Context: an optimization exercise on an open-source flow, tuned for a short achievable clock period and few clock cycles. The choices shown serve that exercise and are no tape-out recipe.
Only simulation tests tie the RTL to the original design; equivalence was not proved.
The series may have gaps, and a smaller design here may also do less where the tests do not look.
Power is estimated from default activity; no workload was simulated.

run_1/chip.png
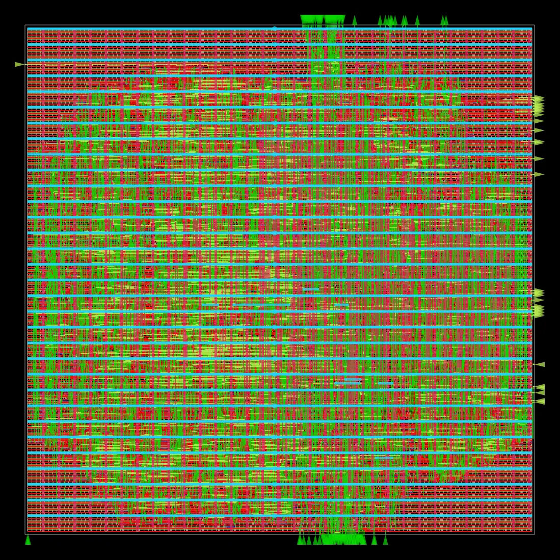
run_1/io_fan.png
Bar = 100 um.
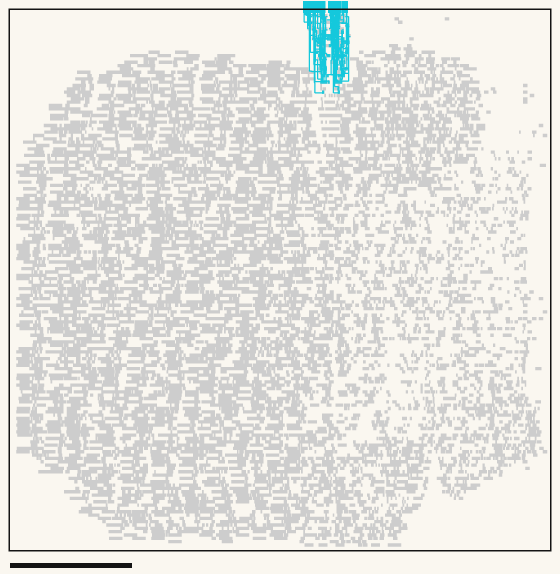
run_1/layer_met3.png
Cells faint in the background.
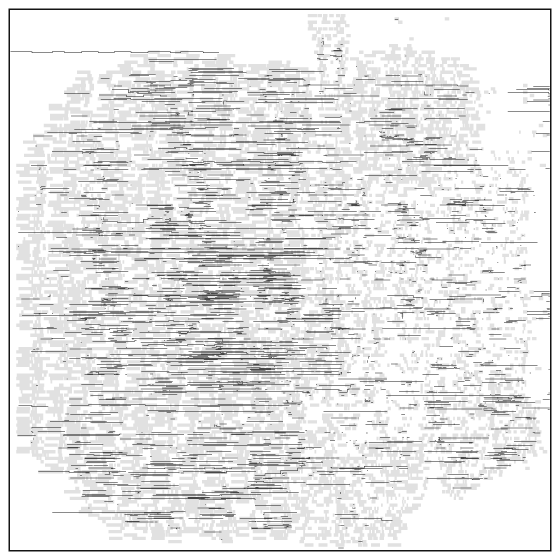
==> flow/design.v <==
module stage_IF (
  input           clk, rst, br_take, hazard,
  input [31:0]    instr_from_mem, pc_res,
  output logic [13:0] instr_addr,
  output logic [31:0] pc_fromIF, pc4_fromIF, instr
);
logic         br_take_reg, hazard_reg;
logic [31:0]  pc, pc4, instr_reg;
assign instr_addr = pc[15:2];
assign pc4 = pc + 4;
always_comb begin
  if(br_take_reg)
    instr = 32'd0;
  else if(hazard_reg)
    instr = instr_reg;
  else
    instr = instr_from_mem;
end
always_ff @(posedge clk) begin
  if (rst)
      pc <= 32'd0;
  else 
    if (br_take)
      pc <= pc_res;
    else if (hazard)
      pc <= pc;
    else
      pc <= pc4;
end
always_ff @(posedge clk) begin
  if (rst || br_take) begin
    pc_fromIF <= 0;
    pc4_fromIF <= 0;
  end
  else if (hazard) begin
    pc_fromIF <= pc_fromIF;
    pc4_fromIF <= pc4_fromIF;    
  end
  else begin
    pc_fromIF <= pc;
    pc4_fromIF <= pc4;
  end
end
always_ff @(posedge clk) begin
  if (rst) begin
    instr_reg <= 32'b0;
    br_take_reg <= 1'b0;
    hazard_reg <= 1'b1;
  end
  else begin
    instr_reg <= instr;
    br_take_reg <= br_take;
    hazard_reg <= hazard;
  end
end
endmodule
module stage_ID (
  input   clk, rst, hazard,
  input   [4:0]   wb_idx,
  input   [31:0]  instr, pc_fromIF, pc4_fromIF, wb_data,  
  output logic        op1_ctrl, op2_ctrl, rd_src_fromID, mem_wr_fromID, mem_rd_fromID,
  output logic [1:0]  br_op,
  output logic [2:0]  funct3_fromID,
  output logic [3:0]  alu_op,
  output logic [4:0]  rs1_idx_fromIF, rs2_idx_fromIF,
  output logic [4:0]  rd_idx_fromID,
  output logic [31:0] imm, rs1_fromID, rs2_fromID, pc_fromID, pc4_fromID
);
logic [31:0]  regfile [31:0];
logic         mem_rd_fromID_comb, mem_wr_fromID_comb;
logic [1:0]   br_op_comb;
logic [3:0]   alu_op_comb;
logic [4:0]   rd_idx_fromIF;
logic [31:0]  imm_comb;
always_comb begin
  case(instr[6:2])
    5'b01100: 
      alu_op_comb = {instr[30], instr[14:12]};
    5'b00100: 
      alu_op_comb = (instr[14:12] == 3'b101) ? {instr[30], instr[14:12]} : {1'b0, instr[14:12]};
    5'b00000, 5'b11001, 5'b01000, 5'b11000, 5'b00101, 5'b01101, 5'b11011:
      alu_op_comb = 4'b0000;
    default:
      alu_op_comb = 4'b1111;
  endcase
end
always_comb begin
  case(instr[6:2])
    5'b00100, 5'b00000, 5'b11001: 
      imm_comb = {{21{instr[31]}}, instr[30:20]};
    5'b01000:
      imm_comb = {{21{instr[31]}}, instr[30:25], instr[11:7]};
    5'b11000:
      imm_comb = {{20{instr[31]}}, instr[7], instr[30:25], instr[11:8], 1'b0};
    5'b00101, 5'b01101:
      imm_comb = {instr[31:12], 12'b0};
    5'b11011:
      imm_comb = {{12{instr[31]}}, instr[19:12], instr[20], instr[30:21], 1'b0};
    default:
      imm_comb = 32'd0;
  endcase
end
always_comb begin
  case(instr[6:2])
    5'b11000: 
      br_op_comb = 2'b01;
    5'b11011, 5'b11001:
      br_op_comb = 2'b10;
    default: 
      br_op_comb = 2'b00;
  endcase
end
always_comb begin
  if (instr[6:2] == 5'b01000 || instr[6:2] == 5'b11000)
    rd_idx_fromIF = 5'd0;
  else
    rd_idx_fromIF = instr[11:7];
end
always_comb begin
  if(instr[6:2] == 5'b01101)
    rs1_idx_fromIF = 5'd0;
  else
    rs1_idx_fromIF = instr[19:15];
end
assign rs2_idx_fromIF = instr[24:20];
always_ff @(posedge clk) begin
  case(instr[6:2])
    5'b11000, 5'b00101, 5'b11011: 
      op1_ctrl <= 1'b1;
    default: 
      op1_ctrl <= 1'b0;
  endcase
  if (instr[6:2] == 5'b01100)
    op2_ctrl <= 1'b0;
  else
    op2_ctrl <= 1'b1;
end
always_ff @(posedge clk) begin
  case(instr[6:2])
    5'b11011, 5'b11001:
      rd_src_fromID <= 1'b1;
    default: 
      rd_src_fromID <= 1'b0;
  endcase
end
always_comb begin
  if (instr[6:2] == 5'b00000) 
    mem_rd_fromID_comb = 1'b1;
  else
    mem_rd_fromID_comb = 1'b0;
  if (instr[6:2] == 5'b01000) 
    mem_wr_fromID_comb = 1'b1;
  else
    mem_wr_fromID_comb = 1'b0;
end
always_ff @(posedge clk) begin
  if (rst)
    regfile[0] <= 32'd0;
  else if (wb_idx > 5'd0)
    regfile[wb_idx] <= wb_data;
end
always_ff @(posedge clk) begin 
  funct3_fromID <= instr[14:12];
end
always_ff @(posedge clk) begin
  if (rst || hazard) begin
    pc_fromID <= 32'd0;
    pc4_fromID <= 32'd0;
    mem_rd_fromID <= 1'b0;
    mem_wr_fromID <= 1'b0;
    rd_idx_fromID <= 5'd0;
    alu_op <= 4'b1111;
    br_op <= 2'b00;
    imm <= 32'd0;
    rs1_fromID <= 32'd0;
    rs2_fromID <= 32'd0;
  end
  else begin
    pc_fromID <= pc_fromIF;
    pc4_fromID <= pc4_fromIF;
    mem_rd_fromID <= mem_rd_fromID_comb;
    mem_wr_fromID <= mem_wr_fromID_comb;
    rd_idx_fromID <= rd_idx_fromIF;
    alu_op <= alu_op_comb;
    br_op <= br_op_comb;
    imm <= imm_comb;
    rs1_fromID <= regfile[rs1_idx_fromIF];
    rs2_fromID <= regfile[rs2_idx_fromIF];
  end
end
endmodule 
module stage_EX(
  input   clk, rst, mem_wr_fromID, mem_rd_fromID, op1_ctrl, op2_ctrl, rd_src_fromID,
  input [1:0]     rs1_ctrl, rs2_ctrl, br_op,
  input [2:0]     funct3_fromID,
  input [3:0]     alu_op,
  input [4:0]     rd_idx_fromID,
  input [31:0]    imm, pc_fromID, pc4_fromID,
  input [31:0]    rs1_fromID, rs1_fw_fromEX, rs1_fw_fromMEM, rs2_fromID, rs2_fw_fromEX, rs2_fw_fromMEM,
  output logic    br_take, mem_rd_fromEX,
  output logic [3:0]    wr_mem_en,
  output logic [2:0]    funct3_fromEX,
  output logic [1:0]    addr_lo_fromEX,
  output logic [4:0]    rd_idx_fromEX,
  output logic [13:0]   mem_addr,
  output logic [31:0]   rd_fromEX, pc_res, rs2_final, wb_mem
  );
logic     br_cond_tmp, br_cond_final;
logic [31:0]  alu_res, op1, op2, rs1_final;
always_comb begin
  case (alu_op)
    4'b0000:
      alu_res = op1 + op2;
    4'b1000:
      alu_res = op1 - op2;
    4'b0001:
      alu_res = op1 << (op2[4:0]);
    4'b0101:
      alu_res = op1 >> (op2[4:0]);
    4'b0010:
      alu_res = $signed(op1) < $signed(op2);
    4'b0011:
      alu_res = $unsigned(op1) < $unsigned(op2);
    4'b0100:
      alu_res = op1 ^ op2;    
    4'b0110:
      alu_res = op1 | op2;
    4'b0111:
      alu_res = op1 & op2;    
    4'b1101:
      alu_res = $signed(op1) >>> (op2[4:0]);
    default:
      alu_res = 32'd0;
  endcase
end
always_ff @(posedge clk) begin
  if(rd_src_fromID == 1'b1)
    rd_fromEX <= pc4_fromID;
  else
    rd_fromEX <= alu_res;
end
assign pc_res = alu_res;
assign mem_addr = alu_res[15:2];
always_comb begin
  case (funct3_fromID[2:1])
    2'b00:
      br_cond_tmp = (rs1_final == rs2_final);
    2'b10:
      br_cond_tmp = ($signed(rs1_final) < $signed(rs2_final));
    2'b11:
      br_cond_tmp = ($unsigned(rs1_final) < $unsigned(rs2_final));
    default:
      br_cond_tmp = 1'b0;
  endcase
end
assign br_cond_final = br_cond_tmp ^ funct3_fromID[0];
always_comb begin
  case(br_op)
    2'b01: 
      br_take = br_cond_final;
    2'b10: 
      br_take = 1'b1;
    default: 
      br_take = 1'b0;
  endcase
end
always_comb begin
  case (rs1_ctrl)
    2'd0:
      rs1_final = rs1_fromID;
    2'd1:
      rs1_final = rs1_fw_fromEX;
    2'd2:
      rs1_final = rs1_fw_fromMEM;
    default:
      rs1_final = rs1_fromID;
  endcase
end
always_comb begin
  if (op1_ctrl == 1'b0)
    op1 = rs1_final;
  else
    op1 = pc_fromID;
end
always_comb begin
  case (rs2_ctrl)
    2'd0:
      rs2_final = rs2_fromID;
    2'd1:
      rs2_final = rs2_fw_fromEX;
    2'd2:
      rs2_final = rs2_fw_fromMEM;
    default:
      rs2_final = rs2_fromID;
  endcase
end
always_comb begin
  if (op2_ctrl == 1'b0)
    op2 = rs2_final;
  else
    op2 = imm;
end
always_comb begin
  if(mem_wr_fromID)
    case(funct3_fromID[1:0])
      2'b00:
        case(alu_res[1:0])
          2'b00: begin
            wr_mem_en = 4'b1110;
            wb_mem = rs2_final;
          end
          2'b01: begin
            wr_mem_en = 4'b1101;
            wb_mem = rs2_final << 8;
          end
          2'b10: begin
            wr_mem_en = 4'b1011;
            wb_mem = rs2_final << 16;
          end
          2'b11: begin
            wr_mem_en = 4'b0111;
            wb_mem = rs2_final << 24;
          end
        endcase
      2'b01: 
        case(alu_res[1:0])
          2'b00: begin
            wr_mem_en = 4'b1100;
            wb_mem = rs2_final;
          end
          2'b01: begin
            wr_mem_en = 4'b1001;
            wb_mem = rs2_final << 8;
          end
          default: begin
            wr_mem_en = 4'b0011;
            wb_mem = rs2_final << 16;
          end
        endcase
      default: begin
        wr_mem_en = 4'b0000;
        wb_mem = rs2_final;
      end
    endcase
  else begin
    wr_mem_en = 4'b1111;
    wb_mem = rs2_final;
  end
end
always_ff @(posedge clk) begin
  if (rst) begin    
    mem_rd_fromEX <= 1'b0;
    rd_idx_fromEX <= 5'd0;
    funct3_fromEX <= 3'd0;
    addr_lo_fromEX <= 2'd0;
  end
  else begin
    mem_rd_fromEX <= mem_rd_fromID;
    rd_idx_fromEX <= rd_idx_fromID;
    funct3_fromEX <= funct3_fromID; 
    addr_lo_fromEX <= alu_res[1:0];
  end
end
endmodule
module stage_MEM_and_WB (
  input   clk, rst, mem_rd_fromEX,
  input [2:0]   funct3_fromEX,
  input [1:0]   addr_lo_fromEX,
  input [4:0]   rd_idx_fromEX,
  input [31:0]  rd_fromEX, mem_read_out,
  output logic [4:0]    wb_idx,
  output logic [31:0]   wb_data, rd_fromMEM
);
logic [31:0] mem_shifted;
assign mem_shifted = mem_read_out >> {addr_lo_fromEX, 3'b000};
always_comb begin
  if(mem_rd_fromEX)
    case(funct3_fromEX)
      3'b000: 
        wb_data = {{24{mem_shifted[7]}}, mem_shifted[7:0]};
      3'b001: 
        wb_data = {{16{mem_shifted[15]}}, mem_shifted[15:0]};
      3'b010: 
        wb_data = mem_read_out[31:0];
      3'b100: 
        wb_data = {24'd0, mem_shifted[7:0]};
      3'b101: 
        wb_data = {16'd0, mem_shifted[15:0]};
      default: 
        wb_data = 32'd0;
    endcase
  else
    wb_data = rd_fromEX;
end
assign wb_idx = rd_idx_fromEX;
always_ff @(posedge clk) begin
  if (rst) begin
    rd_fromMEM <= 32'd0;
  end
  else begin
    if(mem_rd_fromEX)
      rd_fromMEM <= wb_data;
    else
      rd_fromMEM <= rd_fromEX;
  end
end
endmodule
module forward_and_hazard (
  input       clk, rst,
  input       mem_rd_fromID, br_take,
  input [4:0] rs1_idx_fromIF, rs2_idx_fromIF, rd_idx_fromID, rd_idx_fromEX,
  output logic  hazard,
  output logic [1:0]  rs1_ctrl, rs2_ctrl 
);
always_comb begin
  if (((rd_idx_fromID == rs1_idx_fromIF || rd_idx_fromID == rs2_idx_fromIF) 
      && mem_rd_fromID && rd_idx_fromID > 0) || br_take) begin
    hazard = 1'b1;
  end
  else begin
    hazard = 1'b0;
  end
end
always_ff @(posedge clk) begin
  if (rst || hazard)
    rs1_ctrl <= 2'd0;
  else
    if (rd_idx_fromID > 0 && rs1_idx_fromIF == rd_idx_fromID)
      rs1_ctrl <= 2'd1;
    else if (rd_idx_fromEX > 0 && rs1_idx_fromIF == rd_idx_fromEX)
      rs1_ctrl <= 2'd2;
    else
      rs1_ctrl <= 2'd0;
end
always_ff @(posedge clk) begin
  if (rst || hazard)
    rs2_ctrl <= 2'd0;
  else
    if (rd_idx_fromID > 0 && rs2_idx_fromIF == rd_idx_fromID)
      rs2_ctrl <= 2'd1;
    else if (rd_idx_fromEX > 0 && rs2_idx_fromIF == rd_idx_fromEX)
      rs2_ctrl <= 2'd2;
    else
      rs2_ctrl <= 2'd0;
end
endmodule 
module rv32i_core (
    input               clk,
    input               rst,
    output logic [13:0] imem_addr,
    input        [31:0] imem_rdata,
    output logic [13:0] dmem_addr,
    output logic [3:0]  dmem_web,
    output logic [31:0] dmem_wdata,
    input        [31:0] dmem_rdata
);
logic         br_take, hazard, mem_rd_fromEX;
logic         op1_ctrl, op2_ctrl, rd_src_fromID, mem_wr_fromID, mem_rd_fromID;
logic [1:0]   br_op, rs1_ctrl, rs2_ctrl;
logic [1:0]   addr_lo_fromEX;
logic [2:0]   funct3_fromID, funct3_fromEX;
logic [3:0]   alu_op, wr_mem_en;
logic [4:0]   rs1_idx_fromIF, rs2_idx_fromIF, rs1_idx_fromID;
logic [4:0]   rd_idx_fromID, rd_idx_fromEX, wb_idx;
logic [13:0]  instr_addr, data_addr; 
logic [31:0]  instr, instr_from_mem, mem_read_out, pc_fromIF, pc4_fromIF;
logic [31:0]  wb_data, imm, rs1_fromID, rs2_fromID, pc_fromID, pc4_fromID;
logic [31:0]  rd_fromEX, rd_fromMEM, pc_res, rs2_final, wb_mem;
assign imem_addr = instr_addr;
assign instr_from_mem = imem_rdata;
stage_IF IF1(
  .clk(clk),
  .rst(rst),
  .br_take(br_take),
  .hazard(hazard),
  .instr_from_mem(instr_from_mem),
  .pc_res(pc_res),
  .instr_addr(instr_addr), 
  .pc_fromIF(pc_fromIF), 
  .pc4_fromIF(pc4_fromIF),
  .instr(instr)
);
stage_ID ID(
  .clk(clk), 
  .rst(rst), 
  .hazard(hazard),
  .wb_idx(wb_idx),
  .instr(instr), 
  .pc_fromIF(pc_fromIF), 
  .pc4_fromIF(pc4_fromIF), 
  .wb_data(wb_data),  
  .op1_ctrl(op1_ctrl), 
  .op2_ctrl(op2_ctrl), 
  .rd_src_fromID(rd_src_fromID),
  .mem_wr_fromID(mem_wr_fromID), 
  .mem_rd_fromID(mem_rd_fromID),
  .br_op(br_op),
  .funct3_fromID(funct3_fromID),
  .alu_op(alu_op),
  .rs1_idx_fromIF(rs1_idx_fromIF), 
  .rs2_idx_fromIF(rs2_idx_fromIF),
  .rd_idx_fromID(rd_idx_fromID), 
  .imm(imm), 
  .rs1_fromID(rs1_fromID), 
  .rs2_fromID(rs2_fromID), 
  .pc_fromID(pc_fromID), 
  .pc4_fromID(pc4_fromID)
);
stage_EX EX(
  .clk(clk), 
  .rst(rst), 
  .mem_wr_fromID(mem_wr_fromID), 
  .mem_rd_fromID(mem_rd_fromID), 
  .op1_ctrl(op1_ctrl), 
  .op2_ctrl(op2_ctrl), 
  .rd_src_fromID(rd_src_fromID),    
  .rs1_ctrl(rs1_ctrl), 
  .rs2_ctrl(rs2_ctrl),
  .br_op(br_op),
  .funct3_fromID(funct3_fromID),
  .alu_op(alu_op),
  .rd_idx_fromID(rd_idx_fromID),
  .imm(imm), 
  .pc_fromID(pc_fromID), 
  .pc4_fromID(pc4_fromID),
  .rs1_fromID(rs1_fromID), 
  .rs1_fw_fromEX(rd_fromEX), 
  .rs1_fw_fromMEM(rd_fromMEM), 
  .rs2_fromID(rs2_fromID), 
  .rs2_fw_fromEX(rd_fromEX), 
  .rs2_fw_fromMEM(rd_fromMEM),
  .br_take(br_take), 
  .mem_rd_fromEX(mem_rd_fromEX),
  .wr_mem_en(wr_mem_en),
  .funct3_fromEX(funct3_fromEX),
  .addr_lo_fromEX(addr_lo_fromEX),
  .rd_idx_fromEX(rd_idx_fromEX),
  .mem_addr(data_addr),
  .rd_fromEX(rd_fromEX),
  .pc_res(pc_res),
  .rs2_final(rs2_final),
  .wb_mem(wb_mem)
  );
assign dmem_addr = data_addr;
assign dmem_web = wr_mem_en;
assign dmem_wdata = wb_mem;
assign mem_read_out = dmem_rdata;
stage_MEM_and_WB MEMandWB(
  .clk(clk), 
  .rst(rst),
  .mem_rd_fromEX(mem_rd_fromEX), 
  .funct3_fromEX(funct3_fromEX),
  .addr_lo_fromEX(addr_lo_fromEX),
  .rd_idx_fromEX(rd_idx_fromEX),
  .rd_fromEX(rd_fromEX), 
  .mem_read_out(mem_read_out),
  .wb_idx(wb_idx),
  .wb_data(wb_data), 
  .rd_fromMEM(rd_fromMEM)
);
forward_and_hazard FWandHZ(
  .clk(clk), 
  .rst(rst),
  .mem_rd_fromID(mem_rd_fromID),
  .br_take(br_take),
  .rs1_idx_fromIF(rs1_idx_fromIF), 
  .rs2_idx_fromIF(rs2_idx_fromIF), 
  .rd_idx_fromID(rd_idx_fromID), 
  .rd_idx_fromEX(rd_idx_fromEX),
  .hazard(hazard),
  .rs1_ctrl(rs1_ctrl), 
  .rs2_ctrl(rs2_ctrl)  
);
endmodule  
==> flow/run.sh <==
#!/bin/bash
# synth_recipe.tcl (not shown) runs the flow's synth.tcl, then flattens the netlist and writes it again
# the make line also repeats each setting of config.mk as NAME=value (left out here)
make -C /OpenROAD-flow-scripts/flow DESIGN_CONFIG=/design/flow/config.mk WORK_HOME=/design/flow/orfs CLKGATE_MAP_FILE= SYNTH_SCRIPT=/design/flow/synth_recipe.tcl finish
==> flow/config.mk <==
export PLATFORM = sky130hd
export DESIGN_NAME = rv32i_core
export DESIGN_NICKNAME = rv32i_core
export VERILOG_FILES = /design/flow/design.v
export SDC_FILE = /design/flow/constraint.sdc
export NUM_CORES = 4
export LEC_CHECK = 0
export CAP_MARGIN = 20
export CORE_MARGIN = 2
export CORE_UTILIZATION = 40
export PLACE_DENSITY = 0.6
export SLEW_MARGIN = 20
==> flow/constraint.sdc <==
create_clock -name core_clock -period 10.0 [get_ports {clk}]
set_input_delay 2.0000 -clock core_clock [delete_from_list [all_inputs] [get_ports {clk}]]
set_output_delay 2.0000 -clock core_clock [all_outputs]
set_load 0.01 [all_outputs]
==> results list, run 1 <==
- Largest cells by area after synthesis: sky130_fd_sc_hd__edfxtp_1, sky130_fd_sc_hd__dfxtp_1, sky130_fd_sc_hd__mux2i_1
* Area of the multi-input gates: 35,560 um^2
- DP HPWL: 211.3 mm
- Post-layout nets: 7,359
- Final worst-path cycle share: 0.9678
- Subtracting the final worst setup slack from the clock period gives 9.678 ns.
* Antenna violations before repair: 23
- The tightest min-delay check is of the register to register type.
- In this run, distinct cell masters in the synthesized netlist total 98.
- For hold timing, the worst endpoint is IF1.pc_fromIF[10].
* Net switching share of the total power: 0.3204
* Slew headroom: 0.1586
- Based on the critical path, the design can be clocked at up to 0.1033 GHz.
* Arrival time worst endpoint: 7.68 ns
- In the synthesized netlist, the cells that appear most often are sky130_fd_sc_hd__edfxtp_1, sky130_fd_sc_hd__nand2_1, sky130_fd_sc_hd__mux2i_1.
- Launch point of the worst path: FWandHZ.rs2_ctrl[0]
- Buffer levels on the longest clock path: 3
* Clk latency of the worst-skew pair: 0.82 ns
* Stages on worst setup path: 18
* Violation count after the first detailed-routing iteration: 7,135
- Worst hold slack: 0.4499 ns
- Per-cell routed wire length: 32.73 um
* Wire length of the first global-routing pass: 447.9 mm
- Buffer count from post-CTS setup fixing: 0
- The most critical setup path has its endpoint at dmem_wdata[20].
* Max VDD drop: 139.1 uV
- Entering global routing, the biggest net connects 140 pins.
- The area growth from synthesis to layout is 12.38%.
- Startpoint of the worst hold path: IF1.pc_fromIF[10]
* Vias in the first global route: 60,342
- Counting flops with an async set or reset pin after synthesis yields a share of 0.
- CP Cell Sequence: inv_1 > ha_1 > buf_4 > a221o_1 > o21ai_1 > o21ai_0 > ha_1 > or4_1 > a21oi_1 > o31ai_1 > a211oi_1 > o41a_1 > o21ai_0 > nand3b_1 > nand2_2 > a211o_1 > o221ai_1 > clkdlybuf4s50_1
- Max-capacitance violation count: 0
- Dividing the synthesized area by the synthesized cell count gives 10.53 um^2.
* FF+latch count, synth: 1,406
* Cell taking the most area after synthesis: sky130_fd_sc_hd__edfxtp_1
- Final weighted congestion in routability-driven placement: 1.023
- The worst register-to-register path has a depth of 16.
* Result of the run: finished clean
- Counting every instance in the synthesized netlist gives 7,259.
- The register with the most flip-flops in the layout has 1,024 of them.
- Total gr overflow: 0
* Clock network power share: 0.351
- Register area: 38,400 um^2
- Setup slack on the worst reg-to-reg path comes out at 3.11 ns.
- Power density of the placed cells: 185.3 nW/um^2
- Proportion of layout cells with a drive suffix above 1: 0.1095
* Placement row count: 160
* Worst R2R End: EX.rd_fromEX[17]
* Post-Syn Nets: 7,463
- In the global route stage, overall resource usage came out at 0.3211.
- Critical path type: register to output pin
* Critical Path Slowest Stage Cell: sky130_fd_sc_hd__clkdlybuf4s50_1
- Clock transition at the register clock pins on the worst setup and hold paths after CTS: 0.06 ns
- Sequential cell area fraction in the yosys report: 0.5023
- Drc violations: 0
- Number of levels in the clock H-tree: 4
* TritonCTS buffer count: 152
- Share of the core filled with cells: 0.4522
- Portion of total power attributed to combinational logic: 0.240
- Layout Skew: 0.04806 ns
- Data on the critical path is required at its endpoint by 8.00 ns.
- The number of slew-limit violations in the final report was 0.
* Crit-path max cell delay: 0.69 ns
- Summed over all cells, the static leakage comes to 0.02990 uW.
* Placeable core region: 190,000 um^2
- The worst setup path is captured at an output pin.
* Initial Util: 0.4024
- Count of antenna-violating nets left after detailed routing: 0
* Setup repair after global routing missed its margin: false
* Top cell family by delay on the critical path: compound AO/OA/AOI/OAI gates
* EDFF count, synth: 1,024
* Worst path buffer plus inverter count: 3
* Filler cell count in the final layout: 17,525
- Number of warnings printed during yosys synthesis: 5
* Hold Vio Cnt, Final: 0
* Ys flop type: sky130_fd_sc_hd__edfxtp_1
- Number of hold buffers added after cts: 0
* Worst Tran Pin Value: 1.262 ns
- Setup violations remaining at the end of the flow were counted as 0.
* Internal power contribution: 10,820 uW
- Hold Path Depth: 2
- The startpoint identified for the worst register-to-register timing path is FWandHZ.rs1_ctrl[0].
* X dimension of the die: 441.2 um
* Sequential group share of total power: 0.409
- Cell area after synthesis: 76,440 um^2
- Crit path max fanout: 32
- Register ranked first by flip-flop count: ID.regfile
* Net load switching power: 5101 uW
* First-pass DRT Iterations: 8
* Count of cells resized by post-cts repair: 0
- Number of sinks on the clock net: 1,406
- Of the post-synthesis cell area, the dominant cell type holds 0.4023.
* Number of vias per cell after detailed routing: 6.399
* Count leader, synth: sky130_fd_sc_hd__edfxtp_1
- In this run the vertical extent of the chip is 441.2 um.
- CTS tree: built
* Critical path launch point type: register
* Total negative setup slack: 0 ns
- CTS placed an instance of sky130_fd_sc_hd__clkbuf_16 at the clock tree root.
Testbench counts for the RTL of run 1, summed over its fixed seeds: cycles 86,707.
About chip.png:
full die area: 194,600 um^2
cell area after layout: 85,900 um^2
post-layout instance count excluding filler cells: 9,795

About io_fan.png:
[dmem_rdata] cyan | bits: 32 | direction: input | edge: top | end cells: 64 | buffers: 32 | wire: 1,920 um
ports placed on the boundary: 130
Port-buffer cells: 127

About layer_met3.png:
nets with wire on the layer: 791
share of all routed wire: 8.4%
main direction: horizontal
wire length on this layer: 27.0 mm
met3 layer usage reported by global route: 0.06398
via count: 62,675
final wirelength: 320.5 mm

==> run 1: placed cells by master (no fill, tap or decap), types with 101 or more instances in the layout <==
cell type	instances
sky130_fd_sc_hd__nor3_1	101
sky130_fd_sc_hd__and2_1	205
sky130_fd_sc_hd__inv_1	121
sky130_fd_sc_hd__o221ai_1	146
sky130_fd_sc_hd__a211oi_1	330
sky130_fd_sc_hd__ha_1	135
sky130_fd_sc_hd__edfxtp_1	1024
sky130_fd_sc_hd__buf_4	240
sky130_fd_sc_hd__nand2_1	845
sky130_fd_sc_hd__dfxtp_1	377
sky130_fd_sc_hd__a21oi_1	409
sky130_fd_sc_hd__mux2i_1	736
sky130_fd_sc_hd__clkbuf_16	159
sky130_fd_sc_hd__clkdlybuf4s50_1	126
sky130_fd_sc_hd__nor2_1	475
sky130_fd_sc_hd__o21ai_0	351
==> run 1: area by class of cell <==
| type | instances | area share |
|---|---|---|
| multi-input cells | 5078 | 0.4140 |
| well taps | 2511 | 0.03657 |
| flip-flops and latches | 1406 | 0.4470 |
| inverters | 135 | 0.005928 |
| repair buffers | 382 | 0.03931 |
| diodes | 6 | 0.0001748 |
| clock inverters | 71 | 0.007472 |
| clock buffers | 206 | 0.04954 |
==> run 1: through the flow <==
stage          worst slack [ns]  instances  cell area, um^2  power [uW]
2_1_floorplan             2.461       7259            76440        8746
3_3_place_gp              1.093       9512            80930       10320
3_5_place_dp              1.143       9512            80930       10320
4_1_cts                  0.2450       9789            85820       15860
5_1_grt                 0.09321       9793            85900       16370
6_report                 0.3216       9795            85900       15920
==> run 1: cells by family after synthesis <==
family	after synthesis	synth area share
buffers and inverters	775	0.04122
adder cells (fa/ha/maj)	138	0.02278
multiplexers	886	0.1283
flip-flops	1406	0.5023
AO/OA/AOI/OAI	1976	0.1797
AND/OR/NAND/NOR	1997	0.1164
XOR/XNOR	81	0.009281
==> run 1: power by group through the flow <==
stage	clock (uW)	combinational [uW]	sequential [uW]
3_5_place_dp	0	3700	6620
5_1_grt	5880	3980	6510
4_1_cts	5650	3720	6490
3_3_place_gp	0	3700	6620
6_report	5600	3820	6510
2_1_floorplan	0	2220	6520
==> run 1: routing by layer <==
metal / GRT usage / share of wire
met5: 0 / 0.00044
met4: 0.2248 / 0.082
met3: 0.06398 / 0.084
met2: 0.5192 / 0.47
met1: 0.3844 / 0.37
==> run 2: a larger rewrite; changed files in full <==
==> flow/design.v <==
module rv32i_core (
    input               clk,
    input               rst,
    output logic [13:0] imem_addr,
    input        [31:0] imem_rdata,
    output logic [13:0] dmem_addr,
    output logic [3:0]  dmem_web,
    output logic [31:0] dmem_wdata,
    input        [31:0] dmem_rdata
);
logic [31:0] pc_f;
logic        btb_v   [0:15];
logic [9:0]  btb_tag [0:15];
logic [31:0] btb_tgt [0:15];
logic [1:0]  btb_ctr [0:15];
logic        u_en;
logic [3:0]  u_idx;
logic [9:0]  u_tag;
logic [31:0] u_tgt;
logic [1:0]  u_ctr;
logic        d_valid, d_pt, d_hit;
logic [1:0]  d_ctr;
logic [31:0] d_pc, d_ptgt;
logic        e_valid, e_pt, e_hit;
logic [1:0]  e_ctr;
logic [31:0] e_pc, e_ptgt, e_imm, e_rs1v, e_rs2v;
logic        e_wen, e_ld, e_st, e_br, e_jal, e_jalr, e_ctrl, e_opimm, e_sub, e_sra;
logic [4:0]  e_rd;
logic [2:0]  e_f3;
logic        e_r_add, e_r_sll, e_r_sr, e_r_slt, e_r_sltu, e_r_xor, e_r_or, e_r_and,
             e_r_imm, e_r_tgt, e_r_link;
logic        e_fa_m, e_fa_w, e_fa_x, e_fb_m, e_fb_w, e_fb_x;
logic        m_valid, m_wen, m_ld, m_chk;
logic [4:0]  m_rd;
logic [2:0]  m_f3;
logic [1:0]  m_alo;
logic [31:0] m_res, m_atgt, m_ptgt;
logic        w_wen, w_ld;
logic [4:0]  w_rd;
logic [2:0]  w_f3;
logic [1:0]  w_alo;
logic [31:0] w_res;
logic        x_wen;
logic [4:0]  x_rd;
logic [31:0] x_data;
logic [31:0] rf [1:31];
assign imem_addr = pc_f[15:2];
wire [3:0]  f_idx  = pc_f[5:2];
wire        f_hit  = btb_v[f_idx] && (btb_tag[f_idx] == pc_f[15:6]);
wire [1:0]  f_ctr  = btb_ctr[f_idx];
wire [31:0] f_btgt = btb_tgt[f_idx];
wire        f_pt   = f_hit && f_ctr[1];
wire [31:0] ins = imem_rdata;
wire [4:0]  op  = ins[6:2];
wire [4:0]  rd  = ins[11:7];
wire [2:0]  f3  = ins[14:12];
wire [4:0]  rs1 = ins[19:15];
wire [4:0]  rs2 = ins[24:20];
wire is_lui   = (op == 5'b01101);
wire is_auipc = (op == 5'b00101);
wire is_jal   = (op == 5'b11011);
wire is_jalr  = (op == 5'b11001);
wire is_br    = (op == 5'b11000);
wire is_ld    = (op == 5'b00000);
wire is_st    = (op == 5'b01000);
wire is_opi   = (op == 5'b00100);
wire is_op    = (op == 5'b01100);
wire d_rdw   = (is_lui | is_auipc | is_jal | is_jalr | is_ld | is_opi | is_op) & (rd != 5'd0);
wire use_rs1 = is_jalr | is_br | is_ld | is_st | is_opi | is_op;
wire use_rs2 = is_br | is_st | is_op;
logic [31:0] d_imm;
always_comb begin
  if (is_st)
    d_imm = {{21{ins[31]}}, ins[30:25], ins[11:7]};
  else if (is_br)
    d_imm = {{20{ins[31]}}, ins[7], ins[30:25], ins[11:8], 1'b0};
  else if (is_lui | is_auipc)
    d_imm = {ins[31:12], 12'b0};
  else if (is_jal)
    d_imm = {{12{ins[31]}}, ins[19:12], ins[20], ins[30:21], 1'b0};
  else
    d_imm = {{21{ins[31]}}, ins[30:20]};
end
wire [31:0] rf_a = (rs1 == 5'd0) ? 32'd0 : rf[rs1];
wire [31:0] rf_b = (rs2 == 5'd0) ? 32'd0 : rf[rs2];
wire a_m = e_wen & (e_rd == rs1);
wire a_w = m_wen & (m_rd == rs1);
wire a_x = w_wen & (w_rd == rs1);
wire b_m = e_wen & (e_rd == rs2);
wire b_w = m_wen & (m_rd == rs2);
wire b_x = w_wen & (w_rd == rs2);
wire lu_e = e_ld & e_wen & ((use_rs1 & (e_rd == rs1)) | (use_rs2 & (e_rd == rs2)));
wire lu_m = m_ld & m_wen & ((use_rs1 & (m_rd == rs1)) | (use_rs2 & (m_rd == rs2)));
logic redirect_M, redirect_E, replay_D;
wire [31:0] fa = e_fa_m ? m_res : e_fa_w ? w_res : e_fa_x ? x_data : e_rs1v;
wire [31:0] fb = e_fb_m ? m_res : e_fb_w ? w_res : e_fb_x ? x_data : e_rs2v;
wire [31:0] bop = e_opimm ? e_imm : fb;
wire [31:0] sum  = fa + (e_sub ? ~bop : bop) + {31'd0, e_sub};
wire [4:0]  sh   = bop[4:0];
wire [31:0] sll  = fa << sh;
wire [31:0] srx  = $signed({e_sra & fa[31], fa}) >>> sh;
wire        slt  = $signed(fa) < $signed(bop);
wire        sltu = fa < bop;
wire [31:0] tgt  = e_pc + e_imm;
wire [31:0] link = e_pc + 32'd4;
wire [31:0] jtgt = {sum[31:1], 1'b0};
wire [31:0] e_res =
    ({32{e_r_add}}  & sum)  |
    ({32{e_r_sll}}  & sll)  |
    ({32{e_r_sr}}   & srx)  |
    ({32{e_r_slt}}  & {31'd0, slt})  |
    ({32{e_r_sltu}} & {31'd0, sltu}) |
    ({32{e_r_xor}}  & (fa ^ bop)) |
    ({32{e_r_or}}   & (fa | bop)) |
    ({32{e_r_and}}  & (fa & bop)) |
    ({32{e_r_imm}}  & e_imm) |
    ({32{e_r_tgt}}  & tgt)  |
    ({32{e_r_link}} & link);
wire c_eq  = (fa == fb);
wire c_lt  = $signed(fa) < $signed(fb);
wire c_ltu = fa < fb;
logic c_raw;
always_comb begin
  case (e_f3[2:1])
    2'b00:   c_raw = c_eq;
    2'b10:   c_raw = c_lt;
    2'b11:   c_raw = c_ltu;
    default: c_raw = 1'b0;
  endcase
end
wire cond    = c_raw ^ e_f3[0];
wire e_taken = e_jal | e_jalr | (e_br & cond);
wire e_mis   = e_ctrl ? (e_taken != e_pt) : e_pt;
wire [31:0] e_atgt = e_jalr ? jtgt : tgt;
wire [31:0] e_rtgt = e_pt ? link : e_atgt;
assign redirect_M = m_chk & (m_atgt != m_ptgt);
assign redirect_E = e_valid & e_mis & ~redirect_M;
assign replay_D   = d_valid & (lu_e | lu_m) & ~redirect_E & ~redirect_M;
wire [31:0] ld_sh = dmem_rdata >> {w_alo, 3'b000};
logic [31:0] ld_val;
always_comb begin
  case (w_f3)
    3'b000:  ld_val = {{24{ld_sh[7]}}, ld_sh[7:0]};
    3'b001:  ld_val = {{16{ld_sh[15]}}, ld_sh[15:0]};
    3'b100:  ld_val = {24'd0, ld_sh[7:0]};
    3'b101:  ld_val = {16'd0, ld_sh[15:0]};
    default: ld_val = dmem_rdata;
  endcase
end
wire [31:0] wb_data = w_ld ? ld_val : w_res;
always_ff @(posedge clk) begin
  if (rst)
    pc_f <= 32'd0;
  else if (redirect_M)
    pc_f <= m_atgt;
  else if (redirect_E)
    pc_f <= e_rtgt;
  else if (replay_D)
    pc_f <= d_pc;
  else if (f_pt)
    pc_f <= f_btgt;
  else
    pc_f <= pc_f + 32'd4;
end
always_ff @(posedge clk) begin
  if (rst)
    d_valid <= 1'b0;
  else
    d_valid <= ~(redirect_M | redirect_E | replay_D);
  d_pc   <= pc_f;
  d_pt   <= f_pt;
  d_hit  <= f_hit;
  d_ctr  <= f_ctr;
  d_ptgt <= f_btgt;
end
wire d_go = d_valid & ~redirect_E & ~redirect_M & ~replay_D;
always_ff @(posedge clk) begin
  if (rst) begin
    e_valid <= 1'b0;
    e_wen   <= 1'b0;
    e_ld    <= 1'b0;
    e_st    <= 1'b0;
  end else begin
    e_valid <= d_go;
    e_wen   <= d_go & d_rdw;
    e_ld    <= d_go & is_ld;
    e_st    <= d_go & is_st;
  end
  e_pc    <= d_pc;
  e_pt    <= d_pt;
  e_hit   <= d_hit;
  e_ctr   <= d_ctr;
  e_ptgt  <= d_ptgt;
  e_imm   <= d_imm;
  e_rs1v  <= rf_a;
  e_rs2v  <= rf_b;
  e_rd    <= rd;
  e_f3    <= f3;
  e_br    <= is_br;
  e_jal   <= is_jal;
  e_jalr  <= is_jalr;
  e_ctrl  <= is_br | is_jal | is_jalr;
  e_opimm <= ~is_op & ~is_br;
  e_sub   <= is_op & ins[30] & (f3 == 3'b000);
  e_sra   <= ins[30];
  e_r_add  <= ((is_op | is_opi) & (f3 == 3'b000)) | is_ld | is_st;
  e_r_sll  <= (is_op | is_opi) & (f3 == 3'b001);
  e_r_slt  <= (is_op | is_opi) & (f3 == 3'b010);
  e_r_sltu <= (is_op | is_opi) & (f3 == 3'b011);
  e_r_xor  <= (is_op | is_opi) & (f3 == 3'b100);
  e_r_sr   <= (is_op | is_opi) & (f3 == 3'b101);
  e_r_or   <= (is_op | is_opi) & (f3 == 3'b110);
  e_r_and  <= (is_op | is_opi) & (f3 == 3'b111);
  e_r_imm  <= is_lui;
  e_r_tgt  <= is_auipc;
  e_r_link <= is_jal | is_jalr;
  e_fa_m  <= a_m;
  e_fa_w  <= ~a_m & a_w;
  e_fa_x  <= ~a_m & ~a_w & a_x;
  e_fb_m  <= b_m;
  e_fb_w  <= ~b_m & b_w;
  e_fb_x  <= ~b_m & ~b_w & b_x;
end
wire e_go = e_valid & ~redirect_M;
always_ff @(posedge clk) begin
  if (rst) begin
    m_valid  <= 1'b0;
    m_wen    <= 1'b0;
    m_ld     <= 1'b0;
    m_chk    <= 1'b0;
    dmem_web <= 4'hF;
  end else begin
    m_valid <= e_go;
    m_wen   <= e_wen & ~redirect_M;
    m_ld    <= e_ld & ~redirect_M;
    m_chk   <= e_go & e_pt & e_taken;
    if (e_st & ~redirect_M)
      case (e_f3[1:0])
        2'b00:   dmem_web <= ~(4'b0001 << sum[1:0]);
        2'b01:   dmem_web <= sum[1] ? 4'b0011 : 4'b1100;
        default: dmem_web <= 4'b0000;
      endcase
    else
      dmem_web <= 4'hF;
  end
  m_rd    <= e_rd;
  m_f3    <= e_f3;
  m_alo   <= sum[1:0];
  m_res   <= e_res;
  m_atgt  <= e_atgt;
  m_ptgt  <= e_ptgt;
  dmem_addr <= sum[15:2];
  case (e_f3[1:0])
    2'b00:   dmem_wdata <= {4{fb[7:0]}};
    2'b01:   dmem_wdata <= {2{fb[15:0]}};
    default: dmem_wdata <= fb;
  endcase
end
always_ff @(posedge clk) begin
  if (rst) begin
    w_wen <= 1'b0;
    w_ld  <= 1'b0;
  end else begin
    w_wen <= m_wen;
    w_ld  <= m_ld;
  end
  w_rd  <= m_rd;
  w_f3  <= m_f3;
  w_alo <= m_alo;
  w_res <= m_res;
end
always_ff @(posedge clk) begin
  if (rst)
    x_wen <= 1'b0;
  else
    x_wen <= w_wen;
  x_rd   <= w_rd;
  x_data <= wb_data;
  if (w_wen)
    rf[w_rd] <= wb_data;
end
always_ff @(posedge clk) begin
  if (rst)
    u_en <= 1'b0;
  else
    u_en <= e_go & e_ctrl & (e_taken | e_hit);
  u_idx <= e_pc[5:2];
  u_tag <= e_pc[15:6];
  u_tgt <= e_taken ? e_atgt : e_ptgt;
  if (e_taken)
    u_ctr <= ~e_hit ? 2'b11 : (e_ctr == 2'b11) ? 2'b11 : e_ctr + 2'b01;
  else
    u_ctr <= (e_ctr == 2'b00) ? 2'b00 : e_ctr - 2'b01;
end
always_ff @(posedge clk) begin
  for (int i = 0; i < 16; i++) begin
    if (rst)
      btb_v[i] <= 1'b0;
    else if (u_en && u_idx == i[3:0])
      btb_v[i] <= 1'b1;
    if (u_en && u_idx == i[3:0]) begin
      btb_tag[i] <= u_tag;
      btb_tgt[i] <= u_tgt;
      btb_ctr[i] <= u_ctr;
    end
  end
end
endmodule  
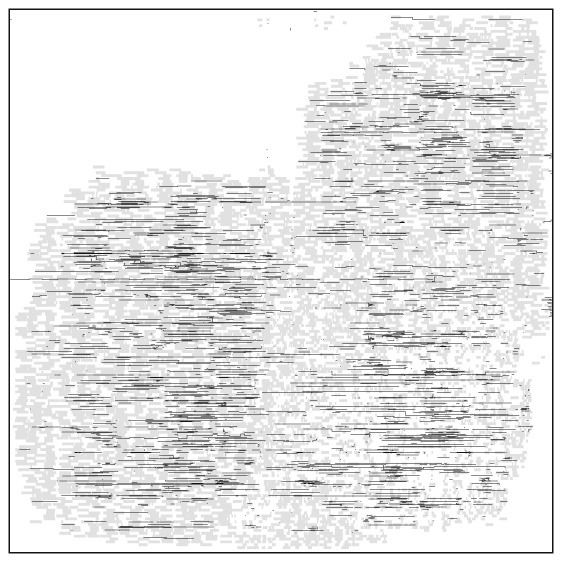
run_2/layer_met3.png
Cells faint in the background.
via count: 68,486
met3 layer usage reported by global route: 0.04689
final wirelength: 363.5 mm

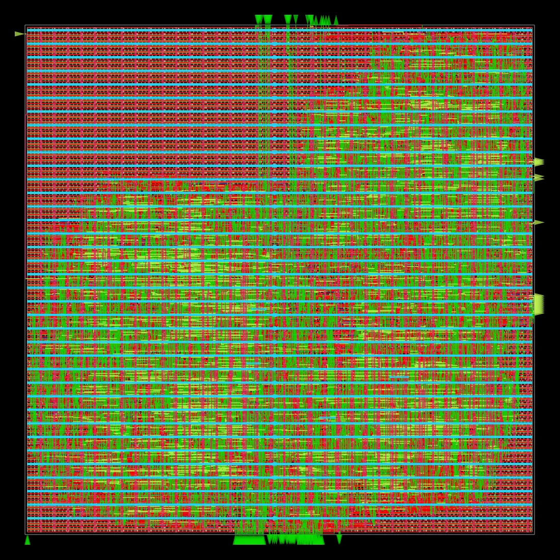
run_2/chip.png
placement row count: 186
post-layout instance count excluding filler cells: 11,068

==> results list, run 2 <==
- Share of synthesized cell area in full adder, half adder and majority cells: 0.02568
* TritonCTS buffer count: 236
- After detailed routing, the number of remaining DRC violations is 0.
* Critical path type: register to register
- Ys flop type: sky130_fd_sc_hd__edfxtp_1
- Met2 demand-to-capacity share in global routing: 0.4396
- In the final layout, the share of cells above drive strength 1 is 0.1831.
* Net load switching power: 5991 uW
- The signal on the critical path passes through buf_4 > mux2_2 > mux2i_1 > o21a_1 > inv_1 > ha_1 > nand4_1 > or4_1 > o31ai_1 > a22oi_1 > a41o_1 > nor3_1 > buf_4 > mux2_2 > nand2_1 > buf_4 > nor3_2 > a22oi_1 > a31oi_1.
- Of the available clock period, the critical path in the final layout requires 0.7132.
- FF+latch count, synth: 2,297
* CTS tree: built
- Max VDD drop: 188.1 uV
* Sequential group share of total power: 0.476
- EDFF count, synth: 1,696
- DP HPWL: 228.8 mm
* Leakage: 0.04058 uW
* GR met1 Demand/Resource: 0.3616
- Layout Skew: 0.1262 ns
* Total negative setup slack: 0 ns
* Initial Util: 0.4015
* Ports placed on the boundary: 130
- Setup repair after global routing left no endpoint under its margin.
* Compound-Gate Fraction of Synth Area: 0.09624
- After filler insertion, the fill cell instance count of the layout stands at 22,355.
* Max Clock Freq: 0.1402 GHz
- Cell taking the most area after synthesis: sky130_fd_sc_hd__edfxtp_1
* Portion of total power attributed to combinational logic: 0.118
* Total gr overflow: 0
- Of the post-synthesis cell area, the part taken by muxes is 0.1567.
- At the pin with the least slew margin, the transition time is 1.178 ns.
- In the synthesized netlist, the number of instances is 7,351.
- After detailed routing, the number of vias per cell comes to 6.188.
* Hold Vio Cnt, Final: 0
- The worst path in the final design needs a cycle of 7.132 ns, including I/O delays and setup.
- The register with the most flip-flops in the layout has 992 of them.
* Critical path launch point type: register
- The library cells used most frequently in the layout, excluding fill and tap cells, are sky130_fd_sc_hd__edfxtp_1, sky130_fd_sc_hd__nand2_1, sky130_fd_sc_hd__dfxtp_1.
- Post-Syn Nets: 7,627
* Clock network power share: 0.406
- Power spread over the standard cell area amounts to 196.5 nW/um^2.
- Across the run, the number of max-cap violations was 0.
- Startpoint of the worst hold path: d_ptgt[11]
* GRT Max-Usage Layer: met2
* R2r startpoint: e_fa_x
* Violation count after the first detailed-routing iteration: 8,813
- For this run, the number of Yosys warnings is 5.
* Port-buffer cells: 127
- Cell area after layout: 117,500 um^2
- Syn avg cell area: 14.00 um^2
- Net switching share of the total power: 0.2595
* Post-layout nets: 7,737
- Count of final max-slew check failures: 0
* Sink of the worst hold path: e_ptgt[11]
- Type of the tightest min-delay check: register to register
* Result of the run: finished clean
- In this run the cell area measured after placement is 109,000 um^2.
- Fraction of synthesized cell area in xor and xnor cells: 0.01813
- For the worst flop-to-flop path, the logic depth is 19.
- The die is 511.2 um tall.
- Area growth from synthesis to layout: 14.18%
- Hold Path Depth: 0
* First-pass DRT Iterations: 6
- Distinct cell type count of the synthesized netlist: 88
- Sequential cell area fraction in the yosys report: 0.6119
- Yosys top cell area share: 0.4950
- Ranked by total cell area, the synthesized netlist is headed by sky130_fd_sc_hd__edfxtp_1, sky130_fd_sc_hd__dfxtp_1, sky130_fd_sc_hd__mux4_2.
- The worst register-to-register path ends at pc_f[6].
* Count of cells resized by post-cts repair: 0
* Global routing usage summed across all routing layers: 0.2716
- Antenna violations before repair: 33
- For flop-to-flop paths, the worst setup slack is 2.87 ns.
- Crit-path max cell delay: 0.84 ns
- Most common cell after layout, fill and taps aside: sky130_fd_sc_hd__edfxtp_1
- Per-cell routed wire length: 32.84 um
- The floorplan step defined a core boundary enclosing 256,200 um^2.
- Number of sinks on the clock net: 2,297
- Hold repair after CTS inserted 0 buffers.
* Wire length of the first global-routing pass: 508.9 mm
* Clock transition at the register clock pins on the worst setup and hold paths after CTS: 0.07 ns
Testbench counts for the RTL of run 2, summed over its fixed seeds: cycles 77,266.
run 2: cell types whose count changed after synthesis, sizes merged, moves of 171 or more:
cell,previous run,this run
a211oi,337,32
edfxtp,1024,1696
mux4,65,499
and2,210,39
mux2i,738,351
nand2,847,629
dfxtp,382,601
run 2: power groups by stage:
| stage | Combinational [uW] | Clock (uW) | Sequential [uW] |
|---|---|---|---|
| global route | 2880 | 9840 | 11000 |
| finish | 2730 | 9370 | 11000 |
| global placement | 2670 | 0 | 11200 |
| floorplan | 1540 | 0 | 11000 |
| CTS | 2690 | 9470 | 11000 |
| detailed placement | 2670 | 0 | 11200 |
run 2: final cells by class:
class                   count  area (um^2)  area share
flip-flops and latches   2297        62980      0.5361
clock inverters           116         1675     0.01426
well taps                3384         4234     0.03604
repair buffers            363         3088     0.02629
clock buffers             333         6769     0.05762
multi-input cells        4405        38110      0.3244
inverters                 158        593.1    0.005049
diodes                     12        30.03   0.0002556
run 2: routing by layer:
metal	wire length, um	up-vias
met5	57	-
met4	16270	8
met3	30540	716
met2	172900	3545
met1	143800	35367
li1	-	28850
run 2: per-stage QoR:
stage	power (uW)	setup WS [ns]	utilization	std cells	hold slack [ns]
2_1_floorplan	12580	4.786	-	7351	0.3096
3_3_place_gp	13820	3.171	0.4251	10605	0.3102
3_5_place_dp	13850	3.143	0.4254	10607	0.3121
6_report	23080	2.868	0.4585	11068	0.2901
4_1_cts	23130	3.038	0.4583	11056	0.2841
5_1_grt	23720	2.678	0.4584	11060	0.2989
run 2: worst max path at each step:
stage | to | depth (start not counted)
final | pc_f[6] | 19
after global routing | pc_f[14] | 19
after CTS | pc_f[6] | 19
after detailed placement | pc_f[3] | 19
after global placement | pc_f[9] | 19
after floorplan | pc_f[5] | 20
run 2: critical path: cells and delay by family, from the launching register on:
| family | cells | cell delay, ns |
|---|---|---|
| multiplexers | 3 | 0.79 |
| AND/OR/NAND/NOR | 5 | 2.25 |
| buffers and inverters | 4 | 1.21 |
| flip-flops | 1 | 0.69 |
| AO/OA/AOI/OAI | 6 | 1.62 |
| adder cells (fa/ha/maj) | 1 | 0.37 |
run 2: kinds of logic (layout without fill, tap and decap cells):
group                      after synthesis  in the layout
and+or+nand+nor                       1564           1564
buffers and inverters                  649            970
xor gates and xnor gates               213            213
AOI/OAI and AO/OA                     1446           1446
muxes                                  972            972
other                                    0             12
DFF                                   2297           2297
adders and majority gates              210            210
--- run 3 (diff from run 2) ---
--- a/flow/config.mk
+++ b/flow/config.mk
@@ -10,3 +10,5 @@
 export CORE_UTILIZATION = 40
 export PLACE_DENSITY = 0.6
+export SETUP_SLACK_MARGIN = 5
 export SLEW_MARGIN = 20
+export TNS_END_PERCENT = 100
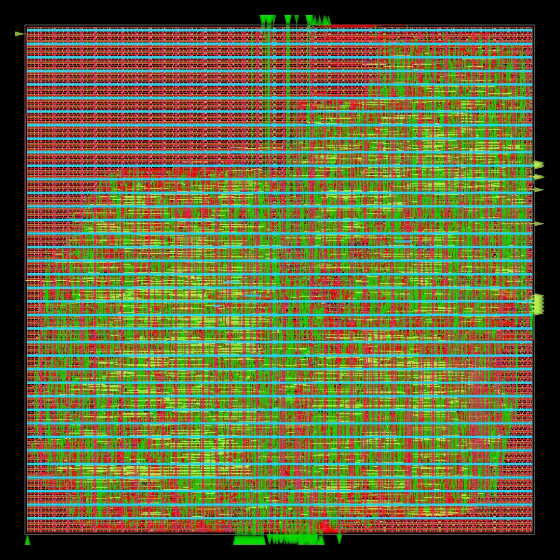
run_3/chip.png
full die area: 261,300 um^2
cell area after layout: 119,000 um^2
share of the core filled with cells: 0.4645
x dimension of the die: 511.2 um
post-layout instance count excluding filler cells: 11,162

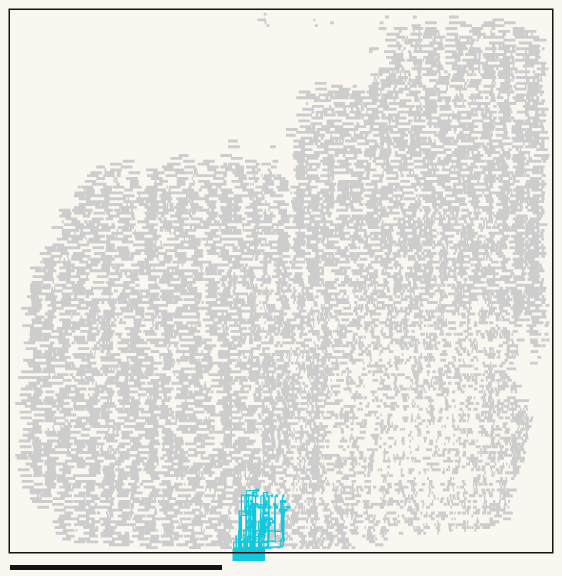
run_3/io_fan.png
Bar = 200 um.
[dmem_rdata] cyan | bits: 32 | direction: input | edge: bottom | end cells: 56 | buffers: 32 | wire: 1,880 um

==> results list, run 3 <==
- The core region is 256,200 um^2.
- Number of hold buffers added after cts: 0
- Most common cell after layout, fill and taps aside: sky130_fd_sc_hd__edfxtp_1
* Number of levels in the clock H-tree: 4
* Placement row count: 186
- Of the total synthesized cell area, the portion taken by full adders, half adders and majority gates is 0.02568.
- In the global route stage, met3 resource usage came out at 0.04931.
* Setup repair after global routing missed its margin: true
- Of the total power, the clock network draws 0.391.
- GRT Max-Usage Layer: met2
* Yosys top cell area share: 0.4950
- The library cells used most frequently in the layout, excluding fill and tap cells, are sky130_fd_sc_hd__edfxtp_1, sky130_fd_sc_hd__nand2_1, sky130_fd_sc_hd__dfxtp_1.
- Cell taking the most area after synthesis: sky130_fd_sc_hd__edfxtp_1
- Layout Skew: 0.1163 ns
* Ports placed on the boundary: 130
* Per-cell routed wire length: 33.03 um
* Commonest cells in the netlist: sky130_fd_sc_hd__edfxtp_1, sky130_fd_sc_hd__nand2_1, sky130_fd_sc_hd__dfxtp_1
- Counting the buffers created by CTS gives 232.
- Metal2 WL: 174.5 mm
- The worst hold path belongs to the class register to register.
* Main combinational cell family by area after synthesis: multiplexers
* Via count: 69,162
- Final wirelength: 368.6 mm
- Filler cell count in the final layout: 22,406
- For the worst setup path, the data required time is 10.78 ns.
- The share of total power dissipated in combinational logic is 0.127.
- Counting flops per register, the top entry is rf.
* First-pass DRT Iterations: 8
* Register area: 62,990 um^2
- In the global route stage, met1 resource usage came out at 0.3617.
- For this run, the number of Yosys warnings is 5.
- The number of nets handed over by synthesis was 7,627.
- Of the total synthesized cell area, the portion taken by XOR and XNOR cells is 0.01813.
* Number of placed instances with taps included: 10,606
- Result of the run: finished clean
* Critical path type: register to register
- Detailed routing placed a total of 32.62 mm of wire on met3.
- After clock tree synthesis, the clock-pin slew on the worst setup and hold paths is 0.06 ns.
- Largest cells by area after synthesis: sky130_fd_sc_hd__edfxtp_1, sky130_fd_sc_hd__dfxtp_1, sky130_fd_sc_hd__mux4_2
* Met2 demand-to-capacity share in global routing: 0.4410
- FF+latch count, synth: 2,297
* Final worst-path setup slack: 4.920 ns
- Number of vias per cell after detailed routing: 6.196
- Initial Util: 0.4015
* Clk latency of the worst-skew pair: 0.94 ns
* Max Clock Freq: 0.1968 GHz
* Cell area after synthesis: 102,900 um^2
- Proportion of layout cells with a drive suffix above 1: 0.2084
- The number of slew-limit violations in the final report came to 0.
- The placed instances occupy a cell area of 109,000 um^2.
- Number of flip-flops in the largest register: 992
* Max-capacitance violation count: 0
- Entering global routing, the biggest net connects 82 pins.
* Basic-gate share of the synthesized area counting and, or, nand and nor cells: 0.06676
- Area growth from synthesis to layout: 15.67%
* Ys flop type: sky130_fd_sc_hd__edfxtp_1
- Type of element capturing the critical path: register
- In this run the power spent charging and discharging nets is 6044 uW.
* Syn avg cell area: 14.00 um^2
- The number of failing hold endpoints at the final stage was 0.
* Sequential group share of total power: 0.481
[run 3: cell counts after synthesis]
No cell type changed its count.
[run 3: final timing paths]
path,from,end,slack [ns],cells past startpoint
worst max-delay path,e_fa_x,pc_f[17],4.92,18
worst min-delay path,d_ctr[0],e_ctr[0],0.27,0
worst max register to register,e_fa_x,pc_f[17],4.92,18
worst min register to register,d_ctr[0],e_ctr[0],0.27,0
[run 3: logic make-up after synthesis]
logic type	count (synthesis)
flip-flops	2297
AND/OR/NAND/NOR	1564
AO/OA/AOI/OAI	1446
multiplexers	972
buffers and inverters	649
XOR/XNOR	213
adder cells (fa/ha/maj)	210
[run 3: final cells by class]
cell class	instances	share of cell area
sequential	2297	0.5293
multi-input combinational	4406	0.3266
clock buffer	307	0.05393
timing repair buffer	468	0.03615
tap	3384	0.03558
clock inverter	128	0.01262
inverter	158	0.005551
antenna	14	0.0002944
[run 3: timing repair]
| item | CTS | global route |
|---|---|---|
| resized for setup | 132 | 117 |
| pin swaps | 10 | 29 |
| gates cloned | 7 | 7 |
| endpoints found under the setup margin | 128 | 77 |
| buffers inserted | 48 | 45 |
[run 3: critical path, cell delays in order, from the launching register on]
cell	delay [ns]
sky130_fd_sc_hd__dfxtp_4	0.46
sky130_fd_sc_hd__buf_12	0.16
sky130_fd_sc_hd__mux2_2	0.34
sky130_fd_sc_hd__mux2i_1	0.15
sky130_fd_sc_hd__o21a_2	0.31
sky130_fd_sc_hd__clkinvlp_4	0.21
sky130_fd_sc_hd__buf_4	0.16
sky130_fd_sc_hd__buf_4	0.15
sky130_fd_sc_hd__ha_1	0.40
sky130_fd_sc_hd__nand2_1	0.11
sky130_fd_sc_hd__or3_1	0.42
sky130_fd_sc_hd__a2111o_1	0.38
sky130_fd_sc_hd__a21oi_4	0.34
sky130_fd_sc_hd__a41oi_1	0.21
sky130_fd_sc_hd__xnor2_1	0.35
sky130_fd_sc_hd__mux2_4	0.26
sky130_fd_sc_hd__mux2i_1	0.08
sky130_fd_sc_hd__mux2_2	0.30
sky130_fd_sc_hd__a211oi_1	0.21
[run 3: power by group through the flow]
stage | sequential, uW | combinational, uW | clock (uW)
3_5_place_dp | 11200 | 2660 | 0
5_1_grt | 11000 | 3040 | 9400
4_1_cts | 11000 | 2770 | 9000
6_report | 11000 | 2910 | 8920
3_3_place_gp | 11100 | 2650 | 0
2_1_floorplan | 11000 | 1540 | 0
--- run 4 (diff from run 3) ---
==> flow/flow/run.sh (new file) <==
#!/bin/bash
set -euo pipefail
bash standard.sh SETUP_SLACK_MARGIN=6.5 finish > standard_flow.log 2>&1
==> flow/standard.sh (new file) <==
#!/bin/bash
# synth_recipe.tcl (not shown) runs the flow's synth.tcl, then flattens the netlist and writes it again
# the make line also repeats each setting of config.mk as NAME=value (left out here)
make -C /OpenROAD-flow-scripts/flow DESIGN_CONFIG=/design/flow/config.mk WORK_HOME=/design/flow/orfs CLKGATE_MAP_FILE= SYNTH_SCRIPT=/design/flow/synth_recipe.tcl "${@:-finish}"
--- a/flow/config.mk
+++ b/flow/config.mk
@@ -10,5 +10,4 @@
 export CORE_UTILIZATION = 40
 export PLACE_DENSITY = 0.6
-export SETUP_SLACK_MARGIN = 5
 export SLEW_MARGIN = 20
 export TNS_END_PERCENT = 100
removed: flow/run.sh
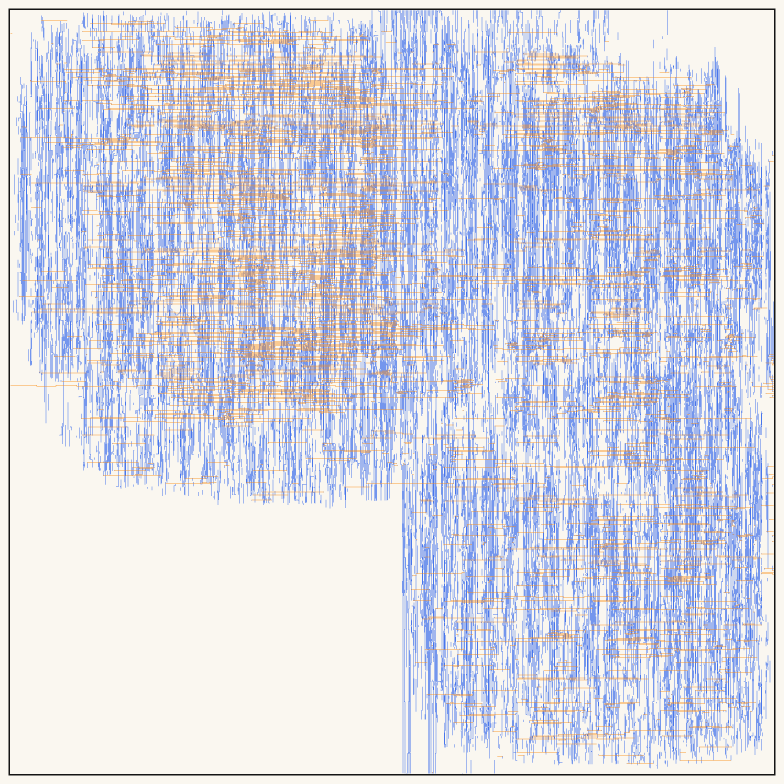
run_4/wires.png
Only two layers are drawn.
[metal 2] blue | wire length: 179 mm
[metal 3] orange | wire length: 43.6 mm
per-cell routed wire length: 34.72 um
global routing usage summed across all routing layers: 0.2970
final wirelength: 399.0 mm
via count: 72,725

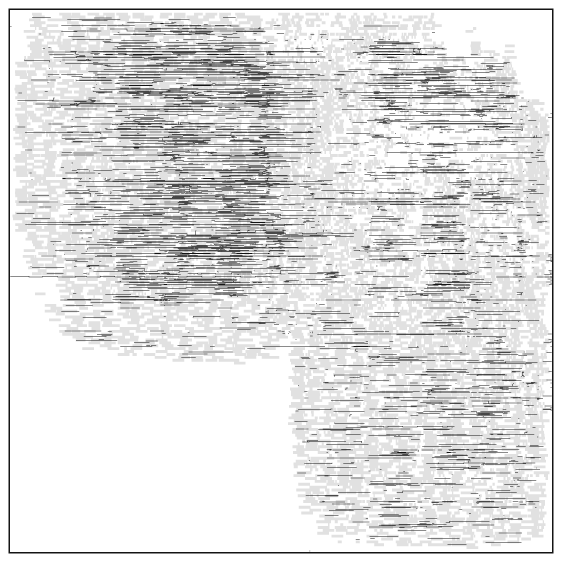
run_4/layer_met3.png
Cells faint in the background.
wire length on this layer: 43.6 mm
longest straight run: 218 um
nets with wire on the layer: 1,087
share of all routed wire: 11%
main direction: horizontal
met3 layer usage reported by global route: 0.07140

==> results list, run 4 <==
- Result of the run: finished clean
- Clock tree root buffer cell: sky130_fd_sc_hd__clkbuf_16
- More flip-flops sit in one register than any other, and that register is rf.
* Layout Skew: 0.1433 ns
* R2R cell count: 21
- Distinct cell type count of the synthesized netlist: 88
* Yosys top cell area share: 0.4950
- Wire length of the first global-routing pass: 549.1 mm
- Antenna violations before repair: 40
- Post-synthesis instance total: 7,351
- The number of slew-limit violations in the final report was 0.
- Port-buffer cells: 127
- Pin placement for this block handled 130 I/O pins.
- The critical path goes through buf_8 > buf_4 > mux2_4 > mux2i_1 > o21a_2 > inv_6 > ha_4 > nand3_2 > or4_4 > o31ai_4 > a22oi_2 > a41o_1 > nor3_4 > buf_12 > mux2_4 > buf_12 > nand2_8 > buf_6 > mux2i_1 > mux2i_1 > a311oi_1.
- Crit path max fanout: 6
* Clock transition at the register clock pins on the worst setup and hold paths after CTS: 0.06 ns
- Of the total power, the share spent switching nets is 0.2716.
- The H-tree generated during clock tree synthesis spans 4 levels.
* Worst path buffer plus inverter count: 6
- Count of antenna-violating nets left after detailed routing: 0
- Entering global routing, the biggest net connects 67 pins.
* Type of element capturing the critical path: register
- Internal power contribution: 17,330 uW
- The largest registers in the layout are rf (992), btb_tgt (512), btb_tag (160).
- Number of flip-flops in the largest register: 992
- Startpoint of the worst hold path: m_res[21]
- Placement row count: 186
- Hold Vio Cnt, Final: 0
- For the worst setup path, the data arrival time is 5.58 ns.
* Number of vias per cell after detailed routing: 6.328
- Among all stages on the critical path, the largest delay is contributed by sky130_fd_sc_hd__or4_4.
* Die span in y: 511.2 um
- The share of total power dissipated in sequential elements is 0.461.
* Crit-path max cell delay: 0.58 ns
- Setup repair after global routing missed its margin: true
- Cell area after synthesis: 102,900 um^2
- In this run the critical register-to-register path is launched from e_fa_x.
* Number of placed instances with taps included: 10,568
* Buffer levels on the longest clock path: 3
- Hold Path Depth: 0
- X dimension of the die: 511.2 um
* Vias in the first global route: 70,200
- Drc violations: 0
* Full die area: 261,300 um^2
* First-pass DRT Iterations: 6
- CTS tree: built
- By count the netlist is led by sky130_fd_sc_hd__edfxtp_1, sky130_fd_sc_hd__nand2_1, sky130_fd_sc_hd__dfxtp_1.
* Proportion of layout cells with a drive suffix above 1: 0.2799
- In the post-synthesis netlist, the cell with the most instances is sky130_fd_sc_hd__edfxtp_1.
* Portion of total power attributed to combinational logic: 0.159
* Slew headroom: 0.2113
- Number of hold buffers added after cts: 0
* Commonest non-fill, non-tap cells in the layout: sky130_fd_sc_hd__edfxtp_1, sky130_fd_sc_hd__nand2_1, sky130_fd_sc_hd__dfxtp_1
- Most common cell after layout, fill and taps aside: sky130_fd_sc_hd__edfxtp_1
- Placeable core region: 256,200 um^2
- The clock drives 2,297 sinks.
- In this run the number of cells on the critical path is 21.
* Type of the tightest min-delay check: register to register
* Worst Tran Pin Value: 1.179 ns
- Share of flip-flops with an asynchronous set or reset: 0
- Yosys attributes the largest share of cell area to sky130_fd_sc_hd__edfxtp_1, sky130_fd_sc_hd__dfxtp_1, sky130_fd_sc_hd__mux4_2.
* Syn avg cell area: 14.00 um^2
- Top cell family by delay on the critical path: compound AO/OA/AOI/OAI gates
* Sequential cell area fraction in the yosys report: 0.6119
- Clock network power share: 0.380
- The synthesized design spends more area on one cell type than any other, namely sky130_fd_sc_hd__edfxtp_1.
- Ys flop type: sky130_fd_sc_hd__edfxtp_1
- Based on the critical path, the design can be clocked at up to 0.2084 GHz.
- FF+latch count, synth: 2,297
- Summed over all nets, the switching power comes to 6463 uW.
- Counting flops with a built-in enable in the synthesized netlist gives 1,696.
- Setup-violating endpoint count in the final report: 0
- Detailed placement ended at an HPWL of 221.0 mm.
- Total gr overflow: 0
* Library cell appearing most often on the critical path: sky130_fd_sc_hd__mux2i_1
- The area growth from synthesis to layout is 23.28%.
* Number of warnings printed during yosys synthesis: 5
* Critical path launch point type: register
* Required time of the worst setup path: 10.78 ns
* Critical path type: register to register
- After the flow finishes, the layout carries non-filler instances totaling 11,492.
- Final worst-path cycle share: 0.4798
- When the netlist entered floorplanning its net count stood at 7,627.
* Reg-to-reg slack, setup: 5.20 ns
- The initial utilization of the core area, before any placement, comes to 0.4015.
- Launch point of the worst path: e_fa_x
* Leakage: 0.04456 uW
* Time the final worst path needs with I/O delays and setup: 4.798 ns
* Max VDD drop: 199.1 uV
- For the worst-skew pair, the clock arrives at the later sink with an insertion delay of 0.97 ns.
- Max-capacitance violation count: 0
- Power density of the placed cells: 187.6 nW/um^2
- Clock tree synthesis inserted a total of 233 buffers.
- Total negative setup slack: 0 ns
- Final weighted congestion in routability-driven placement: 0.9528
- Post-layout nets: 8,169
* Violation count after the first detailed-routing iteration: 10,456
-- run 4: cell counts after synthesis --
No cell type changed its count.
-- run 4: power groups by stage --
stage                     Clock (uW)  Sequential, uW  Combinational (uW)
final                           9030           11000                3780
after global routing            9490           11000                3910
after CTS                       9120           11000                3470
after detailed placement           0           11200                2780
after global placement             0           11100                2770
after floorplan                    0           11000                1700
-- run 4: timing repair --
item	CTS	global route
cloned	64	4
setup buffers	312	93
setup endpoints to repair	1021	843
resized for setup	777	190
pin swaps	181	86
-- run 4: cell families (layout without fill, tap and decap cells) --
kind of cell               after synthesis  count (layout)  synth area share
adders and majority gates              210             210           0.02568
and+or+nand+nor                       1564            1566           0.06676
other                                    0              10                 0
xor gates and xnor gates               213             213           0.01813
buffers and inverters                  649            1370           0.02449
muxes                                  972             972            0.1567
AOI/OAI and AO/OA                     1446            1470           0.09624
DFF                                   2297            2297            0.6119
-- run 4: final timing paths --
kind / end
max: pc_f[0]
min: w_res[21]
max reg2reg: pc_f[0]
min reg2reg: w_res[21]
-- run 4: metrics by stage --
step | hold slack [ns] | area, um^2 | utilization | power, uW | setup WS, ns
finish | 0.3056 | 126800 | 0.4950 | 23790 | 5.202
global route | 0.3257 | 126800 | 0.4950 | 24400 | 5.126
CTS | 0.3242 | 125000 | 0.4879 | 23540 | 5.289
detailed placement | 0.3121 | 109700 | 0.4281 | 13940 | 3.434
global placement | 0.3098 | 109700 | 0.4281 | 13920 | 3.390
floorplan | 0.3096 | 105300 | - | 12740 | 5.742
-- run 4: routing by layer --
metal / routed length [um] / global-route usage / up-vias
li1: - / - / 29820
met1: 152800 / 0.3945 / 37336
met2: 179500 / 0.4550 / 4579
met3: 43580 / 0.07140 / 982
met4: 23100 / 0.1486 / 8
met5: 64 / 0 / -
-- run 4: layout make-up --
cell class	count	area [um^2]
antenna	10	25.02
clock buffer	325	6506
clock inverter	115	1504
fill	21499	129400
inverter	158	688.2
multi-input combinational	4431	41990
sequential	2297	63030
tap	3384	4234
timing repair buffer	771	8851
timing repair inverter	1	5.005
--- run 5 (diff from run 4) ---
--- a/flow/design.v
+++ b/flow/design.v
@@ -24,11 +24,12 @@
 logic        e_valid, e_pt, e_hit;
 logic [1:0]  e_ctr;
-logic [31:0] e_pc, e_ptgt, e_imm, e_rs1v, e_rs2v;
-logic        e_wen, e_ld, e_st, e_br, e_jal, e_jalr, e_ctrl, e_opimm, e_sub, e_sra;
+logic [31:0] e_pc, e_ptgt, e_imm, e_rs1v, e_rs2v, e_bop;
+logic        d_hold;
+logic [31:0] d_ins;
+logic        e_wen, e_ld, e_st, e_br, e_jal, e_jalr, e_ctrl, e_sub, e_sra;
 logic [4:0]  e_rd;
 logic [2:0]  e_f3;
 logic        e_r_add, e_r_sll, e_r_sr, e_r_slt, e_r_sltu, e_r_xor, e_r_or, e_r_and,
              e_r_imm, e_r_tgt, e_r_link;
-logic        e_fa_m, e_fa_w, e_fa_x, e_fb_m, e_fb_w, e_fb_x;
 logic        m_valid, m_wen, m_ld, m_chk;
 logic [4:0]  m_rd;
@@ -41,7 +42,4 @@
 logic [1:0]  w_alo;
 logic [31:0] w_res;
-logic        x_wen;
-logic [4:0]  x_rd;
-logic [31:0] x_data;
 logic [31:0] rf [1:31];
 assign imem_addr = pc_f[15:2];
@@ -51,5 +49,5 @@
 wire [31:0] f_btgt = btb_tgt[f_idx];
 wire        f_pt   = f_hit && f_ctr[1];
-wire [31:0] ins = imem_rdata;
+wire [31:0] ins = d_hold ? d_ins : imem_rdata;
 wire [4:0]  op  = ins[6:2];
 wire [4:0]  rd  = ins[11:7];
@@ -84,16 +82,19 @@
 wire [31:0] rf_a = (rs1 == 5'd0) ? 32'd0 : rf[rs1];
 wire [31:0] rf_b = (rs2 == 5'd0) ? 32'd0 : rf[rs2];
-wire a_m = e_wen & (e_rd == rs1);
-wire a_w = m_wen & (m_rd == rs1);
-wire a_x = w_wen & (w_rd == rs1);
-wire b_m = e_wen & (e_rd == rs2);
-wire b_w = m_wen & (m_rd == rs2);
-wire b_x = w_wen & (w_rd == rs2);
+wire a_e = e_wen & (e_rd == rs1);
+wire a_m = ~a_e & m_wen & (m_rd == rs1);
+wire a_w = ~a_e & ~a_m & w_wen & (w_rd == rs1);
+wire a_r = ~a_e & ~a_m & ~a_w;
+wire b_e = e_wen & (e_rd == rs2);
+wire b_m = ~b_e & m_wen & (m_rd == rs2);
+wire b_w = ~b_e & ~b_m & w_wen & (w_rd == rs2);
+wire b_r = ~b_e & ~b_m & ~b_w;
+wire d_opimm = ~is_op & ~is_br;
 wire lu_e = e_ld & e_wen & ((use_rs1 & (e_rd == rs1)) | (use_rs2 & (e_rd == rs2)));
 wire lu_m = m_ld & m_wen & ((use_rs1 & (m_rd == rs1)) | (use_rs2 & (m_rd == rs2)));
-logic redirect_M, redirect_E, replay_D;
-wire [31:0] fa = e_fa_m ? m_res : e_fa_w ? w_res : e_fa_x ? x_data : e_rs1v;
-wire [31:0] fb = e_fb_m ? m_res : e_fb_w ? w_res : e_fb_x ? x_data : e_rs2v;
-wire [31:0] bop = e_opimm ? e_imm : fb;
+logic redirect_M, redirect_E, stall_D;
+wire [31:0] fa  = e_rs1v;
+wire [31:0] fb  = e_rs2v;
+wire [31:0] bop = e_bop;
 wire [31:0] sum  = fa + (e_sub ? ~bop : bop) + {31'd0, e_sub};
 wire [4:0]  sh   = bop[4:0];
@@ -136,5 +137,5 @@
 assign redirect_M = m_chk & (m_atgt != m_ptgt);
 assign redirect_E = e_valid & e_mis & ~redirect_M;
-assign replay_D   = d_valid & (lu_e | lu_m) & ~redirect_E & ~redirect_M;
+assign stall_D    = d_valid & (lu_e | lu_m) & ~redirect_E & ~redirect_M;
 wire [31:0] ld_sh = dmem_rdata >> {w_alo, 3'b000};
 logic [31:0] ld_val;
@@ -149,4 +150,6 @@
 end
 wire [31:0] wb_data = w_ld ? ld_val : w_res;
+wire [31:0] fwd_a = ({32{a_e}} & e_res) | ({32{a_m}} & m_res) | ({32{a_w}} & wb_data) | ({32{a_r}} & rf_a);
+wire [31:0] fwd_b = ({32{b_e}} & e_res) | ({32{b_m}} & m_res) | ({32{b_w}} & wb_data) | ({32{b_r}} & rf_b);
 always_ff @(posedge clk) begin
   if (rst)
@@ -156,6 +159,6 @@
   else if (redirect_E)
     pc_f <= e_rtgt;
-  else if (replay_D)
-    pc_f <= d_pc;
+  else if (stall_D)
+    pc_f <= pc_f;
   else if (f_pt)
     pc_f <= f_btgt;
@@ -164,15 +167,21 @@
 end
 always_ff @(posedge clk) begin
-  if (rst)
+  if (rst) begin
     d_valid <= 1'b0;
-  else
-    d_valid <= ~(redirect_M | redirect_E | replay_D);
-  d_pc   <= pc_f;
-  d_pt   <= f_pt;
-  d_hit  <= f_hit;
-  d_ctr  <= f_ctr;
-  d_ptgt <= f_btgt;
+    d_hold  <= 1'b0;
+  end else begin
+    d_valid <= ~(redirect_M | redirect_E);
+    d_hold  <= stall_D;
+  end
+  d_ins <= ins;
+  if (!stall_D) begin
+    d_pc   <= pc_f;
+    d_pt   <= f_pt;
+    d_hit  <= f_hit;
+    d_ctr  <= f_ctr;
+    d_ptgt <= f_btgt;
+  end
 end
-wire d_go = d_valid & ~redirect_E & ~redirect_M & ~replay_D;
+wire d_go = d_valid & ~redirect_E & ~redirect_M & ~stall_D;
 always_ff @(posedge clk) begin
   if (rst) begin
@@ -193,6 +202,7 @@
   e_ptgt  <= d_ptgt;
   e_imm   <= d_imm;
-  e_rs1v  <= rf_a;
-  e_rs2v  <= rf_b;
+  e_rs1v  <= fwd_a;
+  e_rs2v  <= fwd_b;
+  e_bop   <= d_opimm ? d_imm : fwd_b;
   e_rd    <= rd;
   e_f3    <= f3;
@@ -201,5 +211,4 @@
   e_jalr  <= is_jalr;
   e_ctrl  <= is_br | is_jal | is_jalr;
-  e_opimm <= ~is_op & ~is_br;
   e_sub   <= is_op & ins[30] & (f3 == 3'b000);
   e_sra   <= ins[30];
@@ -215,10 +224,4 @@
   e_r_tgt  <= is_auipc;
   e_r_link <= is_jal | is_jalr;
-  e_fa_m  <= a_m;
-  e_fa_w  <= ~a_m & a_w;
-  e_fa_x  <= ~a_m & ~a_w & a_x;
-  e_fb_m  <= b_m;
-  e_fb_w  <= ~b_m & b_w;
-  e_fb_x  <= ~b_m & ~b_w & b_x;
 end
 wire e_go = e_valid & ~redirect_M;
@@ -271,10 +274,4 @@
 end
 always_ff @(posedge clk) begin
-  if (rst)
-    x_wen <= 1'b0;
-  else
-    x_wen <= w_wen;
-  x_rd   <= w_rd;
-  x_data <= wb_data;
   if (w_wen)
     rf[w_rd] <= wb_data;
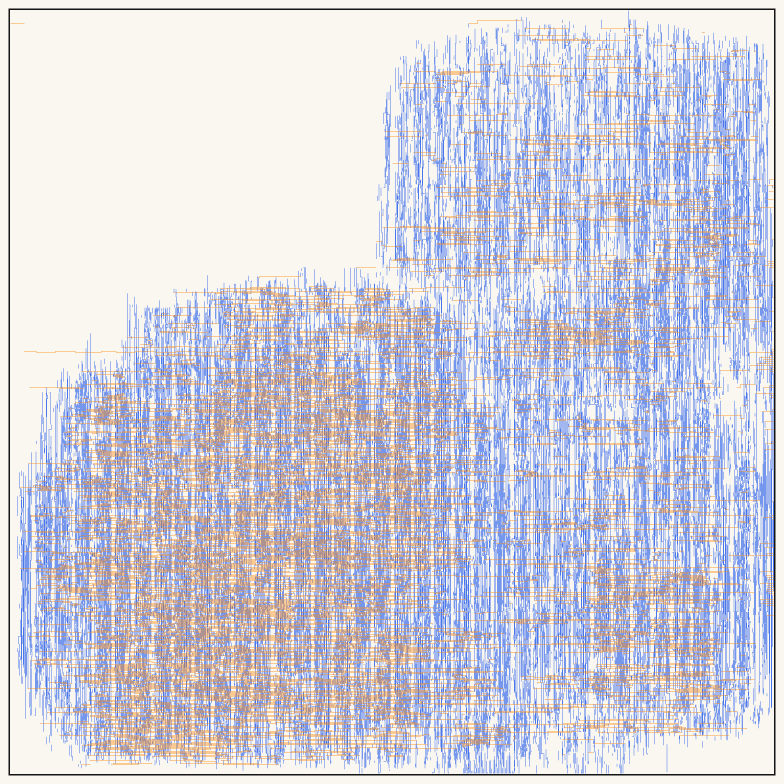
run_5/wires.png
Only two layers are drawn.
per-cell routed wire length: 36.31 um
final wirelength: 519.1 mm
via count: 95,815

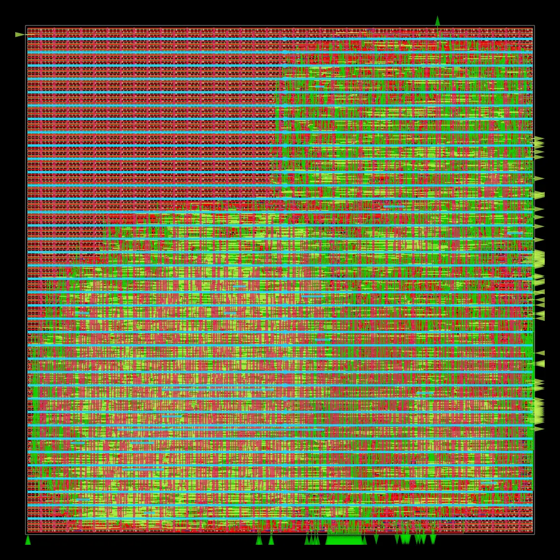
run_5/chip.png
post-layout instance count excluding filler cells: 14,299
cell area after layout: 142,700 um^2
placement row count: 189
share of the core filled with cells: 0.5389

==> results list, run 5 <==
- The flow ran to the end and the layout has no timing, DRC or antenna violations.
- The biggest area contributor in the post-synthesis netlist is sky130_fd_sc_hd__edfxtp_1.
- Layout Skew: 0.1293 ns
* Reg-to-reg slack, setup: 6.03 ns
- Setup repair after global routing could not meet its margin everywhere.
- The number of nets in the synthesized netlist is 10,013.
- For the combinational group, total power comes out at 5590 uW.
- The share of total power dissipated in sequential elements is 0.440.
- Summed over all sequential cells, the power is 11,900 uW.
- Clock tree root buffer cell: sky130_fd_sc_hd__clkbuf_16
- In the layout the commonest cells are sky130_fd_sc_hd__nand2_1, sky130_fd_sc_hd__edfxtp_1, sky130_fd_sc_hd__nand3_1.
* Final worst-path cycle share: 0.4064
- Total negative setup slack: 0 ns
- Largest net degree at the start of global routing: 65
* Slew headroom: 0.1378
* Max VDD drop: 192.6 uV
* Ys flop type: sky130_fd_sc_hd__edfxtp_1
- Initial Util: 0.4016
- Count of final max-slew check failures: 0
- Crit-path max cell delay: 0.43 ns
* Time the final worst path needs with I/O delays and setup: 4.064 ns
- The analysis attributes to net switching a power of 8127 uW.
- In the post-synthesis netlist, the cell with the most instances is sky130_fd_sc_hd__nand2_1.
* Number of warnings printed during yosys synthesis: 5
- Counting stages on the worst path, the most repeated cell is sky130_fd_sc_hd__buf_16.
* EDFF count, synth: 1,764
* Clk latency of the worst-skew pair: 0.98 ns
- Largest registers ranked by flip-flop count: rf (992), btb_tgt (512), btb_tag (160)
* Count of antenna-violating nets left after detailed routing: 0
* Antenna violations before repair: 27
- The mapped netlist covers 106,400 um^2.
- The share of the synthesized area in compound gates (AO/OA/AOI/OAI) is 0.1253.
- TritonCTS buffer count: 247
* Syn avg cell area: 10.91 um^2
- The startpoint identified for the worst register-to-register timing path is m_atgt[4].
- Most common cell after layout, fill and taps aside: sky130_fd_sc_hd__nand2_1
- Hold Path Depth: 0
- Required time of the worst setup path: 10.76 ns
* Arrival time worst endpoint: 4.82 ns
- After clock tree synthesis, the clock-pin slew on the worst setup and hold paths is 0.07 ns.
* Worst R2R End: pc_f[13]
* Global routing usage summed across all routing layers: 0.3595
* FF+latch count, synth: 2,311
- Of the total synthesized cell area, the portion taken by XOR and XNOR cells is 0.01729.
* CP Cell Sequence: buf_6 > mux2i_4 > buf_12 > buf_6 > buf_16 > buf_16 > buf_16 > nand2_1 > nand3_2 > a311oi_4 > a311oi_4 > a21oi_4 > o221ai_2 > a21o_1 > mux2_2
- R2R cell count: 13
- For hold timing, the worst endpoint is e_ptgt[15].
* Startpoint of the worst hold path: d_ptgt[15]
* DP HPWL: 247.6 mm
* Filler cell count in the final layout: 21,387
- At the end of the flow, the number of nets in the layout was 10,807.
- The number of failing hold endpoints at the final stage came to 0.
- Largest cells by area after synthesis: sky130_fd_sc_hd__edfxtp_1, sky130_fd_sc_hd__dfxtp_1, sky130_fd_sc_hd__nand2_1
* Number of flip-flops in the largest register: 992
* Area growth from synthesis to layout: 34.18%
- Of the synthesized area, sequential elements account for 0.6010.
* Critical Path Slowest Stage Cell: sky130_fd_sc_hd__a21oi_4
- Setup-violating endpoint count in the final report: 0
- Share of flip-flops with an asynchronous set or reset: 0
- Ports placed on the boundary: 130
- Critical path launch point type: input pin
- Max Clock Freq: 0.2461 GHz
- The floorplan step defined a die boundary enclosing 270,000 um^2.
- Of the total synthesized cell area, the portion taken by full adders, half adders and majority gates is 0.02332.
* Vias in the first global route: 88,469
- TritonCTS built the clock tree.
- Ranked by instance count, the synthesized netlist is headed by sky130_fd_sc_hd__nand2_1, sky130_fd_sc_hd__edfxtp_1, sky130_fd_sc_hd__nand3_1.
- Of the cells placed in the final design, the portion with a size suffix greater than 1 is 0.2797.
- Dividing the detail-routed via count by the number of cells gives 6.701.
* Critical path type: input pin to register
- The first routing iteration left 16,271 violations.
- CTS built an H-tree with a depth of 4.
* Distinct cell type count of the synthesized netlist: 96
- Along the worst path, the maximum fanout reaches 16.
- Of the total synthesized cell area, the portion taken by AND, OR, NAND and NOR gates is 0.1638.
* Type of element capturing the critical path: register
- Die span in y: 519.7 um
* Net switching share of the total power: 0.3012
- In this run the worst hold path is classified as register to register.
- Number of sinks on the clock net: 2,311
* Max-capacitance violation count: 0
- Power density of the placed cells: 189.1 nW/um^2
- The share of synthesized area in the top cell type comes to 0.4980.
- Number of hold buffers added after cts: 0
- Portion of total power attributed to combinational logic: 0.207
* Wire length of the first global-routing pass: 690.4 mm
* Buffer levels on the longest clock path: 4
- The congestion estimate from routability-driven global placement came to 0.9756.
- Register ranked first by flip-flop count: rf
* First-pass DRT Iterations: 12
* Placeable core region: 264,900 um^2
- Total gr overflow: 0
- Multiplexer share of the synthesized area: 0.03514
- Drc violations: 0
* Port-buffer cells: 127
- Main combinational cell family by area after synthesis: simple AND/OR/NAND/NOR gates
- At the pin with the least slew margin, the transition time is 1.290 ns.
- The internal power of the cells totals 18,860 uW.
- Clock network power share: 0.353
- X dimension of the die: 519.7 um
* Leakage: 0.05272 uW
- Synthesis handed over a netlist of 9,750 instances.
- Power attributed to the clock group: 9520 uW
* Main power group: sequential cells
Testbench counts for the RTL of run 5, summed over its fixed seeds: cycles 76,390.
-- run 5: per-layer routing --
metal  up-vias  wire length (um)  global-route usage
li1      37953                 -                   -
met5         -               571                   0
met1     46559            174800              0.4400
met4        36             50270              0.2585
met2      8675            215500              0.5271
met3      2592             78000              0.1255
-- run 5: logic make-up after synthesis --
| group | count (synthesis) |
|---|---|
| AOI/OAI and AO/OA | 1804 |
| and+or+nand+nor | 4026 |
| DFF | 2311 |
| adders and majority gates | 197 |
| xor gates and xnor gates | 210 |
| muxes | 276 |
| buffers and inverters | 926 |
-- run 5: final cells by class --
cell class / instances / area [um^2] / area share
Timing Repair Buffer: 1213 / 17480 / 0.1225
Timing Repair inverter: 30 / 426.7 / 0.002989
Multi-Input combinational cell: 6526 / 46930 / 0.3288
Antenna cell: 17 / 42.54 / 0.0002981
Clock inverter: 133 / 1446 / 0.01013
Tap cell: 3533 / 4420 / 0.03097
Inverter: 215 / 1089 / 0.007627
Clock buffer: 321 / 6828 / 0.04784
Sequential cell: 2311 / 64060 / 0.4489
-- run 5: through the flow --
stage                     std cells  power [uW]  hold slack (ns)  cell area (um^2)  setup WS, ns
after floorplan                9750       13970           0.3096            109000         5.661
after detailed placement      12912       15740           0.3120            113000         2.261
after global routing          14285       27470           0.2676            142700         5.951
after CTS                     14051       26340           0.2559            137500         6.075
after global placement        12908       15680           0.3137            112900         2.315
final                         14299       26980           0.2585            142700         5.936
-- run 5: worst max path at each step --
stage / start / to / slack [ns]
after floorplan: u_idx[3] / btb_ctr[2][0] / 5.66
after detailed placement: imem_rdata[19] / pc_f[12] / 2.26
after global placement: imem_rdata[19] / pc_f[12] / 2.32
after global routing: pc_f[3] / pc_f[22] / 5.95
after CTS: e_sub / e_bop[19] / 6.07
final: imem_rdata[20] / e_bop[18] / 5.94
-- run 5: worst max-delay path, delay by kind of cell --
family                 cells  cell delay [ns]
buffers and inverters      6             0.88
AOI/OAI and AO/OA          5             1.31
and+or+nand+nor            2             0.24
muxes                      2             0.32
-- run 5: what timing repair did --
item / 4_1_cts / 5_1_grt
pin swaps: 420 / 315
gates resized for setup: 1687 / 543
setup buffers: 472 / 202
gates cloned: 213 / 28
endpoints found under the hold margin: 0 / 0
endpoints found under the setup margin: 1218 / 529
==> run 6: a larger rewrite; changed files in full <==
==> flow/design.v <==
module rv32i_core (
    input               clk,
    input               rst,
    output logic [13:0] imem_addr,
    input        [31:0] imem_rdata,
    output logic [13:0] dmem_addr,
    output logic [3:0]  dmem_web,
    output logic [31:0] dmem_wdata,
    input        [31:0] dmem_rdata
);
localparam bit STATIC_PRED = 1'b1;
logic [31:0] pc_f;
logic        btb_v   [0:15];
logic [9:0]  btb_tag [0:15];
logic [31:0] btb_tgt [0:15];
logic [1:0]  btb_ctr [0:15];
logic        u_en;
logic [3:0]  u_idx;
logic [9:0]  u_tag;
logic [31:0] u_tgt;
logic [1:0]  u_ctr;
logic        d_valid, d_hold, d_pt, d_hit;
logic [1:0]  d_ctr;
logic [31:0] d_pc, d_ptgt, d_ins;
logic        e_valid, e_pt, e_hit;
logic [1:0]  e_ctr;
logic [31:0] e_ptgt, e_imm, e_rs1v, e_rs2v, e_bop, e_tgt, e_link;
logic        e_wen, e_ld, e_st, e_br, e_jal, e_jalr, e_ctrl, e_sub, e_sra, e_misnb;
logic        e_beq, e_bne, e_blt, e_bge, e_bltu, e_bgeu;
logic [4:0]  e_rd;
logic [3:0]  e_tag_lo;
logic [9:0]  e_tag_hi;
logic [2:0]  e_f3;
logic        e_r_add, e_r_sll, e_r_sr, e_r_slt, e_r_sltu, e_r_xor, e_r_or, e_r_and,
             e_r_imm, e_r_tgt, e_r_link;
logic        m_wen, m_ld, m_chk, m_force;
logic [4:0]  m_rd;
logic [2:0]  m_f3;
logic [1:0]  m_alo;
logic [31:0] m_res, m_atgt, m_ptgt;
logic        w_wen, w_ld;
logic [4:0]  w_rd;
logic [2:0]  w_f3;
logic [1:0]  w_alo;
logic [31:0] w_res;
logic [31:0] rf [1:31];
logic redirect_M, redirect_E, stall_D, redirect_D;
assign imem_addr = pc_f[15:2];
wire [3:0]  f_idx  = pc_f[5:2];
wire        f_hit  = btb_v[f_idx] && (btb_tag[f_idx] == pc_f[15:6]);
wire [1:0]  f_ctr  = btb_ctr[f_idx];
wire [31:0] f_btgt = btb_tgt[f_idx];
wire        f_pt   = f_hit && f_ctr[1];
wire [31:0] ins = d_hold ? d_ins : imem_rdata;
wire [4:0]  op  = ins[6:2];
wire [4:0]  rd  = ins[11:7];
wire [2:0]  f3  = ins[14:12];
wire [4:0]  rs1 = ins[19:15];
wire [4:0]  rs2 = ins[24:20];
wire is_lui   = (op == 5'b01101);
wire is_auipc = (op == 5'b00101);
wire is_jal   = (op == 5'b11011);
wire is_jalr  = (op == 5'b11001);
wire is_br    = (op == 5'b11000);
wire is_ld    = (op == 5'b00000);
wire is_st    = (op == 5'b01000);
wire is_opi   = (op == 5'b00100);
wire is_op    = (op == 5'b01100);
wire is_alu   = is_op | is_opi;
wire d_rdw   = (is_lui | is_auipc | is_jal | is_jalr | is_ld | is_opi | is_op) & (rd != 5'd0);
wire use_rs1 = is_jalr | is_br | is_ld | is_st | is_opi | is_op;
wire use_rs2 = is_br | is_st | is_op;
wire d_opimm = ~is_op & ~is_br;
logic [31:0] d_imm;
always_comb begin
  if (is_st)
    d_imm = {{21{ins[31]}}, ins[30:25], ins[11:7]};
  else if (is_br)
    d_imm = {{20{ins[31]}}, ins[7], ins[30:25], ins[11:8], 1'b0};
  else if (is_lui | is_auipc)
    d_imm = {ins[31:12], 12'b0};
  else if (is_jal)
    d_imm = {{12{ins[31]}}, ins[19:12], ins[20], ins[30:21], 1'b0};
  else
    d_imm = {{21{ins[31]}}, ins[30:20]};
end
wire [31:0] d_tgt = d_pc + d_imm;
wire [31:0] rf_a = (rs1 == 5'd0) ? 32'd0 : rf[rs1];
wire [31:0] rf_b = (rs2 == 5'd0) ? 32'd0 : rf[rs2];
wire a_e = e_wen & (e_rd == rs1);
wire a_m = ~a_e & m_wen & (m_rd == rs1);
wire a_w = ~a_e & ~a_m & w_wen & (w_rd == rs1);
wire a_r = ~a_e & ~a_m & ~a_w;
wire b_e = e_wen & (e_rd == rs2);
wire b_m = ~b_e & m_wen & (m_rd == rs2);
wire b_w = ~b_e & ~b_m & w_wen & (w_rd == rs2);
wire b_r = ~b_e & ~b_m & ~b_w;
wire lu_e = e_ld & e_wen & ((use_rs1 & (e_rd == rs1)) | (use_rs2 & (e_rd == rs2)));
wire lu_m = m_ld & m_wen & ((use_rs1 & (m_rd == rs1)) | (use_rs2 & (m_rd == rs2)));
wire [31:0] fa  = e_rs1v;
wire [31:0] fb  = e_rs2v;
wire [31:0] bop = e_bop;
wire [32:0] sum33 = {1'b0, fa} + {1'b0, bop ^ {32{e_sub}}} + {32'd0, e_sub};
wire [31:0] sum   = sum33[31:0];
wire        sltu  = ~sum33[32];
wire        slt   = (fa[31] ^ bop[31]) ? fa[31] : sltu;
wire [4:0]  sh    = bop[4:0];
wire [31:0] sll   = fa << sh;
wire [31:0] srx   = $signed({e_sra & fa[31], fa}) >>> sh;
wire [31:0] jtgt  = {sum[31:1], 1'b0};
wire [31:0] e_res =
    ({32{e_r_add}}  & sum)  |
    ({32{e_r_sll}}  & sll)  |
    ({32{e_r_sr}}   & srx)  |
    ({32{e_r_slt}}  & {31'd0, slt})  |
    ({32{e_r_sltu}} & {31'd0, sltu}) |
    ({32{e_r_xor}}  & (fa ^ bop)) |
    ({32{e_r_or}}   & (fa | bop)) |
    ({32{e_r_and}}  & (fa & bop)) |
    ({32{e_r_imm}}  & e_imm) |
    ({32{e_r_tgt}}  & e_tgt) |
    ({32{e_r_link}} & e_link);
wire [32:0] cmp33 = {1'b0, fa} + {1'b0, ~fb} + 33'd1;
wire c_eq  = (fa == fb);
wire c_ltu = ~cmp33[32];
wire c_lt  = (fa[31] ^ fb[31]) ? fa[31] : c_ltu;
wire cond  = (e_beq & c_eq) | (e_bne & ~c_eq) | (e_blt & c_lt) | (e_bge & ~c_lt) |
             (e_bltu & c_ltu) | (e_bgeu & ~c_ltu);
wire e_taken = e_jal | e_jalr | cond;
wire e_mis   = e_br ? (cond ^ e_pt) : e_misnb;
wire [31:0] e_rtgt = e_pt ? e_link : e_tgt;
wire [31:0] e_atgt = e_jalr ? jtgt : e_tgt;
assign redirect_M = m_force | (m_chk & (m_atgt != m_ptgt));
assign redirect_E = e_valid & e_mis & ~redirect_M;
assign stall_D    = d_valid & (lu_e | lu_m) & ~redirect_E & ~redirect_M;
assign redirect_D = STATIC_PRED & d_valid & ~d_pt & (is_jal | (is_br & ins[31])) &
                    ~(lu_e | lu_m) & ~redirect_E & ~redirect_M;
wire   d_ptk      = d_pt | redirect_D;
wire [31:0] ld_sh = dmem_rdata >> {w_alo, 3'b000};
logic [31:0] ld_val;
always_comb begin
  case (w_f3)
    3'b000:  ld_val = {{24{ld_sh[7]}}, ld_sh[7:0]};
    3'b001:  ld_val = {{16{ld_sh[15]}}, ld_sh[15:0]};
    3'b100:  ld_val = {24'd0, ld_sh[7:0]};
    3'b101:  ld_val = {16'd0, ld_sh[15:0]};
    default: ld_val = dmem_rdata;
  endcase
end
wire [31:0] wb_data = w_ld ? ld_val : w_res;
wire [31:0] fwd_a = ({32{a_e}} & e_res) | ({32{a_m}} & m_res) | ({32{a_w}} & wb_data) | ({32{a_r}} & rf_a);
wire [31:0] fwd_b = ({32{b_e}} & e_res) | ({32{b_m}} & m_res) | ({32{b_w}} & wb_data) | ({32{b_r}} & rf_b);
always_ff @(posedge clk) begin
  if (rst)
    pc_f <= 32'd0;
  else if (redirect_M)
    pc_f <= m_atgt;
  else if (redirect_E)
    pc_f <= e_rtgt;
  else if (stall_D)
    pc_f <= pc_f;
  else if (redirect_D)
    pc_f <= d_tgt;
  else if (f_pt)
    pc_f <= f_btgt;
  else
    pc_f <= pc_f + 32'd4;
end
always_ff @(posedge clk) begin
  if (rst) begin
    d_valid <= 1'b0;
    d_hold  <= 1'b0;
  end else begin
    d_valid <= ~(redirect_M | redirect_E | redirect_D);
    d_hold  <= stall_D;
  end
  d_ins <= ins;
  if (!stall_D) begin
    d_pc   <= pc_f;
    d_pt   <= f_pt;
    d_hit  <= f_hit;
    d_ctr  <= f_ctr;
    d_ptgt <= f_btgt;
  end
end
wire d_go = d_valid & ~redirect_E & ~redirect_M & ~stall_D;
always_ff @(posedge clk) begin
  if (rst) begin
    e_valid <= 1'b0;
    e_wen   <= 1'b0;
    e_ld    <= 1'b0;
    e_st    <= 1'b0;
  end else begin
    e_valid <= d_go;
    e_wen   <= d_go & d_rdw;
    e_ld    <= d_go & is_ld;
    e_st    <= d_go & is_st;
  end
  e_tag_lo <= d_pc[5:2];
  e_tag_hi <= d_pc[15:6];
  e_pt    <= d_ptk;
  e_hit   <= d_hit;
  e_ctr   <= d_ctr;
  e_ptgt  <= redirect_D ? d_tgt : d_ptgt;
  e_imm   <= d_imm;
  e_tgt   <= d_tgt;
  e_link  <= d_pc + 32'd4;
  e_rs1v  <= fwd_a;
  e_rs2v  <= fwd_b;
  e_bop   <= d_opimm ? d_imm : fwd_b;
  e_rd    <= rd;
  e_f3    <= f3;
  e_br    <= is_br;
  e_jal   <= is_jal;
  e_jalr  <= is_jalr;
  e_ctrl  <= is_br | is_jal | is_jalr;
  e_misnb <= is_jal ? ~d_ptk : (~is_br & ~is_jalr & d_ptk);
  e_beq   <= is_br & (f3 == 3'b000);
  e_bne   <= is_br & (f3 == 3'b001);
  e_blt   <= is_br & (f3 == 3'b100);
  e_bge   <= is_br & (f3 == 3'b101);
  e_bltu  <= is_br & (f3 == 3'b110);
  e_bgeu  <= is_br & (f3 == 3'b111);
  e_sub   <= (is_op & ins[30] & (f3 == 3'b000)) | (is_alu & (f3[2:1] == 2'b01));
  e_sra   <= ins[30];
  e_r_add  <= (is_alu & (f3 == 3'b000)) | is_ld | is_st;
  e_r_sll  <= is_alu & (f3 == 3'b001);
  e_r_slt  <= is_alu & (f3 == 3'b010);
  e_r_sltu <= is_alu & (f3 == 3'b011);
  e_r_xor  <= is_alu & (f3 == 3'b100);
  e_r_sr   <= is_alu & (f3 == 3'b101);
  e_r_or   <= is_alu & (f3 == 3'b110);
  e_r_and  <= is_alu & (f3 == 3'b111);
  e_r_imm  <= is_lui;
  e_r_tgt  <= is_auipc;
  e_r_link <= is_jal | is_jalr;
end
wire e_go = e_valid & ~redirect_M;
always_ff @(posedge clk) begin
  if (rst) begin
    m_wen    <= 1'b0;
    m_ld     <= 1'b0;
    m_chk    <= 1'b0;
    m_force  <= 1'b0;
    dmem_web <= 4'hF;
  end else begin
    m_wen   <= e_wen & ~redirect_M;
    m_ld    <= e_ld & ~redirect_M;
    m_chk   <= e_go & e_pt & e_taken;
    m_force <= e_go & e_jalr & ~e_pt;
    if (e_st & ~redirect_M)
      case (e_f3[1:0])
        2'b00:   dmem_web <= ~(4'b0001 << sum[1:0]);
        2'b01:   dmem_web <= sum[1] ? 4'b0011 : 4'b1100;
        default: dmem_web <= 4'b0000;
      endcase
    else
      dmem_web <= 4'hF;
  end
  m_rd    <= e_rd;
  m_f3    <= e_f3;
  m_alo   <= sum[1:0];
  m_res   <= e_res;
  m_atgt  <= e_atgt;
  m_ptgt  <= e_ptgt;
  dmem_addr <= sum[15:2];
  case (e_f3[1:0])
    2'b00:   dmem_wdata <= {4{fb[7:0]}};
    2'b01:   dmem_wdata <= {2{fb[15:0]}};
    default: dmem_wdata <= fb;
  endcase
end
always_ff @(posedge clk) begin
  if (rst) begin
    w_wen <= 1'b0;
    w_ld  <= 1'b0;
  end else begin
    w_wen <= m_wen;
    w_ld  <= m_ld;
  end
  w_rd  <= m_rd;
  w_f3  <= m_f3;
  w_alo <= m_alo;
  w_res <= m_res;
end
always_ff @(posedge clk) begin
  if (w_wen)
    rf[w_rd] <= wb_data;
end
always_ff @(posedge clk) begin
  if (rst)
    u_en <= 1'b0;
  else
    u_en <= e_go & e_ctrl & (e_taken | e_hit);
  u_idx <= e_tag_lo;
  u_tag <= e_tag_hi;
  u_tgt <= e_taken ? e_atgt : e_ptgt;
  if (e_taken)
    u_ctr <= ~e_hit ? 2'b11 : (e_ctr == 2'b11) ? 2'b11 : e_ctr + 2'b01;
  else
    u_ctr <= (e_ctr == 2'b00) ? 2'b00 : e_ctr - 2'b01;
end
always_ff @(posedge clk) begin
  for (int i = 0; i < 16; i++) begin
    if (rst)
      btb_v[i] <= 1'b0;
    else if (u_en && u_idx == i[3:0])
      btb_v[i] <= 1'b1;
    if (u_en && u_idx == i[3:0]) begin
      btb_tag[i] <= u_tag;
      btb_tgt[i] <= u_tgt;
      btb_ctr[i] <= u_ctr;
    end
  end
end
endmodule  
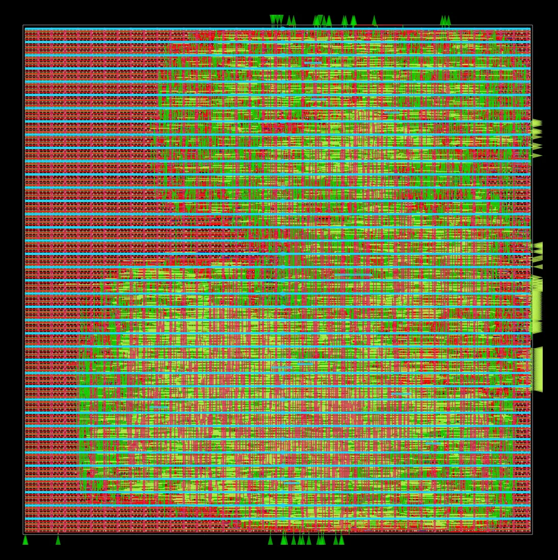
run_6/chip.png
full die area: 274,000 um^2
x dimension of the die: 523.4 um

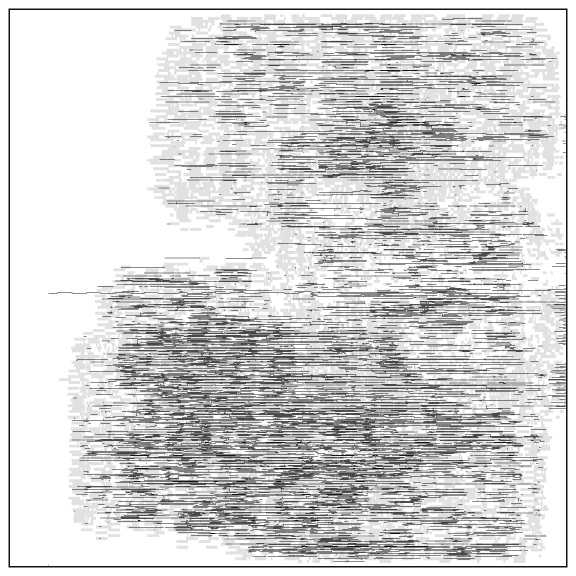
run_6/layer_met3.png
Cells faint in the background.
longest straight run: 269 um
share of all routed wire: 16%
wire length on this layer: 80.2 mm
via count: 94,606
met3 layer usage reported by global route: 0.1222
final wirelength: 494.5 mm

==> results list, run 6 <==
- Leakage: 0.05090 uW
- Number of hold buffers added after cts: 0
- Clock tree synthesis selected as its root buffer the cell sky130_fd_sc_hd__clkbuf_16.
* Ys flop type: sky130_fd_sc_hd__edfxtp_1
- Max Clock Freq: 0.1931 GHz
- Top cell family by delay on the critical path: compound AO/OA/AOI/OAI gates
- Cell area after synthesis: 107,900 um^2
- Global routing usage summed across all routing layers: 0.3415
* Cell taking the most area after synthesis: sky130_fd_sc_hd__edfxtp_1
- Slew headroom: 0.1470
- Most common cell after layout, fill and taps aside: sky130_fd_sc_hd__nand2_1
- Largest net degree at the start of global routing: 81
* Antenna violations before repair: 23
- Per-cell routed wire length: 34.50 um
- First-pass DRT Iterations: 13
- Number of sinks on the clock net: 2,365
- Of the total power, the clock network draws 0.352.
- Placement row count: 190
* Commonest cells in the netlist: sky130_fd_sc_hd__nand2_1, sky130_fd_sc_hd__edfxtp_1, sky130_fd_sc_hd__nand3_1
- Number of warnings printed during yosys synthesis: 5
- The number of failing hold endpoints at the final stage came to 0.
- VDD sags by at most 154.3 uV.
- Detailed placement ended at an HPWL of 251.6 mm.
- The number of buffers and inverters on the critical path is 6.
- After routing, the total negative slack on setup checks comes to 0 ns.
* Net load switching power: 7458 uW
- Ports placed on the boundary: 130
* Vias in the first global route: 86,714
* Final weighted congestion in routability-driven placement: 0.9937
* Sequential cell area fraction in the yosys report: 0.6023
* Top routing layer in use: met5
* Sequential group share of total power: 0.462
* Proportion of layout cells with a drive suffix above 1: 0.2299
- TritonCTS buffer count: 244
* Critical Path Slowest Stage Cell: sky130_fd_sc_hd__fa_2
- Post-layout instance count excluding filler cells: 14,332
- The largest single stage delay on the critical path is 0.36 ns.
- Number of vias per cell after detailed routing: 6.601
- Type of element capturing the critical path: register
- Initial Util: 0.4025
* Metal2 WL: 201.3 mm
* Setup repair after global routing missed its margin: true
- The final layout contains 10,809 nets.
- Area growth from synthesis to layout: 28.08%
* Power density of the placed cells: 184.1 nW/um^2
- Summing internal, switching and leakage power gives 25,450 uW.
* Cell area after layout: 138,200 um^2
- By instance count, the leading cell after synthesis is sky130_fd_sc_hd__nand2_1.
* CTS tree: built
- Clock skew on the completed layout was measured at 0.08483 ns.
* Number of placed instances with taps included: 13,114
- Register ranked first by flip-flop count: rf
- Port-buffer cells: 127
- The signal on the critical path passes through buf_12 > mux2_4 > nand2b_4 > nor3_4 > buf_12 > or2_4 > o32ai_4 > ha_4 > inv_2 > fa_2 > nor2b_4 > o31ai_4 > a21oi_2 > o311ai_4 > buf_6 > a21oi_4 > o21ai_4 > a311oi_2 > buf_4 > buf_12 > a41oi_4 > a21oi_2 > o221a_1.
- EDFF count, synth: 1,764
- Worst Tran Pin Value: 1.277 ns
- After clock tree synthesis, the clock-pin slew on the worst setup and hold paths is 0.06 ns.
- Of the total power, the share spent switching nets is 0.2931.
- The library cells used most frequently in the layout, excluding fill and tap cells, are sky130_fd_sc_hd__nand2_1, sky130_fd_sc_hd__edfxtp_1, sky130_fd_sc_hd__nand3_1.
- The layout has 22,370 filler cells.
- Amount of wire on met3 after detailed routing: 80.17 mm
* Largest cells by area after synthesis: sky130_fd_sc_hd__edfxtp_1, sky130_fd_sc_hd__dfxtp_1, sky130_fd_sc_hd__nand2_1
* Library cell appearing most often on the critical path: sky130_fd_sc_hd__buf_12
- The core region is 268,200 um^2.
- Post-synthesis instance total: 9,946
- Required time of the worst setup path: 10.82 ns
- Wl on met1: 179.0 mm
- Along the worst path, the maximum fanout reaches 4.
- A synthesized cell averages 10.85 um^2.
- Of the post-synthesis cell area, the dominant cell type holds 0.4908.
* Clk latency of the worst-skew pair: 0.96 ns
- Setup-violating endpoint count in the final report: 0
- Count of final max-slew check failures: 0
- Time the final worst path needs with I/O delays and setup: 5.177 ns
- Final worst-path cycle share: 0.5177
* Critical path launch point type: input pin
* Area post-placement: 113,800 um^2
* Count of antenna-violating nets left after detailed routing: 0
* Number of levels in the clock H-tree: 4
- Result of the run: finished clean
- Critical path type: input pin to register
* Share of the core filled with cells: 0.5155
- Global routing finished with a remaining overflow of 0.
- The first global-routing pass estimated 666.2 mm of wire.
- Distinct cell type count of the synthesized netlist: 97
- Post-Syn Nets: 10,178
- Synthesis inferred 2,365 register bits.
- Share of flip-flops with an asynchronous set or reset: 0
- Type of the tightest min-delay check: register to register
- Drc violations: 0
* Largest registers ranked by flip-flop count: rf (992), btb_tgt (512), btb_tag (160)
- After the first detailed-routing iteration, the DRC count stood at 16,603.
* Arrival time worst endpoint: 6.00 ns
- Internal power comes to 17,990 uW.
- The register with the most flip-flops in the layout has 992 of them.
- Buffer levels on the longest clock path: 4
Testbench counts for the RTL of run 6, summed over its fixed seeds: cycles 75,716.
## run 6: path summary, 6_finish.rpt
path	slack, ns	depth (start not counted)	endpoint	from
max	4.82	23	pc_f[30]	imem_rdata[4]
min	0.32	0	m_ptgt[27]	e_ptgt[27]
max reg2reg	5.22	23	pc_f[30]	d_hold
min reg2reg	0.32	0	m_ptgt[27]	e_ptgt[27]
## run 6: cell type report
cell class,instances,area [um^2],area share
clock inverter,104,818.3,0.005919
antenna,8,20.02,0.0001448
inverter,197,967.2,0.006996
timing repair inverter,27,389.1,0.002815
sequential,2365,65160,0.4714
timing repair buffer,1079,14220,0.1029
clock buffer,337,6794,0.04915
multi-input combinational,6663,45420,0.3286
tap,3552,4444,0.03215
## run 6: kinds of logic after synthesis
group / Yosys count / synth area share
AOI/OAI and AO/OA: 1797 / 0.1230
xor gates and xnor gates: 211 / 0.01712
DFF: 2365 / 0.6023
and+or+nand+nor: 4174 / 0.1681
adders and majority gates: 166 / 0.01938
buffers and inverters: 934 / 0.03415
muxes: 299 / 0.03600
## run 6: power by group through the flow
stage / Clock [uW] / Combinational [uW] / Sequential, uW
3_3_place_gp: 0 / 3310 / 11900
5_1_grt: 9320 / 4840 / 11800
4_1_cts: 8950 / 4260 / 11700
6_report: 8950 / 4740 / 11700
3_5_place_dp: 0 / 3320 / 11900
2_1_floorplan: 0 / 1930 / 11700
## run 6: layer usage
layer | track usage | up-vias
met5 | 0 | -
met4 | 0.1884 | 20
met3 | 0.1222 | 1819
met2 | 0.4835 | 8037
met1 | 0.4533 | 46545
li1 | - | 38185
## run 6: repair_timing
item                                    in CTS  in global routing
gates cloned                               134                 24
endpoints found under the setup margin    1269                863
setup buffers                              442                168
pin swaps                                  307                261
gates resized for setup                   1619                414
## run 6: per-stage QoR
| stage | hold slack, ns | worst slack, ns |
|---|---|---|
| 2_1_floorplan | 0.3096 | 4.498 |
| 3_3_place_gp | 0.3103 | 2.238 |
| 3_5_place_dp | 0.3121 | 2.164 |
| 4_1_cts | 0.2914 | 5.018 |
| 5_1_grt | 0.3236 | 4.749 |
| 6_report | 0.3234 | 4.823 |
--- run 7 (diff from run 6) ---
--- a/flow/design.v
+++ b/flow/design.v
@@ -9,5 +9,4 @@
     input        [31:0] dmem_rdata
 );
-localparam bit STATIC_PRED = 1'b1;
 logic [31:0] pc_f;
 logic        btb_v   [0:15];
@@ -25,10 +24,8 @@
 logic        e_valid, e_pt, e_hit;
 logic [1:0]  e_ctr;
-logic [31:0] e_ptgt, e_imm, e_rs1v, e_rs2v, e_bop, e_tgt, e_link;
+logic [31:0] e_pc, e_ptgt, e_imm, e_rs1v, e_rs2v, e_bop, e_link;
 logic        e_wen, e_ld, e_st, e_br, e_jal, e_jalr, e_ctrl, e_sub, e_sra, e_misnb;
 logic        e_beq, e_bne, e_blt, e_bge, e_bltu, e_bgeu;
 logic [4:0]  e_rd;
-logic [3:0]  e_tag_lo;
-logic [9:0]  e_tag_hi;
 logic [2:0]  e_f3;
 logic        e_r_add, e_r_sll, e_r_sr, e_r_slt, e_r_sltu, e_r_xor, e_r_or, e_r_and,
@@ -45,11 +42,23 @@
 logic [31:0] w_res;
 logic [31:0] rf [1:31];
-logic redirect_M, redirect_E, stall_D, redirect_D;
+logic redirect_M, redirect_E, stall_D;
 assign imem_addr = pc_f[15:2];
-wire [3:0]  f_idx  = pc_f[5:2];
-wire        f_hit  = btb_v[f_idx] && (btb_tag[f_idx] == pc_f[15:6]);
-wire [1:0]  f_ctr  = btb_ctr[f_idx];
-wire [31:0] f_btgt = btb_tgt[f_idx];
-wire        f_pt   = f_hit && f_ctr[1];
+logic [15:0] f_sel;
+logic        f_hit, f_pt;
+logic [1:0]  f_ctr;
+logic [31:0] f_btgt;
+always_comb begin
+  f_hit  = 1'b0;
+  f_pt   = 1'b0;
+  f_ctr  = 2'b00;
+  f_btgt = 32'd0;
+  for (int i = 0; i < 16; i++) begin
+    f_sel[i] = btb_v[i] && (pc_f[5:2] == i[3:0]) && (btb_tag[i] == pc_f[15:6]);
+    f_hit  = f_hit | f_sel[i];
+    f_pt   = f_pt | (f_sel[i] & btb_ctr[i][1]);
+    f_ctr  = f_ctr | ({2{f_sel[i]}} & btb_ctr[i]);
+    f_btgt = f_btgt | ({32{f_sel[i]}} & btb_tgt[i]);
+  end
+end
 wire [31:0] ins = d_hold ? d_ins : imem_rdata;
 wire [4:0]  op  = ins[6:2];
@@ -85,7 +94,13 @@
     d_imm = {{21{ins[31]}}, ins[30:20]};
 end
-wire [31:0] d_tgt = d_pc + d_imm;
-wire [31:0] rf_a = (rs1 == 5'd0) ? 32'd0 : rf[rs1];
-wire [31:0] rf_b = (rs2 == 5'd0) ? 32'd0 : rf[rs2];
+logic [31:0] rf_a, rf_b;
+always_comb begin
+  rf_a = 32'd0;
+  rf_b = 32'd0;
+  for (int i = 1; i < 32; i++) begin
+    rf_a = rf_a | ({32{rs1 == i[4:0]}} & rf[i]);
+    rf_b = rf_b | ({32{rs2 == i[4:0]}} & rf[i]);
+  end
+end
 wire a_e = e_wen & (e_rd == rs1);
 wire a_m = ~a_e & m_wen & (m_rd == rs1);
@@ -109,4 +124,5 @@
 wire [31:0] srx   = $signed({e_sra & fa[31], fa}) >>> sh;
 wire [31:0] jtgt  = {sum[31:1], 1'b0};
+wire [31:0] e_tgt = e_pc + e_imm;      
 wire [31:0] e_res =
     ({32{e_r_add}}  & sum)  |
@@ -132,9 +148,6 @@
 wire [31:0] e_atgt = e_jalr ? jtgt : e_tgt;
 assign redirect_M = m_force | (m_chk & (m_atgt != m_ptgt));
-assign redirect_E = e_valid & e_mis & ~redirect_M;
-assign stall_D    = d_valid & (lu_e | lu_m) & ~redirect_E & ~redirect_M;
-assign redirect_D = STATIC_PRED & d_valid & ~d_pt & (is_jal | (is_br & ins[31])) &
-                    ~(lu_e | lu_m) & ~redirect_E & ~redirect_M;
-wire   d_ptk      = d_pt | redirect_D;
+assign redirect_E = e_valid & e_mis;
+assign stall_D    = d_valid & (lu_e | lu_m);
 wire [31:0] ld_sh = dmem_rdata >> {w_alo, 3'b000};
 logic [31:0] ld_val;
@@ -160,6 +173,4 @@
   else if (stall_D)
     pc_f <= pc_f;
-  else if (redirect_D)
-    pc_f <= d_tgt;
   else if (f_pt)
     pc_f <= f_btgt;
@@ -172,6 +183,6 @@
     d_hold  <= 1'b0;
   end else begin
-    d_valid <= ~(redirect_M | redirect_E | redirect_D);
-    d_hold  <= stall_D;
+    d_valid <= ~(redirect_M | redirect_E);
+    d_hold  <= stall_D & ~redirect_E & ~redirect_M;
   end
   d_ins <= ins;
@@ -197,12 +208,10 @@
     e_st    <= d_go & is_st;
   end
-  e_tag_lo <= d_pc[5:2];
-  e_tag_hi <= d_pc[15:6];
-  e_pt    <= d_ptk;
+  e_pc    <= d_pc;
+  e_pt    <= d_pt;
   e_hit   <= d_hit;
   e_ctr   <= d_ctr;
-  e_ptgt  <= redirect_D ? d_tgt : d_ptgt;
+  e_ptgt  <= d_ptgt;
   e_imm   <= d_imm;
-  e_tgt   <= d_tgt;
   e_link  <= d_pc + 32'd4;
   e_rs1v  <= fwd_a;
@@ -215,5 +224,5 @@
   e_jalr  <= is_jalr;
   e_ctrl  <= is_br | is_jal | is_jalr;
-  e_misnb <= is_jal ? ~d_ptk : (~is_br & ~is_jalr & d_ptk);
+  e_misnb <= is_jal ? ~d_pt : (~is_br & ~is_jalr & d_pt);
   e_beq   <= is_br & (f3 == 3'b000);
   e_bne   <= is_br & (f3 == 3'b001);
@@ -293,6 +302,6 @@
   else
     u_en <= e_go & e_ctrl & (e_taken | e_hit);
-  u_idx <= e_tag_lo;
-  u_tag <= e_tag_hi;
+  u_idx <= e_pc[5:2];
+  u_tag <= e_pc[15:6];
   u_tgt <= e_taken ? e_atgt : e_ptgt;
   if (e_taken)
--- a/flow/config.mk
+++ b/flow/config.mk
@@ -8,6 +8,6 @@
 export CAP_MARGIN = 20
 export CORE_MARGIN = 2
-export CORE_UTILIZATION = 40
-export PLACE_DENSITY = 0.6
+export CORE_UTILIZATION = 55
+export PLACE_DENSITY = 0.7
 export SLEW_MARGIN = 20
 export TNS_END_PERCENT = 100
==> results list, run 7 <==
- Summing all placed instances gives a cell area of 107,400 um^2.
- Of all cell types, the one taking the most synthesized area is sky130_fd_sc_hd__edfxtp_1.
* Distinct cell type count of the synthesized netlist: 116
- Largest cells by area after synthesis: sky130_fd_sc_hd__edfxtp_1, sky130_fd_sc_hd__dfxtp_1, sky130_fd_sc_hd__a22oi_1
* Number of hold buffers added after cts: 0
- By count the netlist is led by sky130_fd_sc_hd__edfxtp_1, sky130_fd_sc_hd__dfxtp_1, sky130_fd_sc_hd__a22oi_1.
- Of all flip-flops after synthesis, the portion carrying an async set or reset was 0.
- Post-synthesis instance total: 7,572
- The first error in the log reads "[ERROR GRT-0232] Routing congestion too high. Check the congestion heatmap in the GUI".
- In this run the number of H-tree levels came out at 4.
- Buffer levels on the longest clock path: 3
* FF+latch count, synth: 2,347
- Placement row count: 157
- For this run the aggregate overflow at the end of global routing stands at 1.
- In this run the tool buffered the top-level ports with 127 buffer cells.
- Entering global routing, the biggest net connects 55 pins.
- The number of nets in the synthesized netlist is 7,804.
- Count leader, synth: sky130_fd_sc_hd__edfxtp_1
- Syn avg cell area: 13.38 um^2
* Stage at which the flow ended: global routing
* DP HPWL: 260.0 mm
- X dimension of the die: 433.1 um
- The tree is rooted in a sky130_fd_sc_hd__clkbuf_16.
- Ys flop type: sky130_fd_sc_hd__edfxtp_1
- The cell area that synthesis handed to floorplanning was 101,300 um^2.
- Yosys top cell area share: 0.5227
- Number of sinks on the clock net: 2,347
- Final weighted congestion in routability-driven placement: 1.056
- Yosys mapped a number of flops with a built-in enable equal to 1,763.
* Result of the run: did not finish
- TritonCTS buffer count: 228
- For this run, the number of Yosys warnings is 5.
* Sequential cell area fraction in the yosys report: 0.6381
* Die span in y: 433.1 um
- Initial Util: 0.5532
- Ports placed on the boundary: 130
- Global routing usage summed across all routing layers: 0.5478
Testbench counts for the RTL of run 7, summed over its fixed seeds: cycles 76,868.
[run 7: power groups by stage]
| stage | Clock [uW] | Sequential (uW) | Combinational, uW |
|---|---|---|---|
| after floorplan | 0 | 11000 | 1300 |
| after global placement | 0 | 11100 | 2330 |
| after detailed placement | 0 | 11100 | 2350 |
| after CTS | 8770 | 10900 | 2860 |
[run 7: how the worst max path moves through the flow]
stage | to | from | cells past startpoint
floorplan | e_rs1v[23] | dmem_rdata[23] | 10
global placement | e_bop[6] | imem_rdata[21] | 12
detailed placement | e_bop[17] | imem_rdata[24] | 12
CTS | e_bop[31] | imem_rdata[24] | 16
[run 7: timing repair]
item,4_1_cts
resized for setup,1411
buffers inserted,504
pin swaps,313
cloned,71
setup endpoints to repair,1122
[run 7: per-layer routing]
| layer | overflow | global-route usage |
|---|---|---|
| met1 | 0 | 0.6349 |
| met2 | 1 | 0.6909 |
| met3 | 0 | 0.3534 |
| met4 | 0 | 0.4219 |
| met5 | 0 | 0.2063 |
[run 7: stage by stage]
step	util	worst slack, ns	cells
after floorplan	-	5.625	7572
after global placement	0.5863	2.968	9932
after detailed placement	0.5865	2.869	9934
after CTS	0.6920	5.823	10928
[run 7: cell families after synthesis]
group | Yosys count | share of synthesized area
muxes | 264 | 0.03613
DFF | 2347 | 0.6381
xor gates and xnor gates | 351 | 0.03035
and+or+nand+nor | 1550 | 0.07591
AOI/OAI and AO/OA | 2187 | 0.1676
adders and majority gates | 166 | 0.02065
buffers and inverters | 707 | 0.03123
## Run 8: large edit since run 7, in outline
flow/design.v: 325 -> 307 lines; modules unchanged: 0
  rv32i_core: edited, 325 -> 307 lines
--- a/flow/config.mk
+++ b/flow/config.mk
@@ -8,6 +8,6 @@
 export CAP_MARGIN = 20
 export CORE_MARGIN = 2
-export CORE_UTILIZATION = 55
-export PLACE_DENSITY = 0.7
+export CORE_UTILIZATION = 40
+export PLACE_DENSITY = 0.6
 export SLEW_MARGIN = 20
 export TNS_END_PERCENT = 100
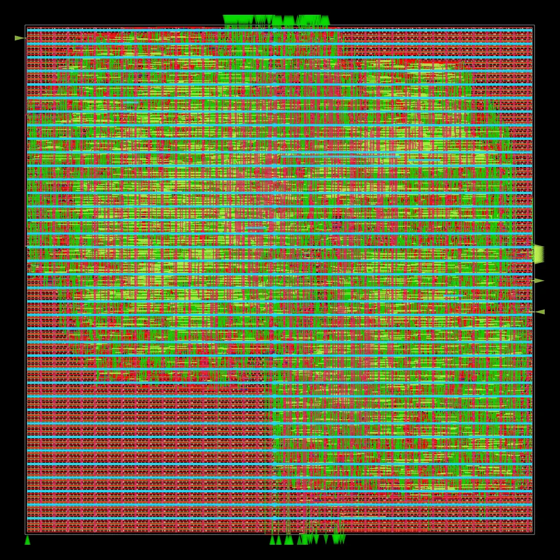
run_8/chip.png
full die area: 261,300 um^2
final wirelength: 404.9 mm

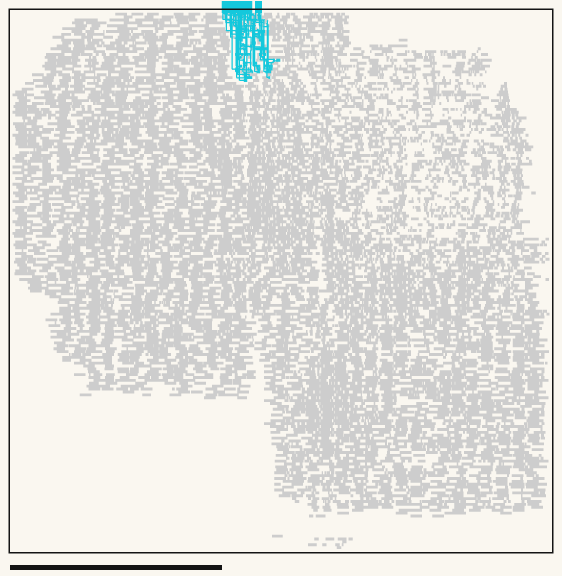
run_8/io_fan.png
Bar = 200 um.

==> results list, run 8 <==
* Result of the run: finished clean
- Time the final worst path needs with I/O delays and setup: 3.836 ns
- Total gr overflow: 0
* Total power: 24,680 uW
* Number of placed instances with taps included: 10,183
- In the synthesized netlist the async set-or-reset flop fraction comes to 0.
* DP HPWL: 221.0 mm
* Distinct cell type count of the synthesized netlist: 101
- Register ranked first by flip-flop count: rf
* Multi-input gate share of the layout cell area: 0.3149
- In the global route stage, overall resource usage came out at 0.2975.
- Critical path type: register to register
- Area post-placement: 108,800 um^2
- Drc violations: 0
- Cell area after layout: 130,000 um^2
- The most common cell in the synthesized netlist is sky130_fd_sc_hd__edfxtp_1.
- 3,980 cells are multi-input combinational gates.
* Worst Tran Pin Value: 1.104 ns
- Of the post-synthesis cell area, the dominant cell type holds 0.4949.
- The initial utilization of the core area, before any placement, comes to 0.4016.
- Across the run, the number of max-cap violations was 0.
- EDFF count, synth: 1,696
- The first global-routing pass estimated 548.0 mm of wire.
- In this run the tool buffered the top-level ports with 127 buffer cells.
* Arrival time worst endpoint: 4.55 ns
- Worst hold slack: 0.2911 ns
* Number of flip-flops in the largest register: 992
* Commonest cells in the netlist: sky130_fd_sc_hd__edfxtp_1, sky130_fd_sc_hd__mux4_2, sky130_fd_sc_hd__dfxtp_1
- Dividing the detail-routed via count by the number of cells gives 6.437.
- Largest cells by area after synthesis: sky130_fd_sc_hd__edfxtp_1, sky130_fd_sc_hd__mux4_2, sky130_fd_sc_hd__dfxtp_1
- Synthesis handed over a netlist of 6,925 instances.
- Ports placed on the boundary: 130
- In the final layout, the multi-input gates occupy 40,950 um^2.
- Flip-flop and latch share of the layout cell area: 0.4902
* Required time of the worst setup path: 10.71 ns
- Clock tree root buffer cell: sky130_fd_sc_hd__clkbuf_16
* Crit path max fanout: 14
- Max VDD drop: 179.3 uV
* Placeable core region: 256,200 um^2
- Proportion of layout cells with a drive suffix above 1: 0.3281
- Sequential cell area fraction in the yosys report: 0.6179
* Type of the tightest min-delay check: register to register
- STA classifies the critical path endpoint as a register.
- In this run the deepest clock path goes through 3 buffers.
* Max Clock Freq: 0.2607 GHz
- Share of the core filled with cells: 0.5074
- The final layout contains 7,820 nets.
* Die span in y: 511.2 um
- The average instance in the mapped netlist occupies 14.86 um^2.
* Relative area of clock buffers and inverters in the final design: 0.06355
- Clk latency of the worst-skew pair: 0.96 ns
* Hold Vio Cnt, Final: 0
- The flow inserted 3,384 tap cells.
- STA classifies the critical path startpoint as a register.
- By area, the class that comes first in the final layout consists of flip-flops and latches.
- The finished layout holds 11,191 standard cells, fillers aside.
- The number of antenna violations at the first check in global routing is 18.
- Violation count after the first detailed-routing iteration: 10,836
- Counting the inverters off the clock network in the layout gives 171.
- The via count of the first global-routing pass came to 69,255.
- Placement row count: 186
* Share of final layout cell area taken by non-clock buffers: 0.09339
- Buffers inserted during clock tree synthesis total 228.
- Placement Setup Slack: 3.593 ns
* Leakage: 0.04578 uW
- The library cell used most frequently in the layout, excluding fill and tap cells, is sky130_fd_sc_hd__edfxtp_1.
- Final worst-path cycle share: 0.3836
- Cell area after synthesis: 102,900 um^2
* Area growth from synthesis to layout: 26.35%
* Post-Syn Nets: 7,157
Testbench counts for the RTL of run 8, summed over its fixed seeds: cycles 77,744.
## run 8: cell count changes after synthesis, sizes merged, moves of 65 or more
cell / change
nand2: +126
mux2i: +65
a22oi: -324
a21oi: +65
nand4: -144
mux4: +567
edfxtp: -67
xor2: -98
a22o: -279
buf: -87
nand3: -75
a221oi: -312
## run 8: final timing paths
kind / from / to / slack [ns] / cells past startpoint
setup reg to reg: pc_f[4] / pc_f[20] / 6.16 / 16
setup / recovery: pc_f[4] / pc_f[20] / 6.16 / 16
hold reg to reg: d_ptgt[12] / e_ptgt[12] / 0.29 / 0
hold / removal: d_ptgt[12] / e_ptgt[12] / 0.29 / 0
## run 8: metal layers
layer	vias up	GRT usage	part of all wire
met2	5158	0.4599	0.46
met3	1051	0.07333	0.12
met4	10	0.1657	0.065
met5	-	0	0.00048
met1	36941	0.3842	0.36
li1	28876	-	-
## run 8: kinds of logic (layout without fill, tap and decap cells)
group | after synthesis | in the layout | share of synthesized area
flops | 2328 | 2328 | 0.6179
mux | 910 | 917 | 0.1676
simple gates | 1353 | 1354 | 0.05982
fa+ha+maj | 166 | 166 | 0.02033
other cells | 0 | 14 | 0
compound gates | 1324 | 1336 | 0.09025
buf+inv | 637 | 1485 | 0.02651
xor+xnor | 207 | 207 | 0.01762
## run 8: worst max-delay path, stage by stage (launching register included)
cell,delay [ns]
sky130_fd_sc_hd__dfxtp_4,0.37
sky130_fd_sc_hd__buf_4,0.17
sky130_fd_sc_hd__buf_4,0.30
sky130_fd_sc_hd__and3b_4,0.28
sky130_fd_sc_hd__buf_4,0.17
sky130_fd_sc_hd__buf_12,0.20
sky130_fd_sc_hd__a22oi_1,0.12
sky130_fd_sc_hd__and4_1,0.23
sky130_fd_sc_hd__a41oi_2,0.34
sky130_fd_sc_hd__nand3_1,0.28
sky130_fd_sc_hd__nor4_4,0.42
sky130_fd_sc_hd__buf_12,0.20
sky130_fd_sc_hd__buf_12,0.15
sky130_fd_sc_hd__buf_16,0.15
sky130_fd_sc_hd__nand2_4,0.05
sky130_fd_sc_hd__o221ai_2,0.06
sky130_fd_sc_hd__o221ai_1,0.15
## run 8: repair_timing
item	in CTS	in global routing
endpoints found under the setup margin	566	245
pin swaps	127	175
gates cloned	122	25
gates resized for setup	1069	334
buffers inserted	291	121
## run 8: report_power, final
part / internal (uW) / switching (uW)
sequential: 10900 / 438
clock: 5360 / 3940
combinational: 1680 / 2370

==> gallery <==
Nets reached from selected ports.
Bar = 200 um.
shot_01.png
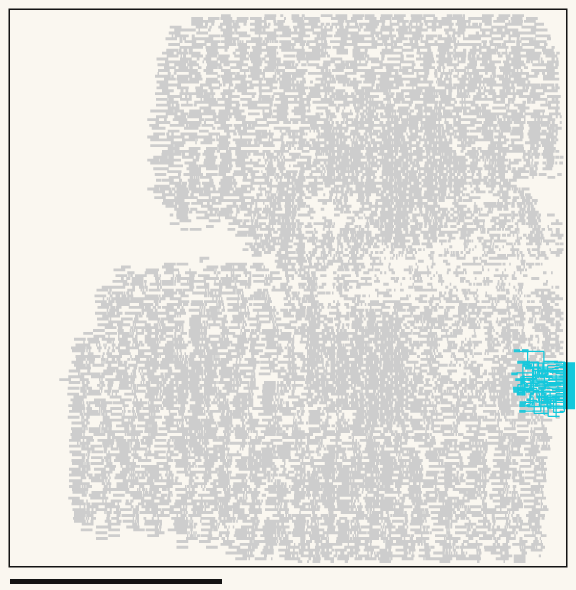
shot_02.png
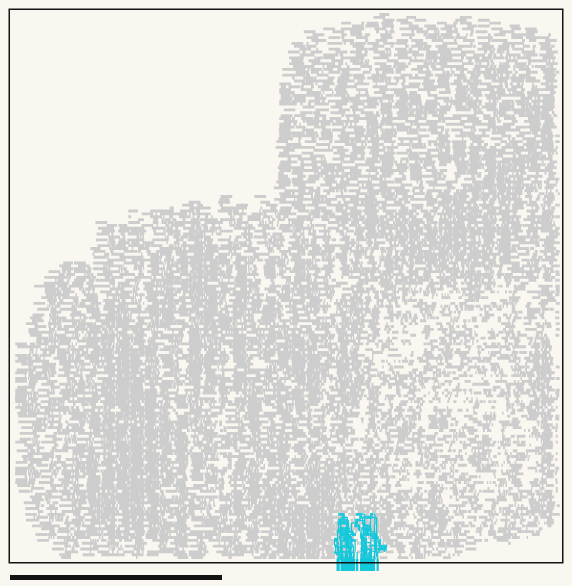
shot_03.png
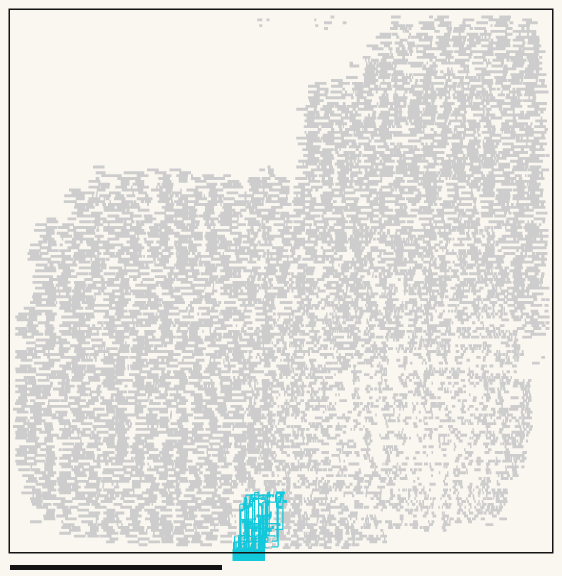
shot_04.png
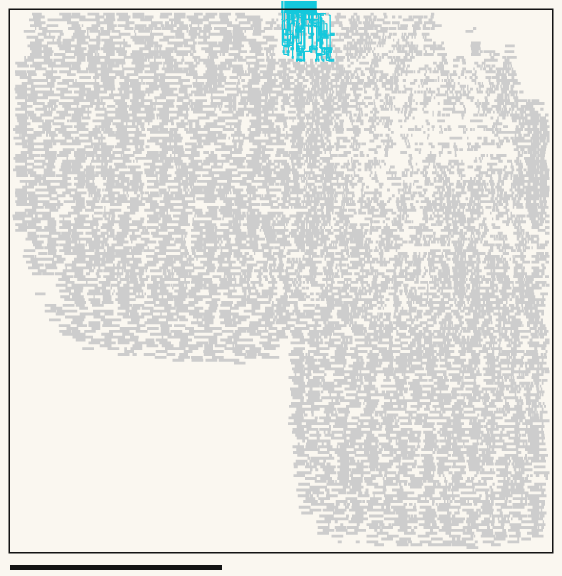
For run 2, see shot_03.png.
For run 5, see shot_02.png.
For run 4, see shot_04.png.
For run 6, see shot_01.png.

Key to shot_01.png:
[dmem_rdata] cyan | bits: 32 | direction: input | edge: right | end cells: 56 | buffers: 32 | wire: 1,720 um


==> layout pictures side by side <==
Met3 routing.
Cells faint in the background.
picture 1
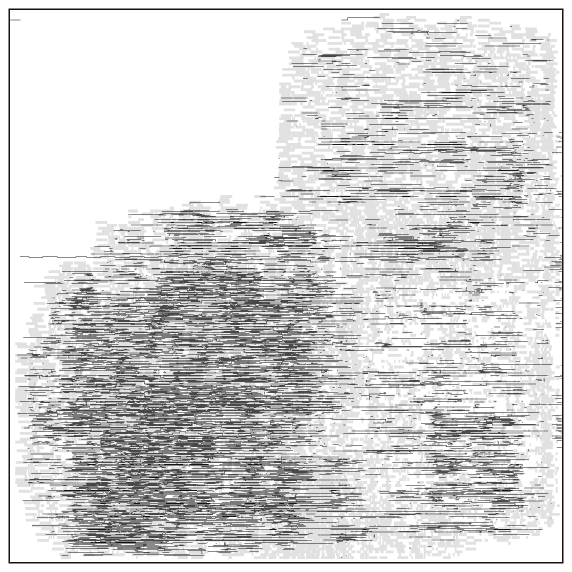
picture 2
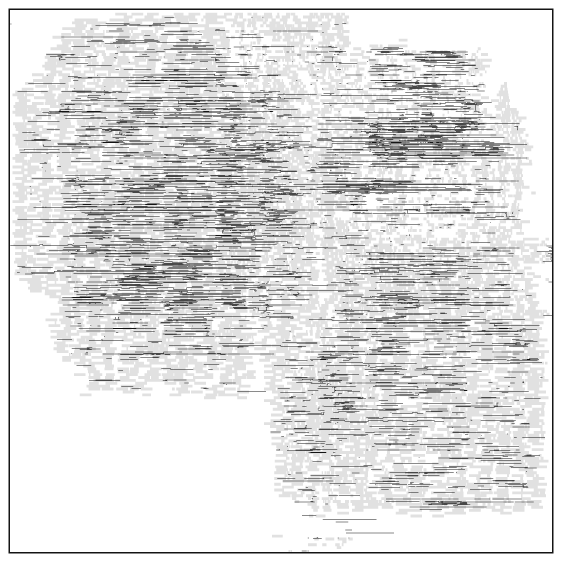
Picture 1 comes from run 5.
Picture 2 comes from run 8.

separate check: timing with driven ports:
Ports are ideal in the flow. The routed layouts listed here were re-timed in OpenROAD.
Step 1 assumes that a clkbuf_16 drives the clock port and a buf_2 every other input.
Step 2 times the ports against the registers' clock, not the clock port: input delays grow and output delays shrink by t, the midpoint of the rising clock arrivals with the driver on.
Slacks: ideal / step 1 / step 2; pairs: ideal / step 1.
| run | t (ns) | slack for setup (ns) | slew at the worst register clock pin (ns) | pins driven straight from the clock port |
|---|---|---|---|---|
| run 1 | 0.880 | 0.322 / 0.239 / 1.119 | 0.06 / 0.06 | 1 |
| run 2 | 0.984 | 2.868 / 2.868 / 2.868 | 0.08 / 0.08 | 1 |
| run 3 | 0.976 | 4.920 / 4.920 / 4.053 | 0.08 / 0.08 | 1 |
| run 4 | 0.978 | 5.202 / 5.202 / 4.400 | 0.08 / 0.08 | 1 |
| run 5 | 1.008 | 5.936 / 5.982 / 4.975 | 0.08 / 0.08 | 1 |
| run 6 | 1.010 | 4.823 / 4.860 / 3.850 | 0.08 / 0.08 | 1 |
| run 8 | 0.986 | 6.164 / 5.918 / 4.932 | 0.07 / 0.07 | 1 |
After both steps every run listed still meets setup and hold. The setup slack of run 8, which loses most, moves by -0.246 ns with the drivers and by -1.232 ns with both steps.
